From an optimization exercise on the open Yosys and OpenROAD flow, aimed at small area, a short achievable clock period and few clock cycles per item; shortcuts taken in it are not production practice.
In this exercise RTL edits were held to simulation tests only and were not proved equivalent to the original.
Not every run is shown, and edits may drop behaviour that the tests do not exercise.

Fig. 1: run 1, full-chip view from the flow's report step
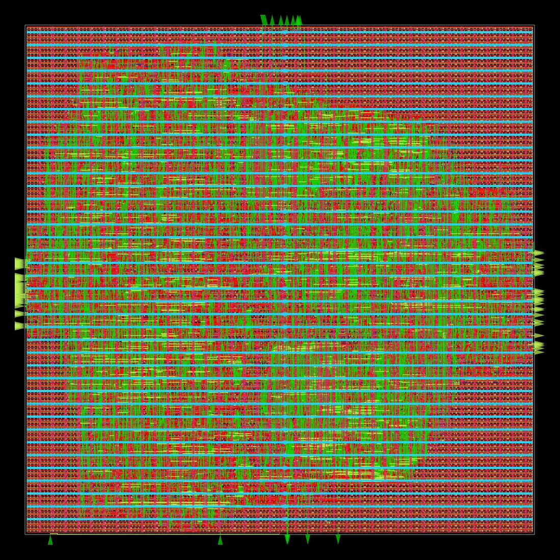
Fig. 2: run 1, a small window of the routed layout
Region (115, 386) to (155, 426) um. Cells in grey, sequential cells in the stronger grey; small squares are vias.
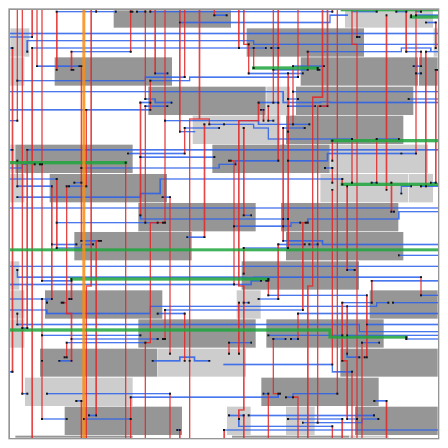
Fig. 3: run 1, cell outlines without signal wires
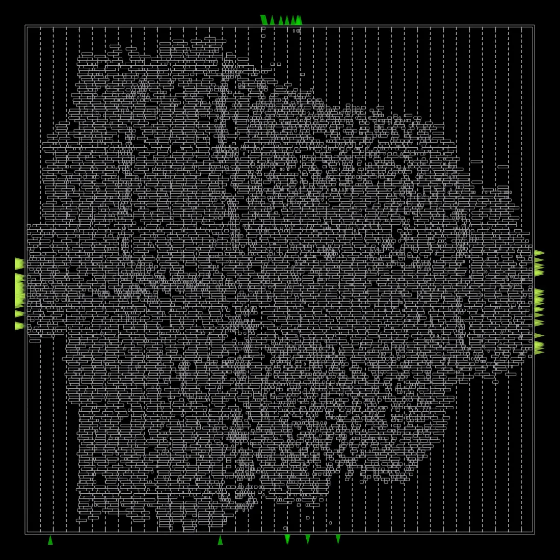
Fig. 4: run 1, cells coloured by class
Scale: 1 px per um.
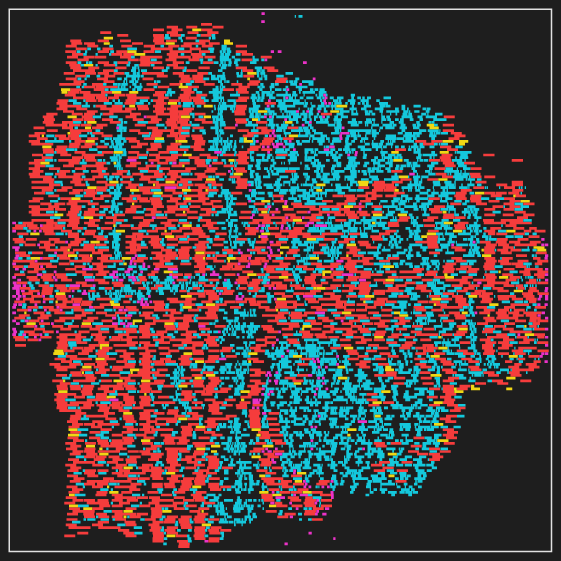
--- flow/design.v: outline only ---
// module mat_mul: 2314 lines
module mat_mul #
    (
        parameter integer DIM_LOG = 2,
        parameter integer DIM = 2**DIM_LOG,
        parameter integer SIZE = DIM*DIM,
        parameter integer SIZE_LOG = 2*DIM_LOG,
        parameter integer DATA_WIDTH = 32
    )
    (
        input wire  s00_axi_aclk,
        input wire  s00_axi_aresetn,
        output wire  s00_axis_tready,
        input wire [DATA_WIDTH-1 : 0] s00_axis_tdata,
        input wire  s00_axis_tlast,
        input wire  s00_axis_tvalid,
        output wire  m00_axis_tvalid,
        output wire [DATA_WIDTH-1 : 0] m00_axis_tdata,
        output wire [(DATA_WIDTH/8)-1 : 0] m00_axis_tstrb,
        output wire  m00_axis_tlast,
        input wire  m00_axis_tready,
        input wire sel,
        input wire start
    );
  // ...
==> flow/flow/run.sh <==
#!/bin/bash
# Standard layout (standard.sh, unchanged synthesis) with timing repair
# aimed below the 10 ns clock: repair_timing works until the setup slack
# reaches SETUP_SLACK_MARGIN, so the layout gets faster than the clock asks.
set -euo pipefail
export SETUP_SLACK_MARGIN=6.3
bash standard.sh > standard_make.log 2>&1
==> flow/standard.sh <==
#!/bin/bash
# synth_recipe.tcl (not shown) runs the flow's synth.tcl, then flattens the netlist and writes it again
# the make line also repeats each setting of config.mk as NAME=value (left out here)
make -C /OpenROAD-flow-scripts/flow DESIGN_CONFIG=/design/flow/config.mk WORK_HOME=/design/flow/orfs CLKGATE_MAP_FILE= SYNTH_SCRIPT=/design/flow/synth_recipe.tcl "${@:-finish}"
==> flow/config.mk <==
export PLATFORM = sky130hd
export DESIGN_NAME = mat_mul
export DESIGN_NICKNAME = mat_mul
export VERILOG_FILES = /design/flow/design.v
export SDC_FILE = /design/flow/constraint.sdc
export NUM_CORES = 4
export LEC_CHECK = 0
export CAP_MARGIN = 20
export CORE_MARGIN = 2
export CORE_UTILIZATION = 40
export CTS_BUF_LIST = sky130_fd_sc_hd__clkbuf_16
export CTS_CLUSTER_DIAMETER = 70
export CTS_CLUSTER_SIZE = 22
export PLACE_DENSITY = 0.6
export SLEW_MARGIN = 20
==> flow/constraint.sdc <==
create_clock -name core_clock -period 10.0 [get_ports {s00_axi_aclk}]
set_input_delay 2.0000 -clock core_clock [delete_from_list [all_inputs] [get_ports {s00_axi_aclk}]]
set_output_delay 2.0000 -clock core_clock [all_outputs]
set_load 0.01 [all_outputs]
==> results.yml, run 1 <==
run_status:
  outcome: "no timing/DRC/antenna violations"
yosys:
  synth_compound_area_share_pct: 5.10
  syn_area_per_cell_um2: 15.0
  dominantRegCellSynth: "edfxtp_1"
  synth-adder-area-share_pct: 11.4
  synth_cells: 7702
  async_reset_ff_share_pct: 0
  synth_seq_area_share_pct: 58.9
  synthMuxAreaShare_pct: 13.6
  synth_enable_flop_cells: 2221
  synth.distinct_cells: 106
  synth_top_family_by_area: "multiplexers"
  synth_seq_cells: 2280
  synth_warnings: 1
  yosys.area_share.simple_pct: 5.81
  syn-cell-area_um2: 115000
  synthXorXnorAreaFrac_pct: 1.95
route:
  ant_nets: 0
  vias: 64700
  drc_errors: 0
  vias_per_cell: 5.56
  first_iter_violations: 6328
  dr.pass1.iters: 6
  wl_per_cell_um: 26.7
  wl_um: 311000
hold_path:
  hold_class: "reg -> reg"
  min_path_cells: 0
clock_tree:
  cts_tree: "built"
  worst_skew_pair.late_latency_ns: 0.89
  cts_root_buf: "clkbuf_16"
  clkSinkCount: 2280
  cts_resized: 138
  clock_path_buffers: 4
  post-cts-setup-buffers: 71
  h-tree-depth: 4
  cts_hold_buf: 0
  clk_pin_slew_ns: 0.08
  cts_made_buffers: 158
floorplan:
  rows: 197
  die_x_um: 541
  start_util_pct: 40.1
  dieArea_um2: 292000
placed_design:
  dp_hpwl_um: 194000
  place.port_buffers: 73
  finalWeightedCongestion: 0.866
worst_setup_path:
  endpoint_kind: "output port"
  worstSetupStartpointType: "register"
  path_max_fanout: 1
  critPathKind: "reg -> out"
  reg2reg_slack_ns: 6.32
  path_depth: 1
  cp.buffers_inverters: 1
  cp_top_family: "flip-flops"
  crit_path_cell_trace: "buf_2"
  r2r_cells: 8
  worstPathArrival_ns: 1.71
  cp_slowest_stage_delay_ns: 0.62
  cp.required_ns: 8.00
  critPathSlowestCell: "edfxtp_1"
global_route:
  antenna_found_initial: 7
  grt_pass1_wl_um: 449000
  groute.usage.overall_pct: 20.9
  grt_pass1_vias: 65100
  grt_max_degree: 156
  overflow: 0
timing:
  slew_headroom_pct: 21.3
  fin_tns_setup_ns: 0
  period_minus_slack_ns: 3.71
  max_freq_mhz: 270
  rsz0062_at_grt: "yes"
  drv_slew: 0
  clock_skew_ns: 0.0943
  setup_viol: 0
  worstMarginPinSlew_ns: 1.17
  final.period_utilization_pct: 37.1
  timing_hold_violations_final: 0
finish:
  final_common_cell: "edfxtp_1"
  final_cell_mix: "edfxtp_1 (2,221), mux2i_1 (908), fa_1 (512), inv_1 (487), nand2_1 (437)"
  syn_to_final_growth_pct: 10.5
  drive_above_1_share_pct: 13.9
  finalNetCount: 8535
job:
  drv_cap: 0
Testbench counts for the RTL of run 1, summed over its fixed seeds: cycles 6,512, jobs 192.
-- Fig. 1 (at the start) --
final instance area: 127,000 um^2
Ports: 78
Die H: 541 um

-- Fig. 2 (at the start) --
red -> M2
orange -> M4
green -> M3
blue -> M1
cells with their middle in the window = 36
sequential cells in the window = 24
most frequent = edfxtp_1 (24), nor2b_1 (4), mux4_2 (4)

-- Fig. 3 (at the start) --
fill count: 25,100
final core occ: 44.3%
num sequential: 2,280
fin cells: 11,600
Core Area: 287,000 um^2

-- Fig. 4 (at the start) --
yellow -> clock drivers and dummy loads  # cells 258, share of their area 4.2%
red -> registers  # cells 2,280, share of their area 55%
cyan -> remaining logic cells  # cells 4,953, share of their area 38%
magenta -> remaining buffers and delay cells  # cells 365, share of their area 2.9%

-- run 1: metrics by stage --
step           instance area [um^2]  setup slack, ns  hold WS (ns)  std cells  util [%]
6_report                     127000             6.29         0.423      11600      44.3
5_1_grt                      127000             6.25         0.435      11600      44.3
4_1_cts                      127000             6.24         0.425      11600      44.1
3_5_place_dp                 121000             5.09         0.405      11300      42.0
3_3_place_gp                 121000             5.06         0.401      11300      41.9
2_1_floorplan                115000             6.29         0.400       7705         -
-- run 1: cells in the mapped netlist, types with 18 or more instances --
cell / instances / area [um^2]
inv_1: 465 / 1750
buf_4: 23 / 173
nor2_1: 237 / 890
mux2_2: 203 / 2290
mux2i_1: 908 / 9090
nand2_1: 437 / 1640
o22ai_1: 131 / 820
nor3_1: 51 / 255
o21a_1: 26 / 195
and3_1: 41 / 257
fa_1: 516 / 10300
xor2_1: 49 / 429
o21ai_0: 125 / 626
ha_1: 222 / 2780
a211oi_1: 178 / 1340
nor2b_1: 345 / 2160
a21o_1: 60 / 450
buf_2: 71 / 355
dfxtp_1: 59 / 1180
a211o_1: 23 / 201
edfxtp_1: 2221 / 66700
nand3_1: 46 / 230
or2_2: 24 / 150
buf_1: 75 / 282
nor3b_1: 18 / 135
clkbuf_1: 298 / 1120
mux4_2: 192 / 4320
nand2b_1: 23 / 144
xnor2_1: 194 / 1700
and2_1: 47 / 294
a21oi_1: 136 / 681
-- run 1: per-layer routing --
layer / share of wire (%) / up-vias / track usage, %
li1: - / 28400 / -
met1: 43 / 33600 / 28.8
met2: 48 / 2201 / 33.9
met3: 5.5 / 481 / 2.49
met4: 4.2 / 0 / 8.00
met5: 0 / - / 0
-- run 1: layout make-up --
type	instances	area (um^2)
Antenna cell	6	15.0
Clock buffer	158	3950
Clock inverter	100	1230
Fill cell	25100	160000
Inverter	468	1760
Multi-Input combinational cell	4485	44300
Sequential cell	2280	67900
Tap cell	3781	4730
Timing Repair Buffer	365	3530
-- run 1: logic make-up after synthesis --
logic type      Yosys count
simple gates           1339
flops                  2280
fa+ha+maj               738
other cells               1
mux                    1303
compound gates          850
buf+inv                 942
xor+xnor                249
==> run 1 -> run 2 <==
--- a/flow/flow/run.sh
+++ b/flow/flow/run.sh
@@ -4,4 +4,4 @@
 # reaches SETUP_SLACK_MARGIN, so the layout gets faster than the clock asks.
 set -euo pipefail
-export SETUP_SLACK_MARGIN=6.3
+export SETUP_SLACK_MARGIN=6.4
 bash standard.sh > standard_make.log 2>&1
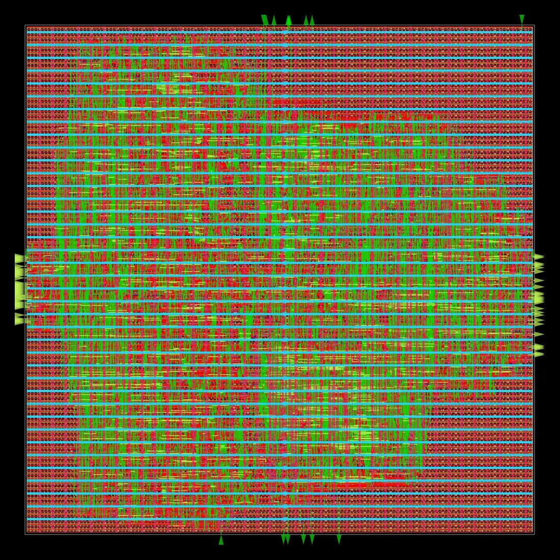
Fig. 5. Full-chip view from the flow's report step (run 2).
die width: 541 um
overall routed net length: 317,000 um
die area: 292,000 um^2
fin cells: 11,700

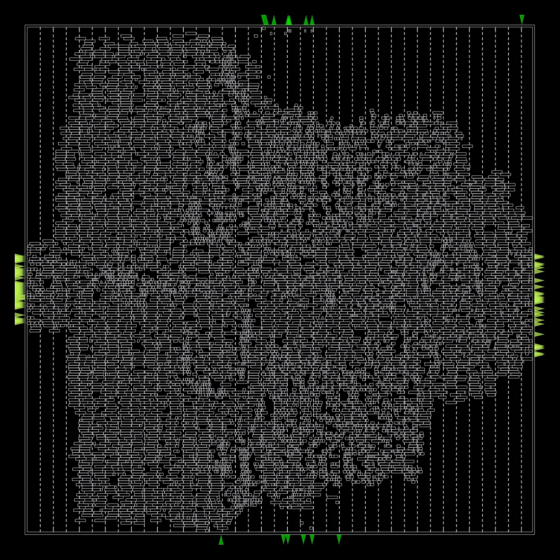
Fig. 6. Cell outlines without signal wires (run 2).
cell row count: 197
final core occ: 44.7%
n_taps: 3,781
fill count: 25,100

==> run 2 against run 1 <==
  * Core utilization increased by 0.35 points
  * Count of clock-buffer cells in the layout is 1 higher
  * Via count rose by 0.59%
  * Still clean on timing, DRC and antenna
  * Critical path type unchanged
  * Critical endpoint is now m00_axis_tlast
==> results.yml, run 2 <==
timing:
  setup_viol: 0
  worstMarginPinSlew_ns: 1.26
  timing_hold_violations_final: 0
  final.period_utilization_pct: 36.1
  rsz0062_at_grt: "yes"
  period_minus_slack_ns: 3.61
  fin_tns_setup_ns: 0
  max_freq_mhz: 277
  drv_slew: 0
  clock_skew_ns: 0.0738
  slew_headroom_pct: 15.6
  fin_hold_ws_ns: 0.426
clock_tree:
  cts_tree: "built"
  clock_path_buffers: 4
  clkSinkCount: 2280
  clk_pin_slew_ns: 0.08
  cts_root_buf: "clkbuf_16"
  cts_made_buffers: 154
  h-tree-depth: 4
finish:
  final_cell_mix: "edfxtp_1 (2,221), mux2i_1 (908), fa_1 (510), inv_1 (480), nand2_1 (436)"
  final_common_cell: "edfxtp_1"
  drive_above_1_share_pct: 15.2
  syn_to_final_growth_pct: 11.4
  finalNetCount: 8610
route:
  drc_errors: 0
  wl_per_cell_um: 27.0
  vias_per_cell: 5.55
  ant_nets: 0
  vias: 65100
  dr.pass1.iters: 6
placed_design:
  dp_hpwl_um: 195000
  finalWeightedCongestion: 0.875
  placed_cell_area_um2: 120000
  place.port_buffers: 73
  pre_cts_slack_ns: 5.17
global_route:
  grt_pass1_vias: 65600
  grt_max_degree: 166
  grt_pass1_wl_um: 451000
  overflow: 0
  groute.usage.overall_pct: 20.9
  antenna_found_initial: 9
yosys:
  synthTopCellsByArea: "edfxtp_1 (58%), fa_1 (9.0%), mux2i_1 (7.9%)"
  dominantRegCellSynth: "edfxtp_1"
  yosysMostFrequentCell: "edfxtp_1"
  synth.distinct_cells: 106
  syn_area_per_cell_um2: 15.0
  synth_common_cells: "edfxtp_1 (2,221), mux2i_1 (908), fa_1 (516)"
  yosys.area.top_type_share_pct: 57.9
  synth_warnings: 1
  synth_seq_cells: 2280
  async_reset_ff_share_pct: 0
  synth_enable_flop_cells: 2221
  synth_cells: 7702
  syn-cell-area_um2: 115000
worst_setup_path:
  crit_path_cell_trace: "buf_2"
  cp.required_ns: 8.00
  worstSetupStartpointType: "register"
  cp_top_family: "flip-flops"
  r2r_cells: 12
  endpoint_kind: "output port"
  cp.buffers_inverters: 1
  path_max_fanout: 1
  critPathSlowestCell: "edfxtp_1"
  reg2reg_slack_ns: 6.46
  critPathKind: "reg -> out"
  cp_slowest_stage_delay_ns: 0.59
  worstPathArrival_ns: 1.61
floorplan:
  core_area_um2: 287000
  num_io_pins: 78
  start_util_pct: 40.1
hold_path:
  min_path_cells: 0
  hold_class: "reg -> reg"
job:
  drv_cap: 0
run_status:
  outcome: "no timing/DRC/antenna violations"
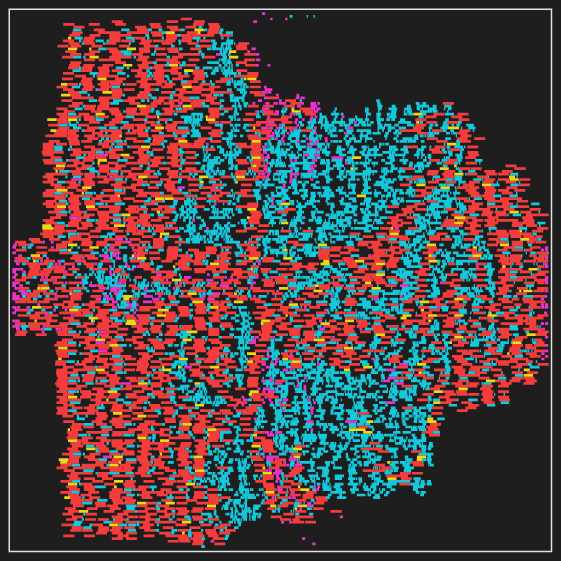
Fig. 7. Cells coloured by class (run 2).
Scale: 1 px per um.
cyan -> remaining logic cells  # cells 4,960, share of their area 37%
magenta -> remaining buffers and delay cells  # cells 437, share of their area 3.6%
red -> registers  # cells 2,280, share of their area 55%
yellow -> clock drivers and dummy loads  # cells 256, share of their area 4.1%
final instance area: 128,000 um^2
Seq area share: 52.9%

==> run 2: cell count changes in the layout (fill, tap and decap cells not counted), sizes merged, moves of 3 or more <==
cell / previous run / this run
buf: 282 / 348
clkbuf: 166 / 175
clkinvlp: 8 / 14
and2: 47 / 52
clkinv: 32 / 28
bufinv: 11 / 8
==> run 2: metrics by stage <==
| stage | cells | util [%] |
|---|---|---|
| after detailed placement | 11300 | 41.9 |
| after global placement | 11300 | 41.9 |
| after floorplan | 7705 | - |
| final | 11700 | 44.7 |
| after CTS | 11600 | 44.1 |
| after global routing | 11700 | 44.7 |
==> run 2: per-layer routing <==
layer  up-vias  track usage, %  share of wire (%)
met3       513            2.03                5.7
li1      28500               -                  -
met4         0            7.87                4.2
met2      2281            34.0                 47
met1     33700            29.1                 43
met5         -               0                  0
==> run 2: logic make-up (layout without fill, tap and decap cells) <==
group | after synthesis | after routing | share of synthesized area [%]
xor gates and xnor gates | 249 | 249 | 1.95
and+or+nand+nor | 1339 | 1346 | 5.81
muxes | 1303 | 1303 | 13.6
other | 1 | 11 | 0.00325
DFF | 2280 | 2280 | 58.9
adders and majority gates | 738 | 738 | 11.4
AOI/OAI and AO/OA | 850 | 851 | 5.10
buffers and inverters | 942 | 1162 | 3.25
==> run 2: what timing repair did <==
action / CTS / global route
pin swaps: 20 / 47
cloned: 11 / 16
hold buffers: 0 / 0
setup buffers: 89 / 74
gates resized for setup: 180 / 148
endpoints found under the setup margin: 1070 / 1030
==> run 2: layout make-up <==
| cell class | count | area (um^2) | share of cell area, % |
|---|---|---|---|
| Sequential cell | 2280 | 67900 | 52.9 |
| Multi-Input combinational cell | 4491 | 44500 | 34.7 |
| Tap cell | 3781 | 4730 | 3.68 |
| Timing Repair Buffer | 437 | 4420 | 3.44 |
| Clock buffer | 159 | 3980 | 3.10 |
| Inverter | 468 | 1770 | 1.38 |
| Clock inverter | 97 | 1050 | 0.819 |
| Antenna cell | 7 | 17.5 | 0.0136 |
| Timing Repair inverter | 1 | 5.00 | 0.00390 |
==> run 2 -> run 3 <==
--- a/flow/config.mk
+++ b/flow/config.mk
@@ -8,8 +8,8 @@
 export CAP_MARGIN = 20
 export CORE_MARGIN = 2
-export CORE_UTILIZATION = 40
+export CORE_UTILIZATION = 50
 export CTS_BUF_LIST = sky130_fd_sc_hd__clkbuf_16
 export CTS_CLUSTER_DIAMETER = 70
 export CTS_CLUSTER_SIZE = 22
-export PLACE_DENSITY = 0.6
+export PLACE_DENSITY = 0.65
 export SLEW_MARGIN = 20
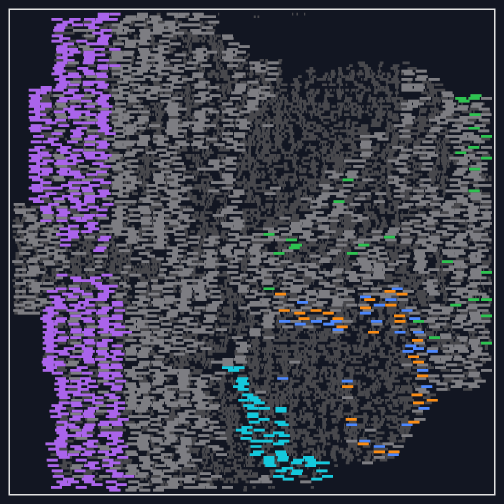
Fig. 8. Sequential cells grouped by signal name (run 3).
Scale: 1 px per um. Other sequential cells in the stronger grey, the rest of the logic in the fainter grey.
green -> c_xi  # sequential cells 32
purple -> mem_A  # sequential cells 512, where a vertical strip on the left
orange -> s2_0_2  # sequential cells 29
cyan -> es0  # sequential cells 63, where bottom middle
blue -> s2_0_1  # sequential cells 31
not coloured = 1,613
final core occ: 55.4%
storage element area: 67,900 um^2

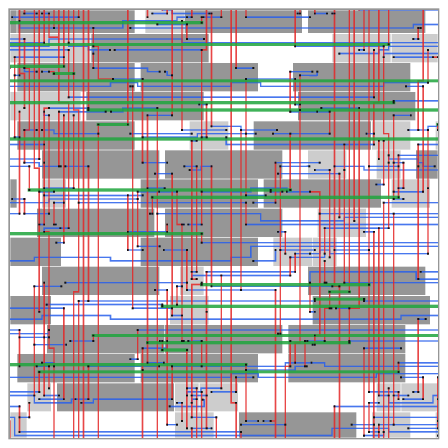
Fig. 9. A small window of the routed layout (run 3).
Region (101, 343) to (141, 383) um. Cells in grey, sequential cells in the stronger grey; small squares are vias.
red -> M2
blue -> M1
green -> M3
sequential cells in the window = 29
most frequent = edfxtp_1 (29), mux2i_1 (11), o22ai_1 (5)
cells with their middle in the window = 52

==> run 3 against run 2 <==
  * Flip-flop and latch count unchanged
  * Critical endpoint is now s2_1_3[23]
  * Cell area down 0.83%
  * Core utilization up 11 points
  * Setup slack better by 0.025 ns
  * Largest cell class unchanged
  * First-iteration DRC count up 4.5%
  * Wire length down 3.1%
  * Non-clock buffer count down 20
  * Die area down 20%
  * Sequential share of layout area up 0.44 points
  * Via count up 0.12%
==> results.yml, run 3 <==
route:
  vias: 65100
  drc_errors: 0
  vias_per_cell: 5.95
  ant_nets: 0
  wl_um: 307000
  wl_per_cell_um: 28.1
  dr.pass1.iters: 6
timing:
  clock_skew_ns: 0.0643
  worstMarginPinSlew_ns: 1.13
  max_freq_mhz: 279
  timing_hold_violations_final: 0
  drv_slew: 0
  fin_hold_ws_ns: 0.426
  period_minus_slack_ns: 3.59
  slew_headroom_pct: 24.4
  setup_viol: 0
  final.period_utilization_pct: 35.9
  fin_tns_setup_ns: 0
  rsz0062_at_grt: "yes"
floorplan:
  dieArea_um2: 234000
  die_x_um: 484
  num_io_pins: 78
  start_util_pct: 50.2
  core_area_um2: 230000
finish:
  finalNetCount: 8582
  num-fill-cells: 17900
  final_common_cell: "edfxtp_1"
  drive_above_1_share_pct: 15.0
  final_cell_mix: "edfxtp_1 (2,221), mux2i_1 (908), fa_1 (511), inv_1 (488), nand2_1 (434)"
  syn_to_final_growth_pct: 10.5
global_route:
  grt_pass1_vias: 65200
  overflow: 0
  groute.usage.overall_pct: 25.7
  grt_max_degree: 142
  grt_pass1_wl_um: 443000
  antenna_found_initial: 9
clock_tree:
  h-tree-depth: 4
  cts_tree: "built"
  worst_skew_pair.late_latency_ns: 0.86
  cts_root_buf: "clkbuf_16"
  clkSinkCount: 2280
  clock_path_buffers: 3
  cts_made_buffers: 150
  clk_pin_slew_ns: 0.08
worst_setup_path:
  reg2reg_slack_ns: 6.41
  r2r_cells: 7
  cp_slowest_stage_delay_ns: 0.54
  endpoint_kind: "register"
  cp.buffers_inverters: 2
  crit_path_cell_trace: "buf_4 -> mux2_2 -> a211oi_1 -> fa_1 -> fa_1 -> inv_1 -> fa_1"
  worstPathArrival_ns: 4.15
  cp_top_family: "adder cells"
  critPathSlowestCell: "fa_1"
  cp.required_ns: 10.56
  path_max_fanout: 22
  worstSetupStartpointType: "register"
  critPathKind: "reg -> reg"
yosys:
  synth_warnings: 1
  synth_cells: 7702
  synthTopCellsByArea: "edfxtp_1 (58%), fa_1 (9.0%), mux2i_1 (7.9%)"
  synth_common_cells: "edfxtp_1 (2,221), mux2i_1 (908), fa_1 (516)"
  dominantRegCellSynth: "edfxtp_1"
  yosys.area.top_type_share_pct: 57.9
  synth.distinct_cells: 106
  yosysMostFrequentCell: "edfxtp_1"
  async_reset_ff_share_pct: 0
  synth_enable_flop_cells: 2221
  syn_area_per_cell_um2: 15.0
  syn-cell-area_um2: 115000
  synth_seq_cells: 2280
placed_design:
  dp_hpwl_um: 193000
  place.port_buffers: 73
  finalWeightedCongestion: 0.882
run_status:
  outcome: "no timing/DRC/antenna violations"
hold_path:
  min_path_cells: 0
  hold_class: "reg -> reg"
job:
  drv_cap: 0
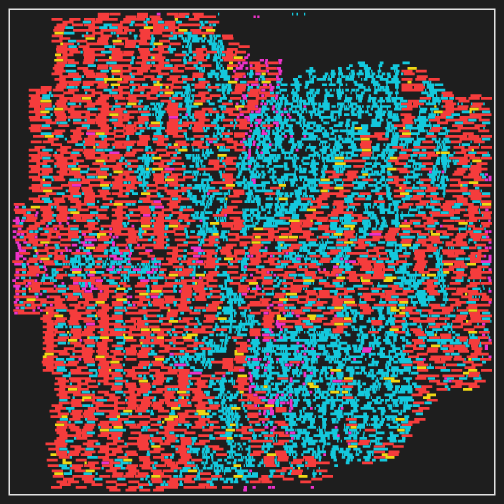
Fig. 10. Cells coloured by class (run 3).
Scale: 1 px per um.
red -> registers  # cells 2,280, share of their area 55%
yellow -> clock drivers and dummy loads  # cells 260, share of their area 4.2%
magenta -> remaining buffers and delay cells  # cells 417, share of their area 3.3%
cyan -> remaining logic cells  # cells 4,956, share of their area 38%
cell row count: 176
final instance area: 127,000 um^2
Seq area share: 53.3%

## run 3: cell counts after synthesis
Identical to the previous run, type by type.
## run 3: through the flow
step	util (%)	setup slack [ns]	instance area, um^2	cells
2_1_floorplan	-	6.40	115000	7705
3_3_place_gp	52.0	5.08	119000	10500
3_5_place_dp	52.0	5.06	119000	10500
4_1_cts	54.9	6.20	126000	10900
5_1_grt	55.4	6.33	127000	10900
6_report	55.4	6.41	127000	10900
## run 3: what timing repair did
action / in CTS / in global routing
resized for setup: 186 / 124
hold buffers: 0 / 0
gates cloned: 7 / 11
pin swaps: 9 / 35
endpoints found under the setup margin: 1201 / 932
setup buffers: 99 / 52
## run 3: kinds of logic (layout without fill, tap and decap cells)
| logic type | after synthesis | in the layout | share of synthesized area [%] |
|---|---|---|---|
| flops | 2280 | 2280 | 58.9 |
| simple gates | 1339 | 1342 | 5.81 |
| mux | 1303 | 1303 | 13.6 |
| buf+inv | 942 | 1146 | 3.25 |
| compound gates | 850 | 851 | 5.10 |
| fa+ha+maj | 738 | 738 | 11.4 |
| xor+xnor | 249 | 249 | 1.95 |
| other cells | 1 | 7 | 0.00325 |
## run 3: area by class of cell
| cell class | instances | area, um^2 | area share [%] |
|---|---|---|---|
| flip-flops and latches | 2280 | 67900 | 53.3 |
| repair inverters | 1 | 5.00 | 0.00393 |
| multi-input cells | 4487 | 44600 | 35.0 |
| clock inverters | 107 | 1350 | 1.06 |
| inverters | 468 | 1770 | 1.39 |
| well taps | 3026 | 3790 | 2.97 |
| repair buffers | 417 | 4120 | 3.24 |
| diodes | 3 | 7.51 | 0.00590 |
| clock buffers | 153 | 3830 | 3.01 |
## run 3: routing by layer
layer / routed length, um / up-vias / track usage, % / share of wire [%]
met5: 0 / - / 0 / 0
met4: 15300 / 0 / 11.4 / 5.0
met3: 19700 / 523 / 3.14 / 6.4
li1: - / 28500 / - / -
met1: 127000 / 33600 / 35.6 / 41
met2: 145000 / 2553 / 41.1 / 47
==> run 3 -> run 4 <==
--- a/flow/flow/run.sh
+++ b/flow/flow/run.sh
@@ -4,4 +4,4 @@
 # reaches SETUP_SLACK_MARGIN, so the layout gets faster than the clock asks.
 set -euo pipefail
-export SETUP_SLACK_MARGIN=6.4
+export SETUP_SLACK_MARGIN=6.3
 bash standard.sh > standard_make.log 2>&1
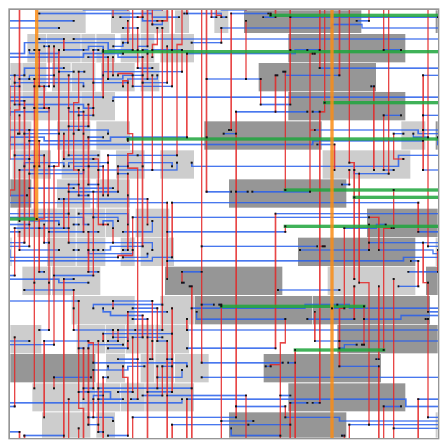
Fig. 11. A small window of the routed layout (run 4).
Region (101, 343) to (141, 383) um. Cells in grey, sequential cells in the stronger grey; small squares are vias.
red -> M2
green -> M3
orange -> M4
blue -> M1
cells with their middle in the window = 77
most frequent = edfxtp_1 (16), xnor2_1 (9), ha_1 (6)
sequential cells in the window = 16

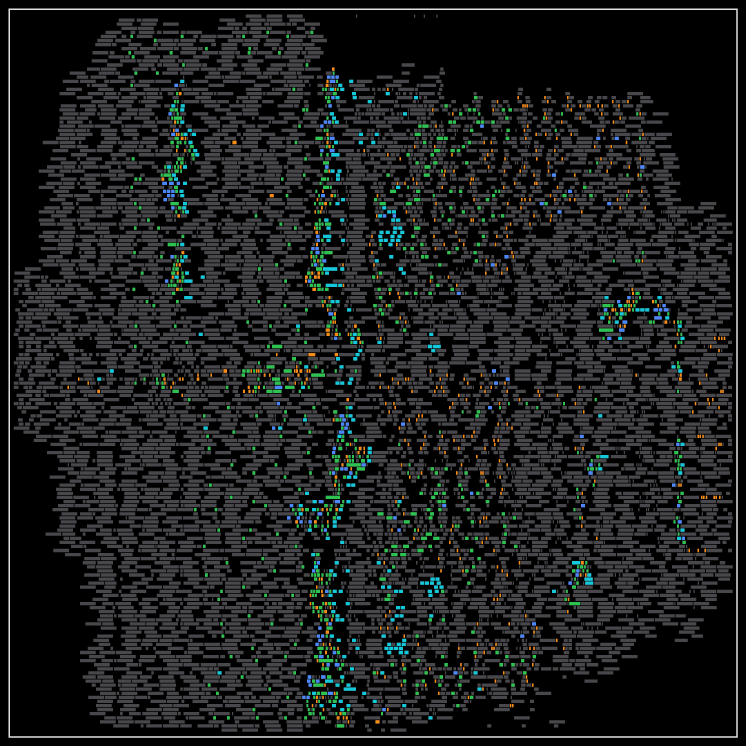
Fig. 12. Gate-type map (run 4).
Scale: 1.5 px per um.
blue -> non-inverting ao/oa cells  # cells 136, most used a21o_1, where widely spread
orange -> nand cells  # cells 529, most used nand2_1
green -> aoi and oai cells  # cells 714, most used a211oi_1
cyan -> xor and xnor cells  # cells 249, most used xnor2_1
fin cells: 10,900
multi-input logic portion of the cell area: 35.1%
commonest non-fill, non-tap cell in the layout: edfxtp_1

==> run 4 against run 3 <==
  * Count of clock-buffer cells in the layout is 8 lower
  * Flip-flop and latch count did not move
  * Hold slack about the same
  * Synthesized cell count did not move
  * Final cell count down 0.64%
  * Core utilization shrank 0.67 points
  * Register-to-register slack lost 0.09 ns
  * First-iteration DRC count up 0.83%
  * Critical path type unchanged
==> results.yml, run 4 <==
run_status:
  outcome: "no timing/DRC/antenna violations"
worst_setup_path:
  worstSetupStartpointType: "register"
  r2r_cells: 8
  worstPathArrival_ns: 4.25
  critPathSlowestCell: "fa_1"
  path_max_fanout: 4
  cp.required_ns: 10.57
  crit_path_cell_trace: "buf_4 -> mux2_2 -> a211oi_2 -> fa_1 -> fa_1 -> fa_1 -> inv_1 -> fa_1"
  cp.buffers_inverters: 2
  cp_top_family: "adder cells"
yosys:
  syn-cell-area_um2: 115000
  synthTopCellsByArea: "edfxtp_1 (58%), fa_1 (9.0%), mux2i_1 (7.9%)"
  synth_enable_flop_cells: 2221
  synth_cells: 7702
  dominantRegCellSynth: "edfxtp_1"
  synth_warnings: 1
  yosysMostFrequentCell: "edfxtp_1"
  synth_common_cells: "edfxtp_1 (2,221), mux2i_1 (908), fa_1 (516)"
hold_path:
  min_path_cells: 0
timing:
  final.period_utilization_pct: 36.8
  clock_skew_ns: 0.0439
  setup_viol: 0
  rsz0062_at_grt: "yes"
  worst_slack_ns: 6.32
  slew_headroom_pct: 32.5
clock_tree:
  clk_pin_slew_ns: 0.09
  cts_tree: "built"
  cts_made_buffers: 144
  cts_hold_buf: 0
  cts_root_buf: "clkbuf_16"
  clkSinkCount: 2280
  worst_skew_pair.late_latency_ns: 0.86
global_route:
  grt_pass1_wl_um: 436000
  grt_pass1_vias: 64100
  grt_max_degree: 175
  antenna_found_initial: 8
  groute.usage.overall_pct: 25.3
finish:
  num-fill-cells: 18100
  final_cell_mix: "edfxtp_1 (2,221), mux2i_1 (908), fa_1 (514), inv_1 (495), nand2_1 (437)"
  syn_to_final_growth_pct: 9.14
  finalNetCount: 8527
route:
  dr.pass1.iters: 6
  ant_nets: 0
  wl_per_cell_um: 27.7
  wl_um: 302000
  vias_per_cell: 5.93
placed_design:
  pre_cts_slack_ns: 5.06
  place.port_buffers: 73
  placed_cell_area_um2: 120000
floorplan:
  num_io_pins: 78
  die_x_um: 484
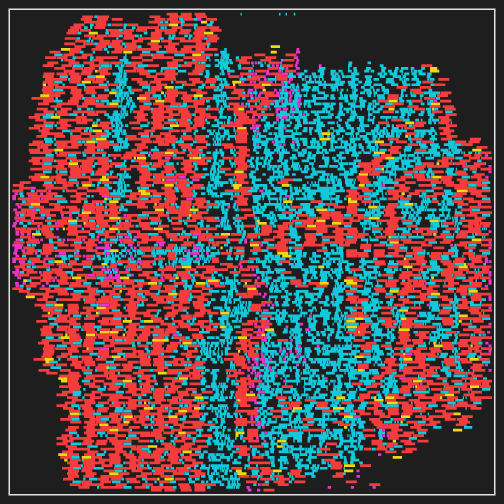
Fig. 13. Cells coloured by class (run 4).
Scale: 1 px per um.
yellow -> clock drivers and dummy loads  # cells 241, share of their area 3.9%
cyan -> remaining logic cells  # cells 4,954, share of their area 38%
red -> registers  # cells 2,280, share of their area 56%
magenta -> remaining buffers and delay cells  # cells 370, share of their area 2.8%
final instance area: 126,000 um^2
Seq area share: 54.0%
Core Area: 230,000 um^2
final core occ: 54.8%

==> run 4: cell counts after synthesis <==
Identical to the previous run, type by type.
==> run 4: layer usage <==
| metal | wire (um) | vias up | GRT usage, % |
|---|---|---|---|
| met5 | 0 | - | 0 |
| met2 | 143000 | 2543 | 40.1 |
| li1 | - | 28400 | - |
| met3 | 19800 | 484 | 2.97 |
| met4 | 13500 | 0 | 10.7 |
| met1 | 126000 | 33100 | 35.7 |
==> run 4: cell families after synthesis <==
family | synth area share (%)
compound gates | 5.10
flops | 58.9
simple gates | 5.81
fa+ha+maj | 11.4
xor+xnor | 1.95
buf+inv | 3.25
other cells | 0.00325
mux | 13.6
==> run 4: final cells by class <==
class / instances / area (um^2) / area share [%]
Clock buffer: 145 / 3630 / 2.88
Sequential cell: 2280 / 67900 / 54.0
Timing Repair Buffer: 370 / 3390 / 2.69
Multi-Input combinational cell: 4485 / 44200 / 35.1
Antenna cell: 1 / 2.50 / 0.00199
Inverter: 468 / 1770 / 1.41
Tap cell: 3026 / 3790 / 3.01
Timing Repair inverter: 1 / 5.00 / 0.00398
Clock inverter: 96 / 1140 / 0.904
==> run 4: metrics by stage <==
step | instances | hold slack, ns
after CTS | 10800 | 0.430
after detailed placement | 10500 | 0.412
after floorplan | 7705 | 0.400
after global placement | 10500 | 0.402
final | 10900 | 0.426
after global routing | 10900 | 0.434
==> run 4: timing repair <==
item                       in CTS  in global routing
setup endpoints to repair     931                848
cloned                          2                  5
resized for setup              86                 83
setup buffers                  73                 31
pin swaps                       1                  9
==> run 4 -> run 5 <==
--- a/flow/flow/run.sh
+++ b/flow/flow/run.sh
@@ -4,4 +4,4 @@
 # reaches SETUP_SLACK_MARGIN, so the layout gets faster than the clock asks.
 set -euo pipefail
-export SETUP_SLACK_MARGIN=6.3
+export SETUP_SLACK_MARGIN=6.5
 bash standard.sh > standard_make.log 2>&1
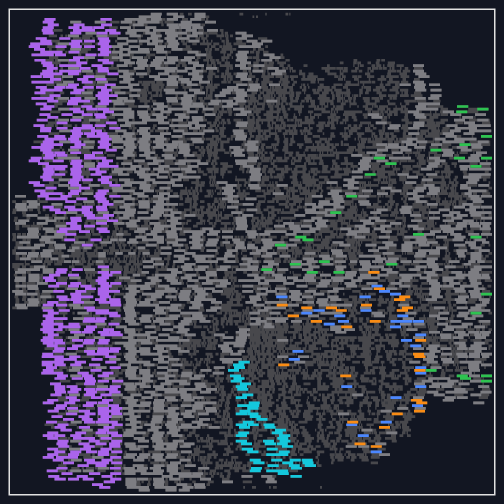
Fig. 14. Sequential cells grouped by signal name (run 5).
Scale: 1 px per um. Other sequential cells in the stronger grey, the rest of the logic in the fainter grey.
blue -> s2_0_1  # sequential cells 31
orange -> s2_0_2  # sequential cells 29
green -> c_xi  # sequential cells 32
purple -> mem_A  # sequential cells 512, where a vertical strip on the left
cyan -> es0  # sequential cells 63, where bottom middle
not coloured = 1,613

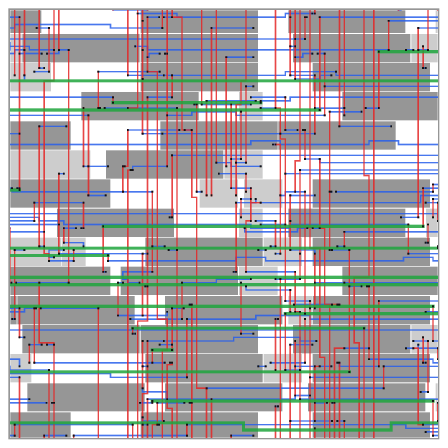
Fig. 15. A small window of the routed layout (run 5).
Region (101, 343) to (141, 383) um. Cells in grey, sequential cells in the stronger grey; small squares are vias.
green -> M3
red -> M2
blue -> M1
most frequent = edfxtp_1 (36), mux2i_1 (8), o22ai_1 (3)
cells with their middle in the window = 51
sequential cells in the window = 36

==> run 5 against run 4 <==
  * Synthesized cell count is the same
  * Setup slack improved by 0.068 ns
  * Via count is 2.2% higher
  * Critical path depth down 7
==> results.yml, run 5 <==
global_route:
  antenna_found_initial: 10
  overflow: 0
  grt_max_degree: 150
  grt_pass1_vias: 65100
  grt_pass1_wl_um: 449000
  groute.usage.overall_pct: 26.3
finish:
  final_cell_mix: "edfxtp_1 (2,221), mux2i_1 (908), fa_1 (503), inv_1 (483), nand2_1 (434)"
  drive_above_1_share_pct: 16.1
  regArea_um2: 67900
  multi_input_area_um2: 44700
  syn_to_final_growth_pct: 11.3
  stdcell_count: 11000
  finalNetCount: 8644
  num-fill-cells: 17900
  utilization_pct: 55.9
  final_common_cell: "edfxtp_1"
clock_tree:
  clkSinkCount: 2280
  cts_tree: "built"
  cts_hold_buf: 0
  clk_pin_slew_ns: 0.08
  h-tree-depth: 4
  cts_made_buffers: 146
  cts_root_buf: "clkbuf_16"
  worst_skew_pair.late_latency_ns: 0.84
  clock_path_buffers: 3
yosys:
  yosys.area.top_type_share_pct: 57.9
  synth_seq_area_share_pct: 58.9
  synth_enable_flop_cells: 2221
  synth_seq_cells: 2280
  async_reset_ff_share_pct: 0
  dominantRegCellSynth: "edfxtp_1"
  yosysTopAreaCell: "edfxtp_1"
  synth.distinct_cells: 106
  synthTopCellsByArea: "edfxtp_1 (58%), fa_1 (9.0%), mux2i_1 (7.9%)"
  synth_common_cells: "edfxtp_1 (2,221), mux2i_1 (908), fa_1 (516)"
  syn-cell-area_um2: 115000
  synth_cells: 7702
  yosysMostFrequentCell: "edfxtp_1"
  synth_warnings: 1
  syn_area_per_cell_um2: 15.0
placed_design:
  pre_cts_slack_ns: 5.20
  place.port_buffers: 73
  dp_hpwl_um: 191000
  dp_cells: 10500
  finalWeightedCongestion: 0.872
worst_setup_path:
  path_depth: 1
  worstSetupStartpointType: "register"
  crit_path_cell_trace: "buf_2"
  critPathKind: "reg -> out"
  r2r_cells: 7
  cp_top_family: "flip-flops"
  worstPathArrival_ns: 1.61
  cp.required_ns: 8.00
  cp.buffers_inverters: 1
  reg2reg_slack_ns: 6.49
  path_max_fanout: 1
  endpoint_kind: "output port"
  cp_slowest_stage_delay_ns: 0.56
  critPathSlowestCell: "edfxtp_1"
timing:
  clock_skew_ns: 0.0612
  rsz0062_at_grt: "yes"
  worst_slack_ns: 6.39
  drv_slew: 0
  max_freq_mhz: 277
  fin_tns_setup_ns: 0
  worstMarginPinSlew_ns: 1.14
  timing_hold_violations_final: 0
  final.period_utilization_pct: 36.1
  period_minus_slack_ns: 3.61
  slew_headroom_pct: 24.0
  setup_viol: 0
floorplan:
  start_util_pct: 50.2
  rows: 176
  die_x_um: 484
  dieArea_um2: 234000
  num_io_pins: 78
  core_area_um2: 230000
route:
  drc_errors: 0
  first_iter_violations: 6947
  dr.pass1.iters: 5
  wl_per_cell_um: 28.7
  ant_nets: 0
  vias: 65900
  vias_per_cell: 5.99
hold_path:
  hold_class: "reg -> reg"
  min_path_cells: 0
job:
  drv_cap: 0
run_status:
  outcome: "no timing/DRC/antenna violations"
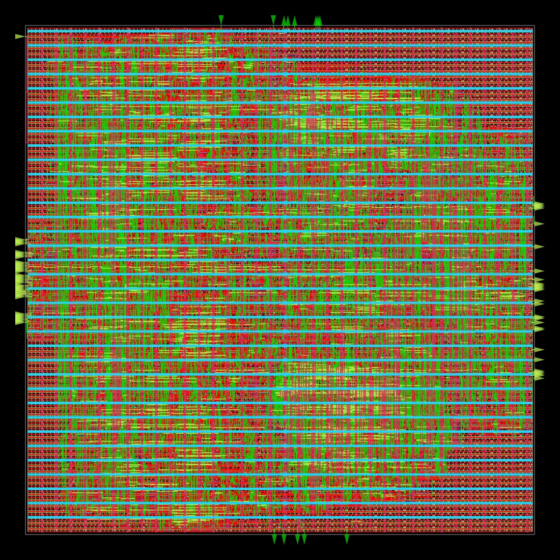
Fig. 16. Full-chip view from the flow's report step (run 5).
overall routed net length: 315,000 um
Die H: 484 um

## run 5: timing repair
item,CTS,global route
pin swaps,40,78
gates cloned,22,15
resized for setup,291,141
setup buffers,135,69
setup endpoints to repair,1279,983
## run 5: cell families (layout without fill, tap and decap cells)
logic type | Yosys count | count (layout) | synth area share, %
buf+inv | 942 | 1202 | 3.25
other cells | 1 | 6 | 0.00325
flops | 2280 | 2280 | 58.9
fa+ha+maj | 738 | 738 | 11.4
mux | 1303 | 1303 | 13.6
xor+xnor | 249 | 249 | 1.95
simple gates | 1339 | 1345 | 5.81
compound gates | 850 | 851 | 5.10
## run 5: area by class of cell
class / count / area share (%)
Antenna cell: 2 / 0.00390
Clock buffer: 151 / 2.95
Clock inverter: 102 / 0.882
Inverter: 468 / 1.39
Multi-Input combinational cell: 4490 / 34.8
Sequential cell: 2280 / 52.9
Tap cell: 3026 / 2.95
Timing Repair Buffer: 479 / 4.06
Timing Repair inverter: 2 / 0.00780
## run 5: per-layer routing
metal  vias to the layer above  wire (um)  track usage (%)  part of all wire (%)
met5                         -          0                0                     0
met4                         0      17800             12.7                   5.6
met3                       623      23400             3.79                   7.4
met2                      2860     146000             41.3                    46
met1                     33900     128000             36.3                    41
li1                      28600          -                -                     -
## run 5: per-stage QoR
stage	hold slack, ns	cell area [um^2]
floorplan	0.400	115000
global placement	0.404	119000
detailed placement	0.406	119000
CTS	0.424	127000
global route	0.436	128000
finish	0.424	128000
==> run 5 -> run 6 <==
--- a/flow/flow/run.sh
+++ b/flow/flow/run.sh
@@ -4,4 +4,4 @@
 # reaches SETUP_SLACK_MARGIN, so the layout gets faster than the clock asks.
 set -euo pipefail
-export SETUP_SLACK_MARGIN=6.5
+export SETUP_SLACK_MARGIN=6.6
 bash standard.sh > standard_make.log 2>&1
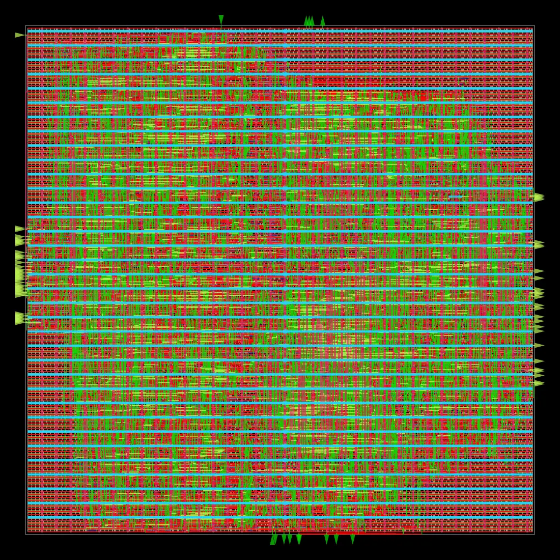
Fig. 17. Full-chip view from the flow's report step (run 6).
final core occ: 56.4%
fin cells: 11,000

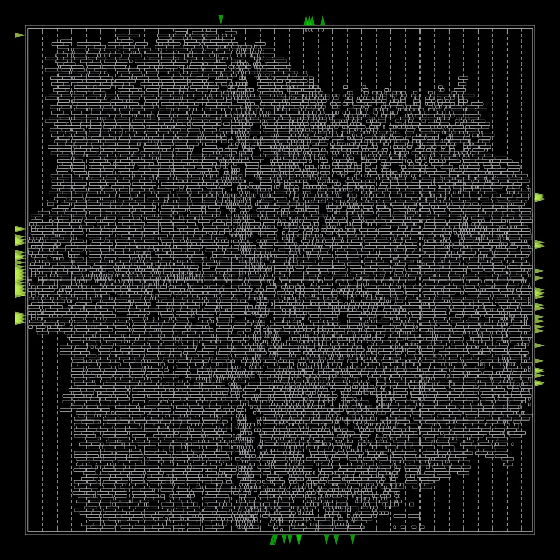
Fig. 18. Cell outlines without signal wires (run 6).
fill count: 17,700
Seq area share: 52.4%
n_taps: 3,026

==> run 6 against run 5 <==
  * Still clean
  * Flip-flop and latch count unchanged
  * Via count increased by 0.25%
  * Maximum frequency increased by 3.1%
  * Final cell count increased by 0.44%
  * Non-clock buffer count increased by 56
  * Setup slack improved by 0.11 ns
  * First-iteration DRC count increased by 6.5%
  * Critical endpoint is now s2_1_3[30]
==> results.yml, run 6 <==
worst_setup_path:
  reg2reg_slack_ns: 6.50
  cp.required_ns: 10.55
  critPathKind: "reg -> reg"
  r2r_cells: 8
  worstSetupStartpointType: "register"
  path_max_fanout: 4
  worstPathArrival_ns: 4.05
  endpoint_kind: "register"
floorplan:
  start_util_pct: 50.2
  die_x_um: 484
  num_io_pins: 78
  core_area_um2: 230000
  rows: 176
  dieArea_um2: 234000
  fp.dieH_um: 484
yosys:
  yosysTopAreaCell: "edfxtp_1"
  syn_area_per_cell_um2: 15.0
  synth_cells: 7702
  yosys.area.top_type_share_pct: 57.9
  async_reset_ff_share_pct: 0
  synth_seq_cells: 2280
  synth_warnings: 1
  dominantRegCellSynth: "edfxtp_1"
  synth.distinct_cells: 106
  synthTopCellsByArea: "edfxtp_1 (58%), fa_1 (9.0%), mux2i_1 (7.9%)"
  yosysMostFrequentCell: "edfxtp_1"
  synth_seq_area_share_pct: 58.9
  synth_common_cells: "edfxtp_1 (2,221), mux2i_1 (908), fa_1 (516)"
  syn-cell-area_um2: 115000
  synth_enable_flop_cells: 2221
timing:
  worstMarginPinSlew_ns: 1.07
  slew_headroom_pct: 28.4
  timing_hold_violations_final: 0
  final.period_utilization_pct: 35.0
  max_freq_mhz: 286
  drv_slew: 0
  fin_tns_setup_ns: 0
  setup_viol: 0
  fin_hold_ws_ns: 0.402
  worst_slack_ns: 6.50
  period_minus_slack_ns: 3.50
  rsz0062_at_grt: "yes"
  clock_skew_ns: 0.0435
finish:
  syn_to_final_growth_pct: 12.3
  finalNetCount: 8698
  drive_above_1_share_pct: 17.8
  final_common_cell: "edfxtp_1"
  final_cell_mix: "edfxtp_1 (2,221), mux2i_1 (908), fa_1 (485), inv_1 (475), nand2_1 (436)"
run_status:
  outcome: "no timing/DRC/antenna violations"
placed_design:
  dp_hpwl_um: 195000
  place.port_buffers: 73
  dp_cells: 10500
  finalWeightedCongestion: 0.926
  pre_cts_slack_ns: 4.78
global_route:
  groute.usage.overall_pct: 26.4
  grt_pass1_vias: 64800
  antenna_found_initial: 6
  overflow: 0
  grt_max_degree: 93
  grt_pass1_wl_um: 452000
route:
  dr.pass1.iters: 5
  drc_errors: 0
  vias_per_cell: 5.98
  ant_nets: 0
  first_iter_violations: 7402
  wl_um: 318000
  vias: 66100
  wl_per_cell_um: 28.8
clock_tree:
  clock_path_buffers: 3
  worst_skew_pair.late_latency_ns: 0.85
  cts_tree: "built"
  cts_made_buffers: 148
  clk_pin_slew_ns: 0.09
  h-tree-depth: 4
  cts_root_buf: "clkbuf_16"
  cts_hold_buf: 0
  clkSinkCount: 2280
hold_path:
  min_path_cells: 0
  hold_class: "reg -> reg"
job:
  drv_cap: 0
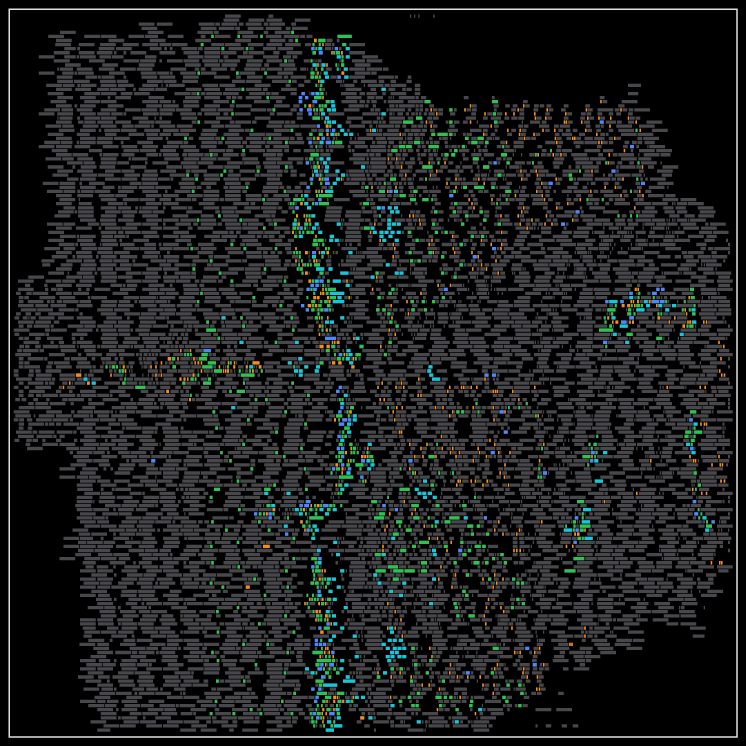
Fig. 19. Gate-type map (run 6).
Scale: 1.5 px per um.
orange -> nand cells  # cells 529, most used nand2_1
green -> aoi and oai cells  # cells 714, most used o22ai_1
cyan -> xor and xnor cells  # cells 249, most used xnor2_1
blue -> non-inverting ao/oa cells  # cells 137, most used a21o_1

==> run 6: cell counts after synthesis <==
Identical to the previous run, type by type.
==> run 6: logic make-up (layout without fill, tap and decap cells) <==
group / after synthesis / in the layout / synth area share [%]
AOI/OAI and AO/OA: 850 / 851 / 5.10
buffers and inverters: 942 / 1253 / 3.25
and+or+nand+nor: 1339 / 1341 / 5.81
muxes: 1303 / 1303 / 13.6
xor gates and xnor gates: 249 / 249 / 1.95
adders and majority gates: 738 / 738 / 11.4
DFF: 2280 / 2280 / 58.9
other: 1 / 7 / 0.00325
==> run 6: stage by stage <==
step / util, % / instance area [um^2]
final: 56.4 / 129000
after global routing: 56.4 / 129000
after CTS: 55.7 / 128000
after detailed placement: 52.1 / 120000
after global placement: 52.0 / 119000
after floorplan: - / 115000
==> run 6: per-layer routing <==
metal / track usage, % / share of wire (%) / vias up
li1: - / - / 28700
met1: 36.9 / 41 / 34100
met2: 41.9 / 47 / 2772
met3: 3.80 / 7.2 / 552
met4: 10.7 / 4.8 / 2
met5: 0 / 0.0035 / -
==> run 6: what timing repair did <==
item / 4_1_cts / 5_1_grt
resized for setup: 459 / 184
pin swaps: 73 / 91
setup buffers: 179 / 50
cloned: 31 / 22
endpoints found under the setup margin: 1380 / 1003
==> run 6: worst max-delay path, stage by stage, from the launching register on <==
cell and delay, ns:
edfxtp_1 0.45, buf_12 0.17, mux2_2 0.26, a211oi_2 0.24, fa_1 0.49, fa_1 0.56
fa_1 0.52, inv_1 0.06, fa_2 0.44
==> run 6: cell type report <==
| cell class | instances | area [um^2] |
|---|---|---|
| Fill cell | 17700 | 100000 |
| Sequential cell | 2280 | 67900 |
| Multi-Input combinational cell | 4486 | 45100 |
| Timing Repair Buffer | 535 | 6100 |
| Tap cell | 3026 | 3790 |
| Clock buffer | 151 | 3780 |
| Inverter | 468 | 1780 |
| Clock inverter | 97 | 988 |
| Timing Repair inverter | 2 | 10.0 |
| Antenna cell | 3 | 7.51 |
==> run 6 -> run 7 <==
--- a/flow/flow/run.sh
+++ b/flow/flow/run.sh
@@ -4,4 +4,4 @@
 # reaches SETUP_SLACK_MARGIN, so the layout gets faster than the clock asks.
 set -euo pipefail
-export SETUP_SLACK_MARGIN=6.6
+export SETUP_SLACK_MARGIN=6.5
 bash standard.sh > standard_make.log 2>&1
--- a/flow/config.mk
+++ b/flow/config.mk
@@ -8,8 +8,8 @@
 export CAP_MARGIN = 20
 export CORE_MARGIN = 2
-export CORE_UTILIZATION = 50
+export CORE_UTILIZATION = 55
 export CTS_BUF_LIST = sky130_fd_sc_hd__clkbuf_16
 export CTS_CLUSTER_DIAMETER = 70
 export CTS_CLUSTER_SIZE = 22
-export PLACE_DENSITY = 0.65
+export PLACE_DENSITY = 0.7
 export SLEW_MARGIN = 20
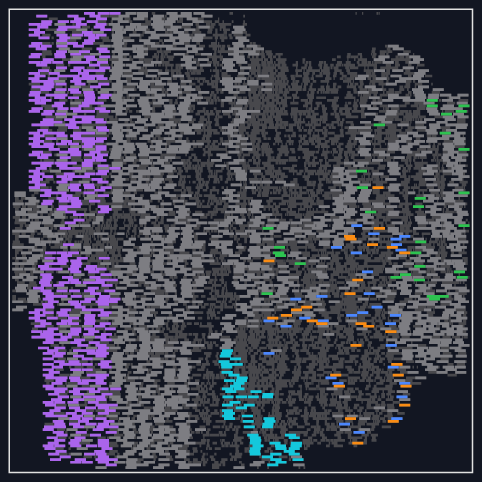
Fig. 20. Sequential cells grouped by signal name (run 7).
Scale: 1 px per um. Other sequential cells in the stronger grey, the rest of the logic in the fainter grey.
blue -> s2_0_1  # sequential cells 31
purple -> mem_A  # sequential cells 512, where a vertical strip on the left
orange -> s2_0_2  # sequential cells 29
cyan -> es0  # sequential cells 63, where bottom middle
green -> c_xi  # sequential cells 32
not coloured = 1,613
storage element area: 67,900 um^2
final core occ: 61.1%
Seq area share: 53.1%

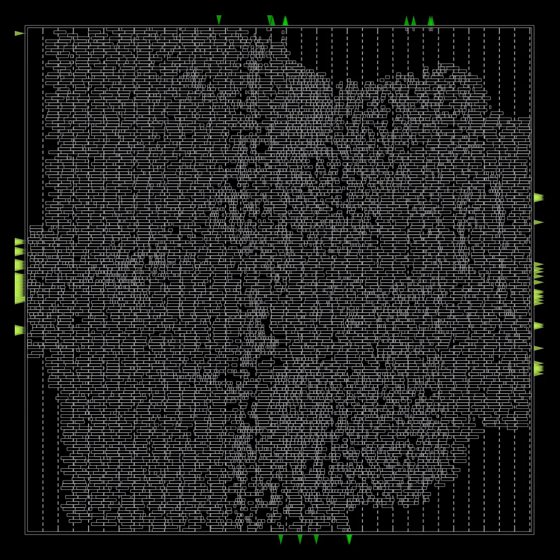
Fig. 21. Cell outlines without signal wires (run 7).
Core Area: 209,000 um^2
n_taps: 2,805

==> run 7 against run 6 <==
  * Critical path type is now reg -> out
  * Global-route usage grew 2.7 points
  * Die area is 9.0% lower
  * Synthesized cell count unchanged
  * Setup slack got worse by 0.12 ns
  * Hold slack better by 0.021 ns
  * Via count rose by 0.68%
  * Core utilization grew 4.8 points
  * Area after synthesis is the same
  * Maximum frequency decreased by 3.3%
==> results.yml, run 7 <==
timing:
  setup_viol: 0
  period_minus_slack_ns: 3.62
  fin_tns_setup_ns: 0
  slew_headroom_pct: 29.4
  final.period_utilization_pct: 36.2
  timing_hold_violations_final: 0
  drv_slew: 0
  worstMarginPinSlew_ns: 1.05
  max_freq_mhz: 276
  clock_skew_ns: 0.0439
  rsz0062_at_grt: "yes"
  fin_hold_ws_ns: 0.423
worst_setup_path:
  worstPathArrival_ns: 1.62
  cp.buffers_inverters: 1
  critPathKind: "reg -> out"
  path_depth: 1
  r2r_cells: 8
  endpoint_kind: "output port"
  reg2reg_slack_ns: 6.39
  path_max_fanout: 1
  cp_slowest_stage_delay_ns: 0.56
  critPathSlowestCell: "edfxtp_1"
  cp_top_family: "flip-flops"
  worstSetupStartpointType: "register"
  crit_path_cell_trace: "buf_2"
  cp.required_ns: 8.00
floorplan:
  dieArea_um2: 213000
  rows: 168
  die_x_um: 462
  num_io_pins: 78
  fp.dieH_um: 462
  start_util_pct: 55.2
finish:
  syn_to_final_growth_pct: 10.9
  finalNetCount: 8633
  final_common_cell: "edfxtp_1"
  final_cell_mix: "edfxtp_1 (2,221), mux2i_1 (908), fa_1 (505), inv_1 (484), nand2_1 (436)"
  multi_input_area_um2: 44700
  drive_above_1_share_pct: 16.1
  num-fill-cells: 15300
global_route:
  use_met2_pct: 45.2
  grt_max_degree: 171
  antenna_found_initial: 8
  overflow: 0
  met1_usage_pct: 41.0
  grt_pass1_vias: 65600
  grtUsageMet3_pct: 4.32
  groute.usage.overall_pct: 29.1
  grt_pass1_wl_um: 448000
  gr-max-usage-layer: "met2"
run_status:
  outcome: "no timing/DRC/antenna violations"
clock_tree:
  cts_root_buf: "clkbuf_16"
  clkSinkCount: 2280
  cts_made_buffers: 143
  cts_tree: "built"
  cts_hold_buf: 0
  clock_path_buffers: 3
  worst_skew_pair.late_latency_ns: 0.86
  clk_pin_slew_ns: 0.09
  h-tree-depth: 4
route:
  wl_per_cell_um: 29.2
  drc_errors: 0
  vias: 66500
  ant_nets: 0
  first_iter_violations: 7883
  vias_per_cell: 6.18
  wl_um: 314000
  dr.pass1.iters: 6
placed_design:
  dp_hpwl_um: 191000
  finalWeightedCongestion: 0.922
  place.port_buffers: 73
yosys:
  synthTopCellsByArea: "edfxtp_1 (58%), fa_1 (9.0%), mux2i_1 (7.9%)"
  synth_common_cells: "edfxtp_1 (2,221), mux2i_1 (908), fa_1 (516)"
  syn_area_per_cell_um2: 15.0
  yosysTopAreaCell: "edfxtp_1"
  async_reset_ff_share_pct: 0
  synth_seq_cells: 2280
  syn-cell-area_um2: 115000
  yosys.area.top_type_share_pct: 57.9
  synth_enable_flop_cells: 2221
  synth_cells: 7702
  synth_seq_area_share_pct: 58.9
  yosysMostFrequentCell: "edfxtp_1"
  synth.distinct_cells: 106
  dominantRegCellSynth: "edfxtp_1"
  synth_warnings: 1
job:
  drv_cap: 0
hold_path:
  hold_class: "reg -> reg"
  min_path_cells: 0
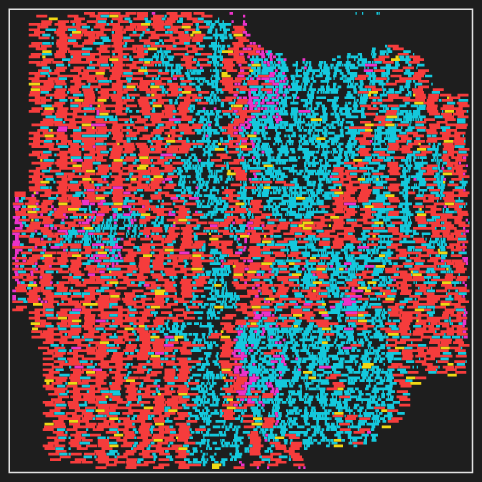
Fig. 22. Cells coloured by class (run 7).
Scale: 1 px per um.
magenta -> remaining buffers and delay cells  # cells 476, share of their area 4.1%
yellow -> clock drivers and dummy loads  # cells 237, share of their area 3.9%
cyan -> remaining logic cells  # cells 4,955, share of their area 37%
red -> registers  # cells 2,280, share of their area 55%

[run 7: cell families after synthesis]
| logic type | Yosys count | synth area share [%] |
|---|---|---|
| xor gates and xnor gates | 249 | 1.95 |
| adders and majority gates | 738 | 11.4 |
| and+or+nand+nor | 1339 | 5.81 |
| AOI/OAI and AO/OA | 850 | 5.10 |
| other | 1 | 0.00325 |
| muxes | 1303 | 13.6 |
| DFF | 2280 | 58.9 |
| buffers and inverters | 942 | 3.25 |
[run 7: cell type report]
class	count	share of cell area (%)
flip-flops and latches	2280	53.1
multi-input cells	4486	35.0
repair buffers	476	3.99
clock buffers	145	2.84
well taps	2805	2.75
inverters	468	1.39
clock inverters	92	0.922
diodes	9	0.0176
repair inverters	1	0.00392
[run 7: layer usage]
layer,vias to the layer above,wire [um]
met3,680,26000
li1,28600,-
met2,3108,145000
met1,34200,126000
met5,-,41
met4,6,17300
[run 7: what timing repair did]
action,CTS,global route
pin swaps,34,69
setup buffers,151,56
gates resized for setup,304,143
gates cloned,19,13
endpoints found under the setup margin,1143,1016
[run 7: metrics by stage]
stage | area [um^2] | setup slack [ns] | std cells
after floorplan | 115000 | 6.51 | 7705
after global placement | 119000 | 4.51 | 10300
after detailed placement | 119000 | 4.42 | 10300
after CTS | 126000 | 6.32 | 10700
after global routing | 128000 | 6.35 | 10800
final | 128000 | 6.38 | 10800
## Run 8: large edit since run 7, in outline
flow/design.v: 2315 -> 3973 lines; modules unchanged: 0
  mat_mul: edited, 2314 -> 3972 lines
==> flow/run.sh (new file) <==
#!/bin/bash
# synth_recipe.tcl (not shown) runs the flow's synth.tcl, then flattens the netlist and writes it again
# the make line also repeats each setting of config.mk as NAME=value (left out here)
make -C /OpenROAD-flow-scripts/flow DESIGN_CONFIG=/design/flow/config.mk WORK_HOME=/design/flow/orfs CLKGATE_MAP_FILE= SYNTH_SCRIPT=/design/flow/synth_recipe.tcl finish
==> flow/config.mk (replaced) <==
export PLATFORM = sky130hd
export DESIGN_NAME = mat_mul
export DESIGN_NICKNAME = mat_mul
export VERILOG_FILES = /design/flow/design.v
export SDC_FILE = /design/flow/constraint.sdc
export NUM_CORES = 4
export LEC_CHECK = 0
export CAP_MARGIN = 20
export CORE_MARGIN = 2
export CORE_UTILIZATION = 40
export PLACE_DENSITY = 0.6
export SLEW_MARGIN = 20
removed: flow/flow/run.sh
removed: flow/standard.sh
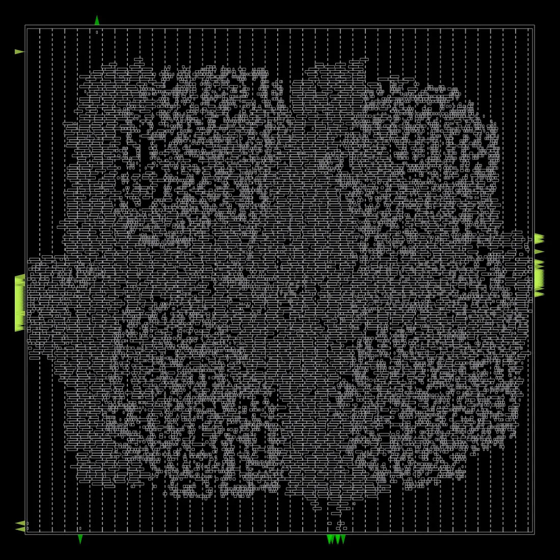
Fig. 23. Cell outlines without signal wires (run 8).
cell row count: 204
num sequential: 1,650

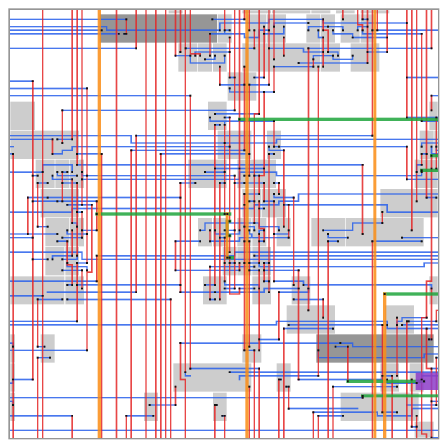
Fig. 24. A small window of the routed layout (run 8).
Region (120, 401) to (160, 441) um. Cells in grey, sequential cells in the stronger grey; small squares are vias.
orange -> M4
blue -> M1
red -> M2
purple -> M5
green -> M3
cells with their middle in the window = 62
most frequent = nand2_1 (12), o21ai_0 (9), nor2_1 (8)
sequential cells in the window = 2

==> run 8 against run 7 <==
  * Still clean on timing, DRC and antenna
  * Synthesized cell count grew 60%
  * Area after synthesis grew 7.9%
  * Sequential share of layout area shrank 16 points
  * Core utilization shrank 18 points
  * Clock skew grew 0.047 ns
  * Critical path depth grew 20
  * Critical path type is now reg -> reg
  * Largest cell class is now multi-input combinational cells
==> results.yml, run 8 <==
worst_setup_path:
  endpoint_kind: "register"
  crit_top_cell: "xnor2_1"
  cp.buffers_inverters: 5
  crit_path_cell_trace: "buf_4 -> and2_1 -> buf_4 -> a22oi_1 -> o22ai_1 -> a21oi_1 -> fa_1 -> inv_1 -> fa_1 -> inv_1 -> fa_1 -> inv_1 -> fa_1 -> fa_1 -> xnor2_1 -> xnor2_1 -> xnor2_1 -> xnor2_1 -> xnor2_1 -> xnor3_1 -> xnor2_1"
  worstPathArrival_ns: 6.99
  path_depth: 21
  critPathKind: "reg -> reg"
  critPathSlowestCell: "edfxtp_1"
  r2r_cells: 21
  worstSetupStartpointType: "register"
  path_max_fanout: 35
  reg2reg_slack_ns: 3.60
  cp_slowest_stage_delay_ns: 0.93
  cp_top_family: "adder cells"
  cp.required_ns: 10.59
hold_path:
  hold_class: "reg -> reg"
  min_path_cells: 1
yosys:
  synthTopCellsByArea: "edfxtp_1 (39%), fa_1 (15%), a21oi_1 (5.1%)"
  yosys.area.top_type_share_pct: 39.4
  synth.distinct_cells: 71
  synth_seq_area_share_pct: 39.7
  synth_enable_flop_cells: 1632
  dominantRegCellSynth: "edfxtp_1"
  synth_warnings: 1
  syn_area_per_cell_um2: 10.1
  yosysMostFrequentCell: "edfxtp_1"
  synth_cells: 12300
  syn-cell-area_um2: 124000
  synth_seq_cells: 1650
  async_reset_ff_share_pct: 0
  yosysTopAreaCell: "edfxtp_1"
  synth_common_cells: "edfxtp_1 (1,632), nand2_1 (1,278), a21oi_1 (1,257)"
global_route:
  gr-max-usage-layer: "met2"
  grt_pass1_wl_um: 607000
  grt_pass1_vias: 89800
  grt_max_degree: 154
  groute.usage.overall_pct: 25.7
  overflow: 0
  antenna_found_initial: 23
  met1_usage_pct: 33.8
  use_met2_pct: 40.8
  grtUsageMet3_pct: 5.25
timing:
  max_freq_mhz: 156
  final.period_utilization_pct: 64.0
  setup_viol: 0
  period_minus_slack_ns: 6.40
  timing_hold_violations_final: 0
  rsz0062_at_grt: "no"
  drv_slew: 0
  worstMarginPinSlew_ns: 1.11
  clock_skew_ns: 0.0906
  fin_tns_setup_ns: 0
  fin_hold_ws_ns: 0.480
  slew_headroom_pct: 25.8
finish:
  finalNetCount: 12700
  final_cell_mix: "edfxtp_1 (1,632), nand2_1 (1,278), a21oi_1 (1,257), inv_1 (1,177), fa_1 (933)"
  final_common_cell: "edfxtp_1"
  drive_above_1_share_pct: 7.75
  utilization_pct: 43.3
  num-fill-cells: 28700
  syn_to_final_growth_pct: 7.69
placed_design:
  finalWeightedCongestion: 0.948
  place.port_buffers: 73
  dp_hpwl_um: 280000
floorplan:
  start_util_pct: 40.2
  fp.dieH_um: 562
  num_io_pins: 78
  core_area_um2: 309000
  die_x_um: 562
  dieArea_um2: 315000
clock_tree:
  cts_made_buffers: 185
  cts_root_buf: "clkbuf_16"
  clk_pin_slew_ns: 0.06
  clkSinkCount: 1650
  worst_skew_pair.late_latency_ns: 0.89
  post-cts-setup-buffers: 0
  cts_tree: "built"
  clock_path_buffers: 4
  h-tree-depth: 4
  cts_hold_buf: 0
  cts_resized: 0
job:
  drv_cap: 0
route:
  ant_nets: 0
  first_iter_violations: 12800
  wl_um: 414000
  drc_errors: 0
  wl_per_cell_um: 26.1
  vias: 95300
  vias_per_cell: 6.01
  dr.pass1.iters: 12
run_status:
  outcome: "no timing/DRC/antenna violations"
Testbench counts for the RTL of run 8, summed over its fixed seeds: cycles 6,488, jobs 192.
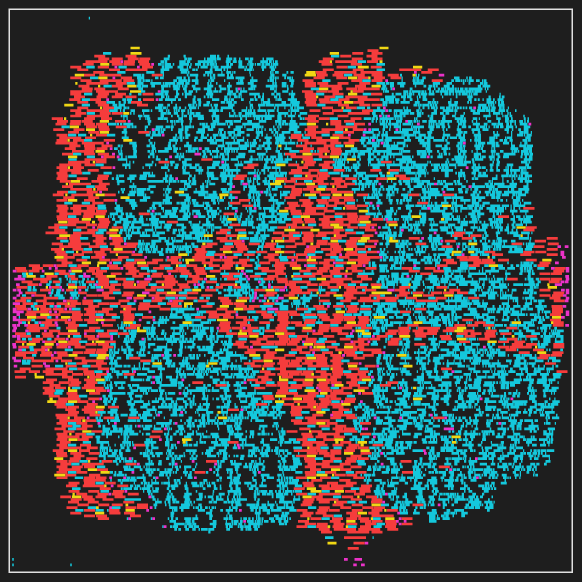
Fig. 25. Cells coloured by class (run 8).
Scale: 1 px per um.
yellow -> clock drivers and dummy loads  # cells 330, share of their area 4.7%
red -> registers  # cells 1,650, share of their area 38%
cyan -> remaining logic cells  # cells 9,376, share of their area 55%
magenta -> remaining buffers and delay cells  # cells 371, share of their area 2.4%

run 8: cell types whose count changed after synthesis, sizes merged, moves of 417 or more:
| cell | previous run | this run |
|---|---|---|
| edfxtp | 2221 | 1632 |
| clkbuf | 301 | 972 |
| fa | 516 | 933 |
| nand2 | 438 | 1278 |
| nor2 | 241 | 808 |
| inv | 467 | 1184 |
| o21ai | 142 | 670 |
| mux2i | 908 | 30 |
| a21oi | 142 | 1258 |
run 8: area by class of cell:
class,instances,area (um^2),area share (%)
sequential,1650,49400,36.9
multi-input combinational,8175,65800,49.1
timing repair buffer,371,3050,2.28
inverter,1201,4520,3.37
clock inverter,116,1300,0.969
clock buffer,214,4760,3.55
antenna,4,10.0,0.00747
tap,4120,5150,3.85
run 8: kinds of logic (layout without fill, tap and decap cells):
logic type      count (synthesis)  count (layout)  share of synthesized area, %
flops                        1650            1650                          39.7
xor+xnor                      400             400                          2.87
compound gates               3538            3538                          17.5
buf+inv                      2493            1902                          7.56
mux                           325             325                          5.23
simple gates                 2612            2612                          8.83
other cells                     1               8                       0.00302
fa+ha+maj                    1296            1296                          18.3
run 8: layer usage:
metal  share of wire [%]  vias up
li1                    -    42000
met1                  39    47600
met2                  46     4862
met3                 9.4      811
met4                 5.1       10
met5               0.014        -
run 8: per-stage QoR:
step / setup slack [ns] / cell area [um^2] / cells
2_1_floorplan: 0.608 / 124000 / 12300
3_3_place_gp: 3.59 / 128000 / 15500
3_5_place_dp: 3.70 / 128000 / 15500
4_1_cts: 3.64 / 134000 / 15800
5_1_grt: 3.23 / 134000 / 15800
6_report: 3.60 / 134000 / 15900
--- run 9: outline of the changes from run 8 ---
flow/design.v: 3973 -> 4125 lines; modules unchanged: 0
  mat_mul: edited, 3972 -> 4124 lines
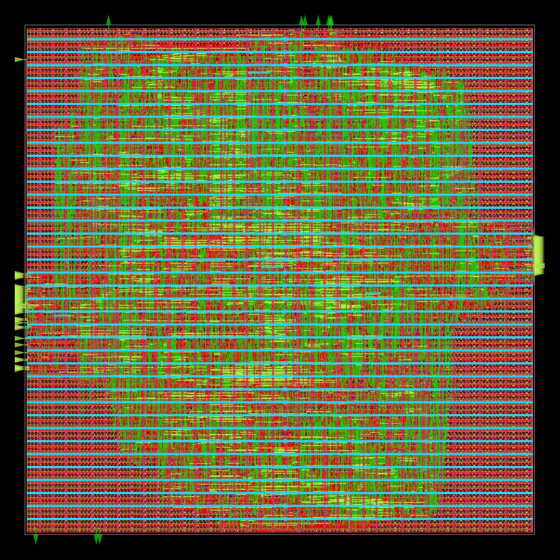
Fig. 26. Full-chip view from the flow's report step (run 9).
die width: 534 um
final instance area: 124,000 um^2
fin cells: 12,900

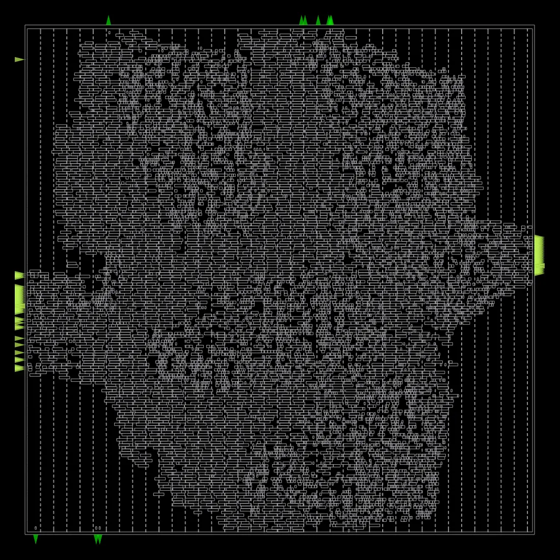
Fig. 27. Cell outlines without signal wires (run 9).
cell row count: 194
final core occ: 44.2%
fill count: 25,400
Seq area share: 40.5%
Core Area: 280,000 um^2

==> run 9 against run 8 <==
  * Area after synthesis fell by 9.5%
  * Register-to-register slack improved by 0.29 ns
  * Final cell count fell by 19%
  * Count of clock-buffer cells in the layout fell by 2
==> results.yml, run 9 <==
finish:
  finalNetCount: 10200
  final_common_cell: "edfxtp_1"
  drive_above_1_share_pct: 10.0
  syn_to_final_growth_pct: 9.97
  final_cell_mix: "edfxtp_1 (1,635), inv_1 (1,141), fa_1 (961), xnor2_1 (748), nand2_1 (575)"
yosys:
  synth_compound_area_share_pct: 9.96
  yosysMostFrequentCell: "edfxtp_1"
  synth_seq_area_share_pct: 44.5
  synth_cells: 9271
  synth_common_cells: "edfxtp_1 (1,635), inv_1 (1,141), fa_1 (961)"
  synthXorXnorAreaFrac_pct: 9.12
  dominantRegCellSynth: "edfxtp_1"
  yosysTopAreaCell: "edfxtp_1"
  syn-cell-area_um2: 113000
  syn_area_per_cell_um2: 12.1
  synthMuxAreaShare_pct: 6.12
  async_reset_ff_share_pct: 0
  synth.distinct_cells: 64
  synth-adder-area-share_pct: 18.9
  synth_seq_cells: 1684
  yosys.area_share.simple_pct: 4.81
route:
  route.met3.wl_um: 26700
  wl_met1_um: 148000
  vias: 72500
  wl_per_cell_um: 26.7
  wl_um: 344000
  ant_nets: 0
  first_iter_violations: 9203
  dr.pass1.iters: 7
  vias_per_cell: 5.63
  drc_errors: 0
worst_setup_path:
  endpoint_kind: "register"
  reg2reg_slack_ns: 3.89
  critPathKind: "reg -> reg"
  cp.required_ns: 10.61
  worstSetupStartpointType: "register"
  worstPathArrival_ns: 6.73
  path_max_fanout: 23
clock_tree:
  clkSinkCount: 1684
  h-tree-depth: 4
  cts_hold_buf: 0
  cts_made_buffers: 185
  cts_root_buf: "clkbuf_16"
  clock_path_buffers: 4
  worst_skew_pair.late_latency_ns: 0.89
  post-cts-setup-buffers: 0
placed_design:
  place.port_buffers: 73
  dp_cells: 12500
  pre_cts_slack_ns: 3.92
  dp_hpwl_um: 245000
  finalWeightedCongestion: 0.936
global_route:
  grt_max_degree: 135
  antenna_found_initial: 28
  groute.usage.overall_pct: 23.9
  grt_pass1_vias: 71200
  grt_pass1_wl_um: 502000
timing:
  rsz0062_at_grt: "no"
  timing_hold_violations_final: 0
  worst_slack_ns: 3.89
  clock_skew_ns: 0.0985
  setup_viol: 0
  slew_headroom_pct: 22.2
  max_freq_mhz: 164
  worstMarginPinSlew_ns: 1.17
  period_minus_slack_ns: 6.11
  drv_slew: 0
floorplan:
  dieArea_um2: 286000
  start_util_pct: 40.2
run_status:
  outcome: "no timing/DRC/antenna violations"
hold_path:
  hold_class: "reg -> reg"
  min_path_cells: 0
job:
  drv_cap: 0
Testbench counts for the RTL of run 9, summed over its fixed seeds: cycles 6,488, jobs 192.
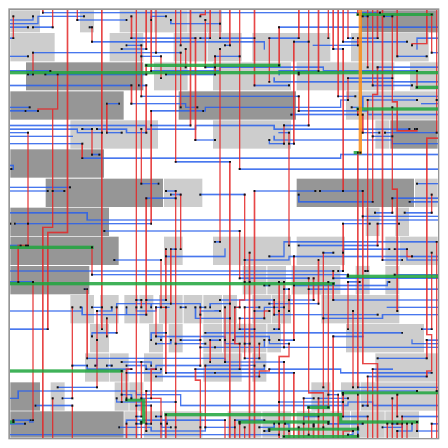
Fig. 28. A small window of the routed layout (run 9).
Region (114, 381) to (154, 421) um. Cells in grey, sequential cells in the stronger grey; small squares are vias.
blue -> M1
green -> M3
orange -> M4
red -> M2
sequential cells in the window = 11
most frequent = edfxtp_1 (11), fa_1 (10)
cells with their middle in the window = 81

-- run 9: changes by cell type after synthesis, moves of 117 or more --
cell      change
nand2_1     -703
xnor2_1     +477
xor2_1      +300
o221ai_1    +150
maj3_1      -202
clkbuf_1    -439
a22oi_1     -117
o22ai_1     -155
o21ai_0     -320
a211oi_1    -159
a21oi_1     -937
nor2_1      -308
-- run 9: critical path, stage by stage (launching register included) --
cell	delay, ns
edfxtp_1	0.70
buf_4	0.43
nor2_1	0.12
nand2_1	0.57
o221ai_1	0.30
fa_1	0.55
inv_1	0.06
fa_1	0.51
inv_1	0.07
fa_1	0.55
inv_1	0.06
fa_1	0.41
fa_1	0.41
xnor2_1	0.22
xnor2_1	0.17
xnor2_1	0.16
xnor2_1	0.16
xnor2_1	0.11
xnor2_1	0.21
xnor2_1	0.08
-- run 9: stage by stage --
stage,area (um^2),hold WS (ns)
6_report,124000,0.425
3_3_place_gp,117000,0.410
5_1_grt,124000,0.436
2_1_floorplan,113000,0.400
4_1_cts,124000,0.423
3_5_place_dp,117000,0.434
-- run 9: per-layer routing --
layer,vias up,track usage (%)
li1,31500,-
met1,37300,35.1
met2,3231,37.0
met3,486,2.93
met4,8,7.69
met5,-,0
-- run 9: cells by family (layout without fill, tap and decap cells) --
family	count (synthesis)	after routing
compound gates	1676	1676
xor+xnor	1172	1172
fa+ha+maj	1122	1122
buf+inv	1946	1828
flops	1684	1684
mux	363	363
other cells	1	12
simple gates	1307	1307
-- run 9: area by class of cell --
cell class	count	area, um^2
Antenna cell	8	20.0
Clock buffer	212	4780
Clock inverter	120	1290
Fill cell	25400	156000
Inverter	1142	4290
Multi-Input combinational cell	5644	55400
Sequential cell	1684	50100
Tap cell	3724	4660
Timing Repair Buffer	354	3170
## Run 10: large edit since run 9, in outline
flow/design.v: 4125 -> 3885 lines; modules unchanged: 0
  mat_mul: edited, 4124 -> 3884 lines
--- a/flow/config.mk
+++ b/flow/config.mk
@@ -10,3 +10,4 @@
 export CORE_UTILIZATION = 40
 export PLACE_DENSITY = 0.6
+export SETUP_SLACK_MARGIN = 5
 export SLEW_MARGIN = 20
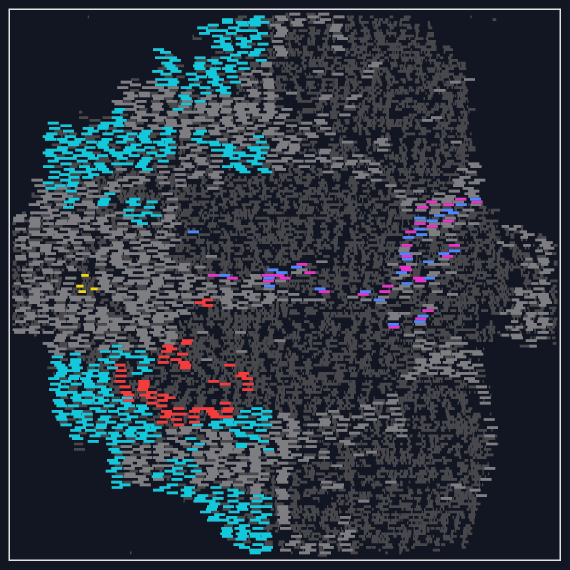
Fig. 29. Sequential cells grouped by signal name (run 10).
Scale: 1 px per um. Other sequential cells in the stronger grey, the rest of the logic in the fainter grey.
cyan -> mem_A  # sequential cells 512
blue -> s2_0_1  # sequential cells 31
red -> ae1  # sequential cells 63
yellow -> wr_addr  # sequential cells 4, where left middle
magenta -> s2_0_0  # sequential cells 32
not coloured = 1,168
Seq area share: 40.7%
storage element area: 53,900 um^2

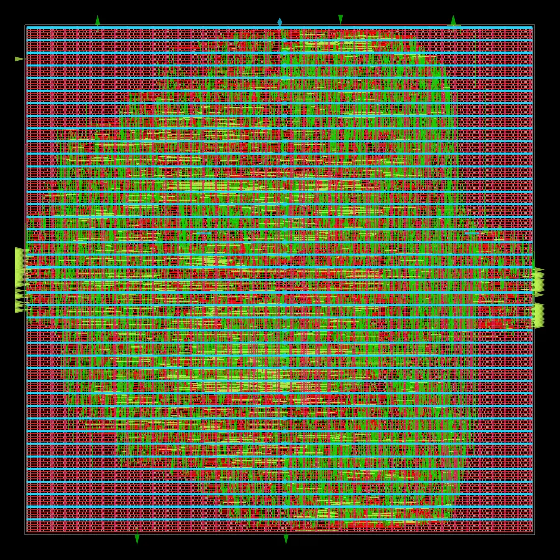
Fig. 30. Full-chip view from the flow's report step (run 10).
Die H: 550 um
overall routed net length: 351,000 um
die area: 302,000 um^2
final core occ: 44.6%

==> run 10 against run 9 <==
  * Still clean
  * Area after synthesis rose by 5.8%
  * Die area rose by 5.8%
  * Critical path depth fell by 3
  * Clock skew fell by 0.031 ns
  * Global-route usage fell by 1.1 points
  * Setup slack improved by 1.2 ns
  * Critical endpoint is now r_out[28]
==> results.yml, run 10 <==
global_route:
  grt_max_degree: 141
  antenna_found_initial: 26
  overflow: 0
  grt_pass1_vias: 72900
  grt_pass1_wl_um: 510000
  groute.usage.overall_pct: 22.8
worst_setup_path:
  critPathKind: "reg -> reg"
  r2r_cells: 16
  path_max_fanout: 3
  worstSetupStartpointType: "register"
  cp.required_ns: 10.58
  endpoint_kind: "register"
  worstPathArrival_ns: 5.48
  reg2reg_slack_ns: 5.10
route:
  vias_per_cell: 5.48
  route.met3.wl_um: 24200
  wl_met2_um: 158000
  first_iter_violations: 7385
  wl_per_cell_um: 26.5
  wl_met1_um: 156000
  vias: 72400
  ant_nets: 0
  dr.pass1.iters: 5
  highest_layer: "met5"
  drc_errors: 0
floorplan:
  num_io_pins: 78
  rows: 200
  die_x_um: 550
  start_util_pct: 40.2
yosys:
  synth_warnings: 1
  dominantRegCellSynth: "edfxtp_1"
  synth_seq_cells: 1810
  yosysTopAreaCell: "edfxtp_1"
  synthTopCellsByArea: "edfxtp_1 (44%), fa_1 (16%), mux2i_1 (8.8%)"
  synth_enable_flop_cells: 1759
  synth_seq_area_share_pct: 45.2
  yosysMostFrequentCell: "edfxtp_1"
  yosys.area.top_type_share_pct: 44.4
  syn_area_per_cell_um2: 13.0
  synth_cells: 9163
  syn-cell-area_um2: 119000
  synth.distinct_cells: 65
  async_reset_ff_share_pct: 0
  synth_common_cells: "edfxtp_1 (1,759), inv_1 (1,246), mux2i_1 (1,044)"
timing:
  fin_tns_setup_ns: 0
  clock_skew_ns: 0.0677
  rsz0062_at_grt: "yes"
  setup_viol: 0
  final.period_utilization_pct: 49.0
  drv_slew: 0
  slew_headroom_pct: 25.4
  period_minus_slack_ns: 4.90
  max_freq_mhz: 204
  worstMarginPinSlew_ns: 1.11
  timing_hold_violations_final: 0
run_status:
  outcome: "no timing/DRC/antenna violations"
placed_design:
  place.port_buffers: 73
  dp_cells: 12600
  finalWeightedCongestion: 0.897
  dp_hpwl_um: 241000
clock_tree:
  clk_pin_slew_ns: 0.06
  cts_hold_buf: 0
  clkSinkCount: 1810
  h-tree-depth: 4
  cts_root_buf: "clkbuf_16"
  cts_tree: "built"
  worst_skew_pair.late_latency_ns: 0.90
  clock_path_buffers: 4
  cts_made_buffers: 201
hold_path:
  hold_class: "reg -> reg"
  min_path_cells: 2
job:
  drv_cap: 0
finish:
  syn_to_final_growth_pct: 11.2
  finalNetCount: 10300
  final_common_cell: "edfxtp_1"
  drive_above_1_share_pct: 16.6
  final_cell_mix: "edfxtp_1 (1,759), inv_1 (1,231), mux2i_1 (1,044), fa_1 (959), nor2b_1 (573)"
Testbench counts for the RTL of run 10, summed over its fixed seeds: cycles 6,488, jobs 192.
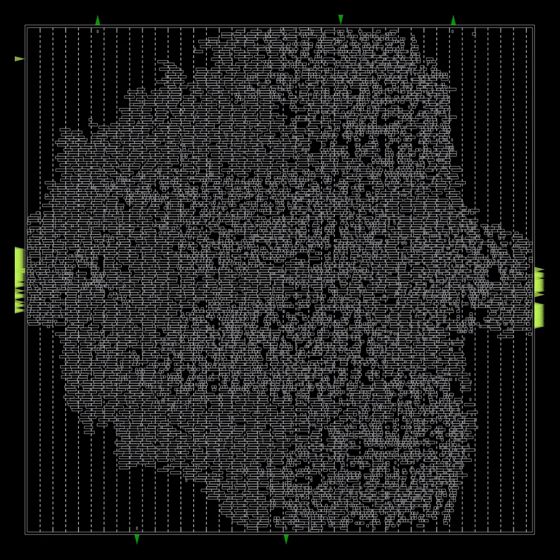
Fig. 31. Cell outlines without signal wires (run 10).
fin cells: 13,200
Core Area: 297,000 um^2
fill count: 26,500

[run 10: per-stage QoR]
stage	hold slack (ns)	setup WS, ns	utilization (%)	cell area (um^2)
finish	0.464	5.10	44.6	132000
global route	0.481	4.95	44.6	132000
CTS	0.463	4.98	43.9	130000
detailed placement	0.442	4.82	41.7	124000
global placement	0.442	4.84	41.7	124000
floorplan	0.400	4.77	-	119000
[run 10: worst max-delay path, stage by stage, from the launching register on]
cell and delay (ns):
edfxtp_1 0.40, fa_2 0.64, inv_1 0.07, fa_1 0.35, inv_1 0.07, fa_1 0.43, inv_1 0.10, fa_1 0.46
fa_2 0.38, nor2b_1 0.15, o211ai_1 0.13, a31o_1 0.25, a2111o_1 0.45, a31oi_4 0.26, a311oi_4 0.16, xor2_1 0.20
o21ai_1 0.09
[run 10: layout make-up]
cell class / count / area [um^2] / share of cell area (%)
Sequential cell: 1810 / 53900 / 40.7
Inverter: 1249 / 4720 / 3.56
Clock buffer: 238 / 5240 / 3.96
Clock inverter: 122 / 1210 / 0.914
Timing Repair inverter: 2 / 10.0 / 0.00756
Tap cell: 3939 / 4930 / 3.72
Multi-Input combinational cell: 5362 / 58200 / 44.0
Antenna cell: 12 / 30.0 / 0.0227
Timing Repair Buffer: 476 / 4180 / 3.16
[run 10: kinds of logic after synthesis]
logic type	share of synthesized area (%)
and+or+nand+nor	6.46
AOI/OAI and AO/OA	4.54
buffers and inverters	6.32
DFF	45.2
xor gates and xnor gates	1.57
adders and majority gates	17.8
other	0.00315
muxes	18.0
[run 10: what timing repair did]
| action | in CTS | in global routing |
|---|---|---|
| setup buffers | 13 | 196 |
| pin swaps | 6 | 39 |
| gates resized for setup | 16 | 42 |
| endpoints found under the setup margin | 12 | 33 |
| cloned | 0 | 2 |
[run 10: metal layers]
metal | up-vias | global-route usage, %
met5 | - | 0
met4 | 4 | 7.07
met3 | 453 | 2.87
met2 | 2626 | 35.3
met1 | 37800 | 33.6
li1 | 31500 | -
==> run 10 -> run 11 <==
==> flow/flow/run.sh (new file) <==
#!/bin/bash
# Standard layout (standard.sh, unchanged synthesis) with timing repair
# aimed below the 10 ns clock: repair_timing works until the setup slack
# reaches SETUP_SLACK_MARGIN, so the layout gets faster than the clock asks.
set -euo pipefail
export SETUP_SLACK_MARGIN=6
bash standard.sh > standard_make.log 2>&1
==> flow/standard.sh (new file) <==
#!/bin/bash
# synth_recipe.tcl (not shown) runs the flow's synth.tcl, then flattens the netlist and writes it again
# the make line also repeats each setting of config.mk as NAME=value (left out here)
make -C /OpenROAD-flow-scripts/flow DESIGN_CONFIG=/design/flow/config.mk WORK_HOME=/design/flow/orfs CLKGATE_MAP_FILE= SYNTH_SCRIPT=/design/flow/synth_recipe.tcl "${@:-finish}"
--- a/flow/config.mk
+++ b/flow/config.mk
@@ -10,4 +10,3 @@
 export CORE_UTILIZATION = 40
 export PLACE_DENSITY = 0.6
-export SETUP_SLACK_MARGIN = 5
 export SLEW_MARGIN = 20
removed: flow/run.sh
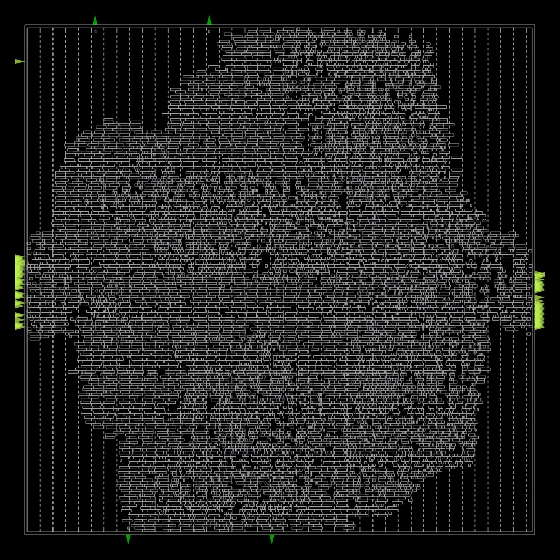
Fig. 32. Cell outlines without signal wires (run 11).
Seq area share: 37.9%
num sequential: 1,810
cell row count: 200
fin cells: 13,700

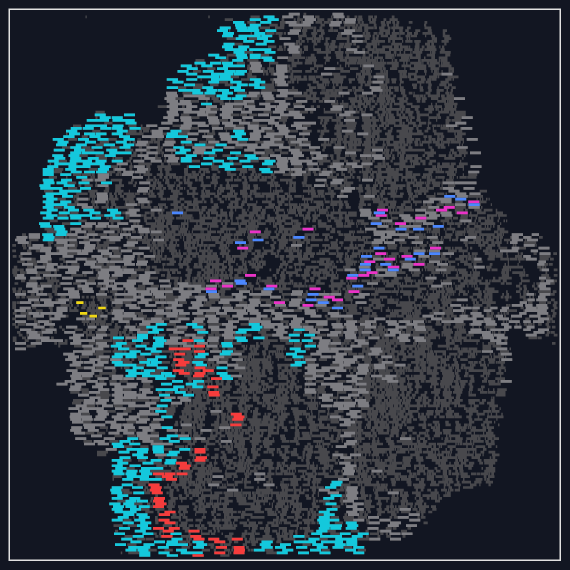
Fig. 33. Sequential cells grouped by signal name (run 11).
Scale: 1 px per um. Other sequential cells in the stronger grey, the rest of the logic in the fainter grey.
yellow -> wr_addr  # sequential cells 4, where left middle
blue -> s2_0_1  # sequential cells 31
red -> ae1  # sequential cells 63
magenta -> s2_0_0  # sequential cells 32
cyan -> mem_A  # sequential cells 512
not coloured = 1,168
final core occ: 47.9%

==> run 11 against run 10 <==
  * Critical path type unchanged
  * Final cell count up 4.0%
  * Flip-flop and latch count unchanged
  * Count of clock-buffer cells in the layout up 6
  * First-iteration DRC count up 12%
  * Via count up 5.2%
==> results.yml, run 11 <==
run_status:
  outcome: "no timing/DRC/antenna violations"
route:
  ant_nets: 0
  wl_um: 385000
  wl_per_cell_um: 28.0
  vias_per_cell: 5.54
  drc_errors: 0
placed_design:
  place.port_buffers: 73
  finalWeightedCongestion: 0.898
finish:
  finalNetCount: 10800
  syn_to_final_growth_pct: 19.2
  regArea_um2: 53900
  num-fill-cells: 25500
global_route:
  grt_max_degree: 134
  groute.usage.overall_pct: 25.2
  grt_pass1_wl_um: 551000
  overflow: 0
  antenna_found_initial: 31
yosys:
  synthTopCellsByArea: "edfxtp_1 (44%), fa_1 (16%), mux2i_1 (8.8%)"
  async_reset_ff_share_pct: 0
  yosysTopAreaCell: "edfxtp_1"
  synth_enable_flop_cells: 1759
  yosysMostFrequentCell: "edfxtp_1"
  synth_common_cells: "edfxtp_1 (1,759), inv_1 (1,246), mux2i_1 (1,044)"
  syn_area_per_cell_um2: 13.0
  synth.distinct_cells: 65
  synth_cells: 9163
  yosys.area.top_type_share_pct: 44.4
  syn-cell-area_um2: 119000
floorplan:
  num_io_pins: 78
  start_util_pct: 40.2
  die_x_um: 550
  core_area_um2: 297000
clock_tree:
  h-tree-depth: 4
  clkSinkCount: 1810
  clk_pin_slew_ns: 0.06
  worst_skew_pair.late_latency_ns: 0.93
  cts_hold_buf: 0
  cts_root_buf: "clkbuf_16"
hold_path:
  min_path_cells: 2
  hold_class: "reg -> reg"
timing:
  period_minus_slack_ns: 5.02
  setup_viol: 0
  timing_hold_violations_final: 0
  worstMarginPinSlew_ns: 1.18
  fin_hold_ws_ns: 0.449
  clock_skew_ns: 0.110
  rsz0062_at_grt: "yes"
  final.period_utilization_pct: 50.2
  max_freq_mhz: 199
  fin_tns_setup_ns: 0
worst_setup_path:
  path_max_fanout: 3
  r2r_cells: 18
  reg2reg_slack_ns: 4.98
  worstPathArrival_ns: 5.68
  cp.required_ns: 10.66
  endpoint_kind: "register"
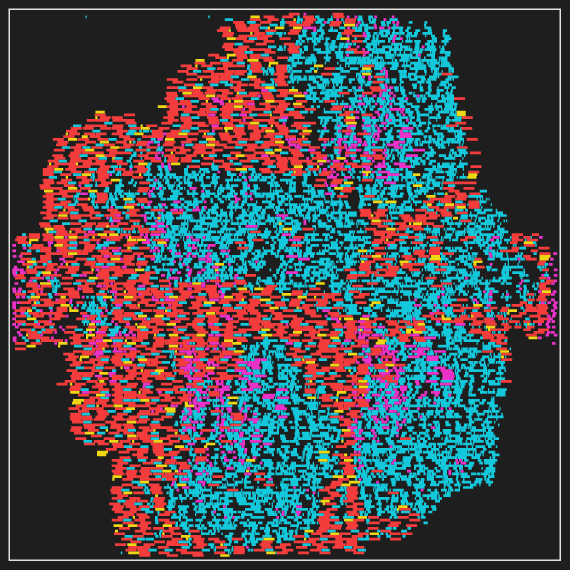
Fig. 34. Cells coloured by class (run 11).
Scale: 1 px per um.
cyan -> remaining logic cells  # cells 6,616, share of their area 47%
yellow -> clock drivers and dummy loads  # cells 353, share of their area 4.8%
red -> registers  # cells 1,810, share of their area 39%
magenta -> remaining buffers and delay cells  # cells 1,009, share of their area 8.4%

## run 11: layer usage
| layer | routed length, um | track usage, % |
|---|---|---|
| met4 | 19500 | 10.8 |
| met5 | 97 | 0 |
| met2 | 172000 | 38.6 |
| met1 | 162000 | 35.2 |
| met3 | 30800 | 4.30 |
## run 11: logic make-up (layout without fill, tap and decap cells)
family          count (synthesis)  in the layout  share of synthesized area, %
compound gates                763            763                          4.54
buf+inv                      1994           2613                          6.32
xor+xnor                      214            214                          1.57
flops                        1810           1810                          45.2
mux                          1767           1767                          18.0
fa+ha+maj                    1122           1122                          17.8
other cells                     1             18                       0.00315
simple gates                 1492           1495                          6.46
## run 11: worst max-delay path, cell delays in order (launching register included)
cell and delay (ns):
edfxtp_1 0.40, fa_2 0.63, inv_2 0.05, fa_2 0.52
inv_1 0.06, ha_1 0.30, ha_1 0.28, ha_1 0.16
inv_1 0.07, fa_2 0.43, nor2b_4 0.13, o211ai_1 0.14
a31o_2 0.28, a2111o_1 0.51, a31oi_4 0.25, a311oi_4 0.15
buf_4 0.17, nor3_2 0.18, nor3b_4 0.07
## run 11: layout make-up
class                   instances  area share [%]
diodes                         14          0.0247
clock buffers                 244            3.76
clock inverters               109           0.856
inverters                    1249            3.32
multi-input cells            5365            42.5
flip-flops and latches       1810            37.9
well taps                    3939            3.47
repair buffers               1009            8.14
repair inverters                2         0.00881
## run 11: what timing repair did
| item | 4_1_cts | 5_1_grt |
|---|---|---|
| gates resized for setup | 772 | 378 |
| setup buffers | 564 | 95 |
| cloned | 60 | 9 |
| pin swaps | 342 | 273 |
| hold endpoints to repair | 0 | 0 |
| endpoints found under the setup margin | 949 | 897 |
## run 11: per-stage QoR
step / util (%) / std cells / instance area [um^2] / worst slack [ns]
2_1_floorplan: - / 9166 / 119000 / 4.77
3_3_place_gp: 41.8 / 12600 / 124000 / 4.77
3_5_place_dp: 41.8 / 12600 / 124000 / 4.82
4_1_cts: 47.1 / 13600 / 140000 / 5.03
5_1_grt: 47.9 / 13700 / 142000 / 4.85
6_report: 47.9 / 13700 / 142000 / 4.98

==> notes/layouts.md <==
Pictures saved along the way, in no particular order.

Sequential cells grouped by signal name.
Scale: 1 px per um. Other sequential cells in the stronger grey, the rest of the logic in the fainter grey.
(a)
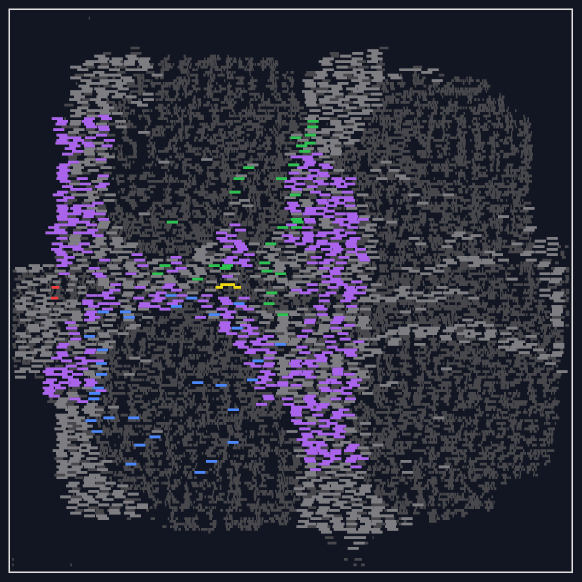
(b)
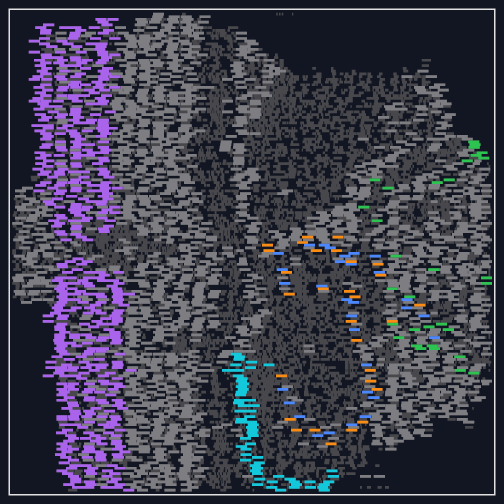
(c)
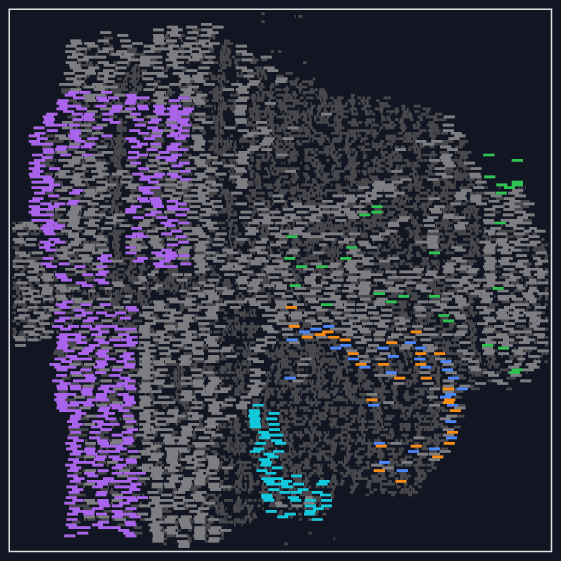
(d)
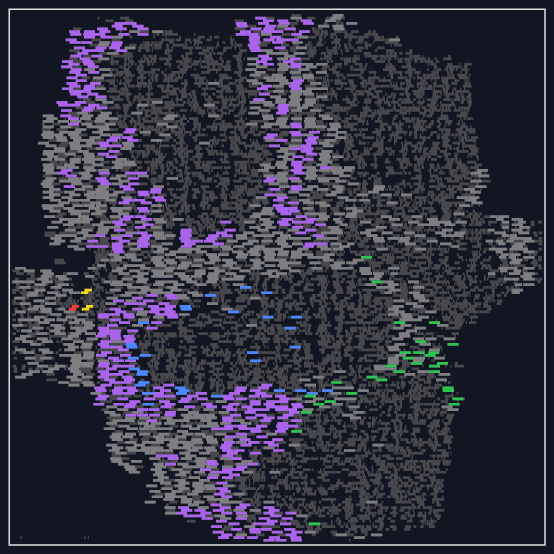
(e)
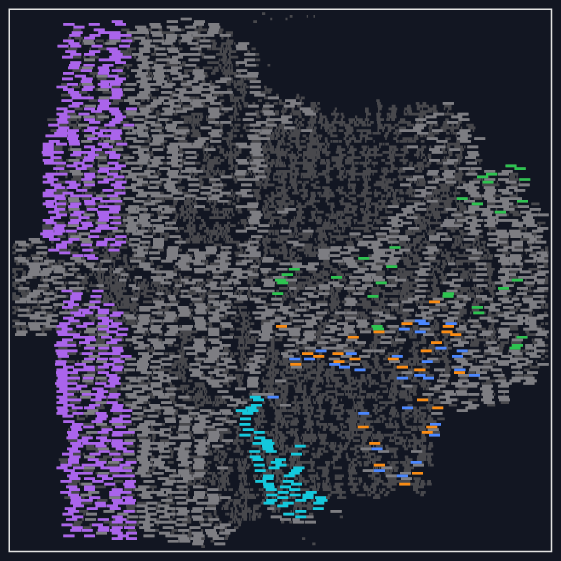
(e) is run 2.
(d) is run 9.
(b) is run 6.
(c) is run 1.
(a) is run 8.
- smallest die: (b)
- most cells: (a)

Key to (e):
cyan -> es0  # sequential cells 63, where bottom middle
green -> c_xi  # sequential cells 32, where right middle
orange -> s2_0_2  # sequential cells 29
blue -> s2_0_1  # sequential cells 31
purple -> mem_A  # sequential cells 512, where a vertical strip on the left

==> separate check: timing with driven ports <==
How much do the figures lean on ideal ports? The routed layouts below were timed once more, with nothing changed but the port constraints.
Step 1, drivers: a clkbuf_16 drives s00_axi_aclk and a buf_2 each remaining input, both assumed.
Step 2 adds t to the input delays and takes it off the output delays; t is the mean of the earliest and latest rising clock arrival at the registers after step 1. Input paths then give back, and output paths get back, about the clock's delay inside the block.
Three values: no drivers, after step 1, after step 2; two values: the first two.
run	t (ns)	setup slack, ns	pins driven straight from the clock port
run 1	0.930	6.291 / 6.202 / 5.947	1
run 2	0.930	6.385 / 6.279 / 5.910	1
run 3	0.918	6.411 / 6.341 / 6.008	1
run 4	0.938	6.324 / 6.282 / 6.001	1
run 5	0.905	6.392 / 6.301 / 6.003	1
run 6	0.921	6.501 / 6.496 / 6.087	1
run 7	0.935	6.382 / 6.286 / 5.890	1
run 8	0.946	3.600 / 3.600 / 3.600	1
run 9	0.940	3.886 / 3.886 / 3.886	1
run 10	0.964	5.097 / 5.097 / 5.097	1
run 11	0.971	4.984 / 4.984 / 4.984	1
After both steps setup and hold are still met in every run listed. The setup slack of run 7, which loses most, moves by -0.096 ns with the drivers and by -0.492 ns with both steps.
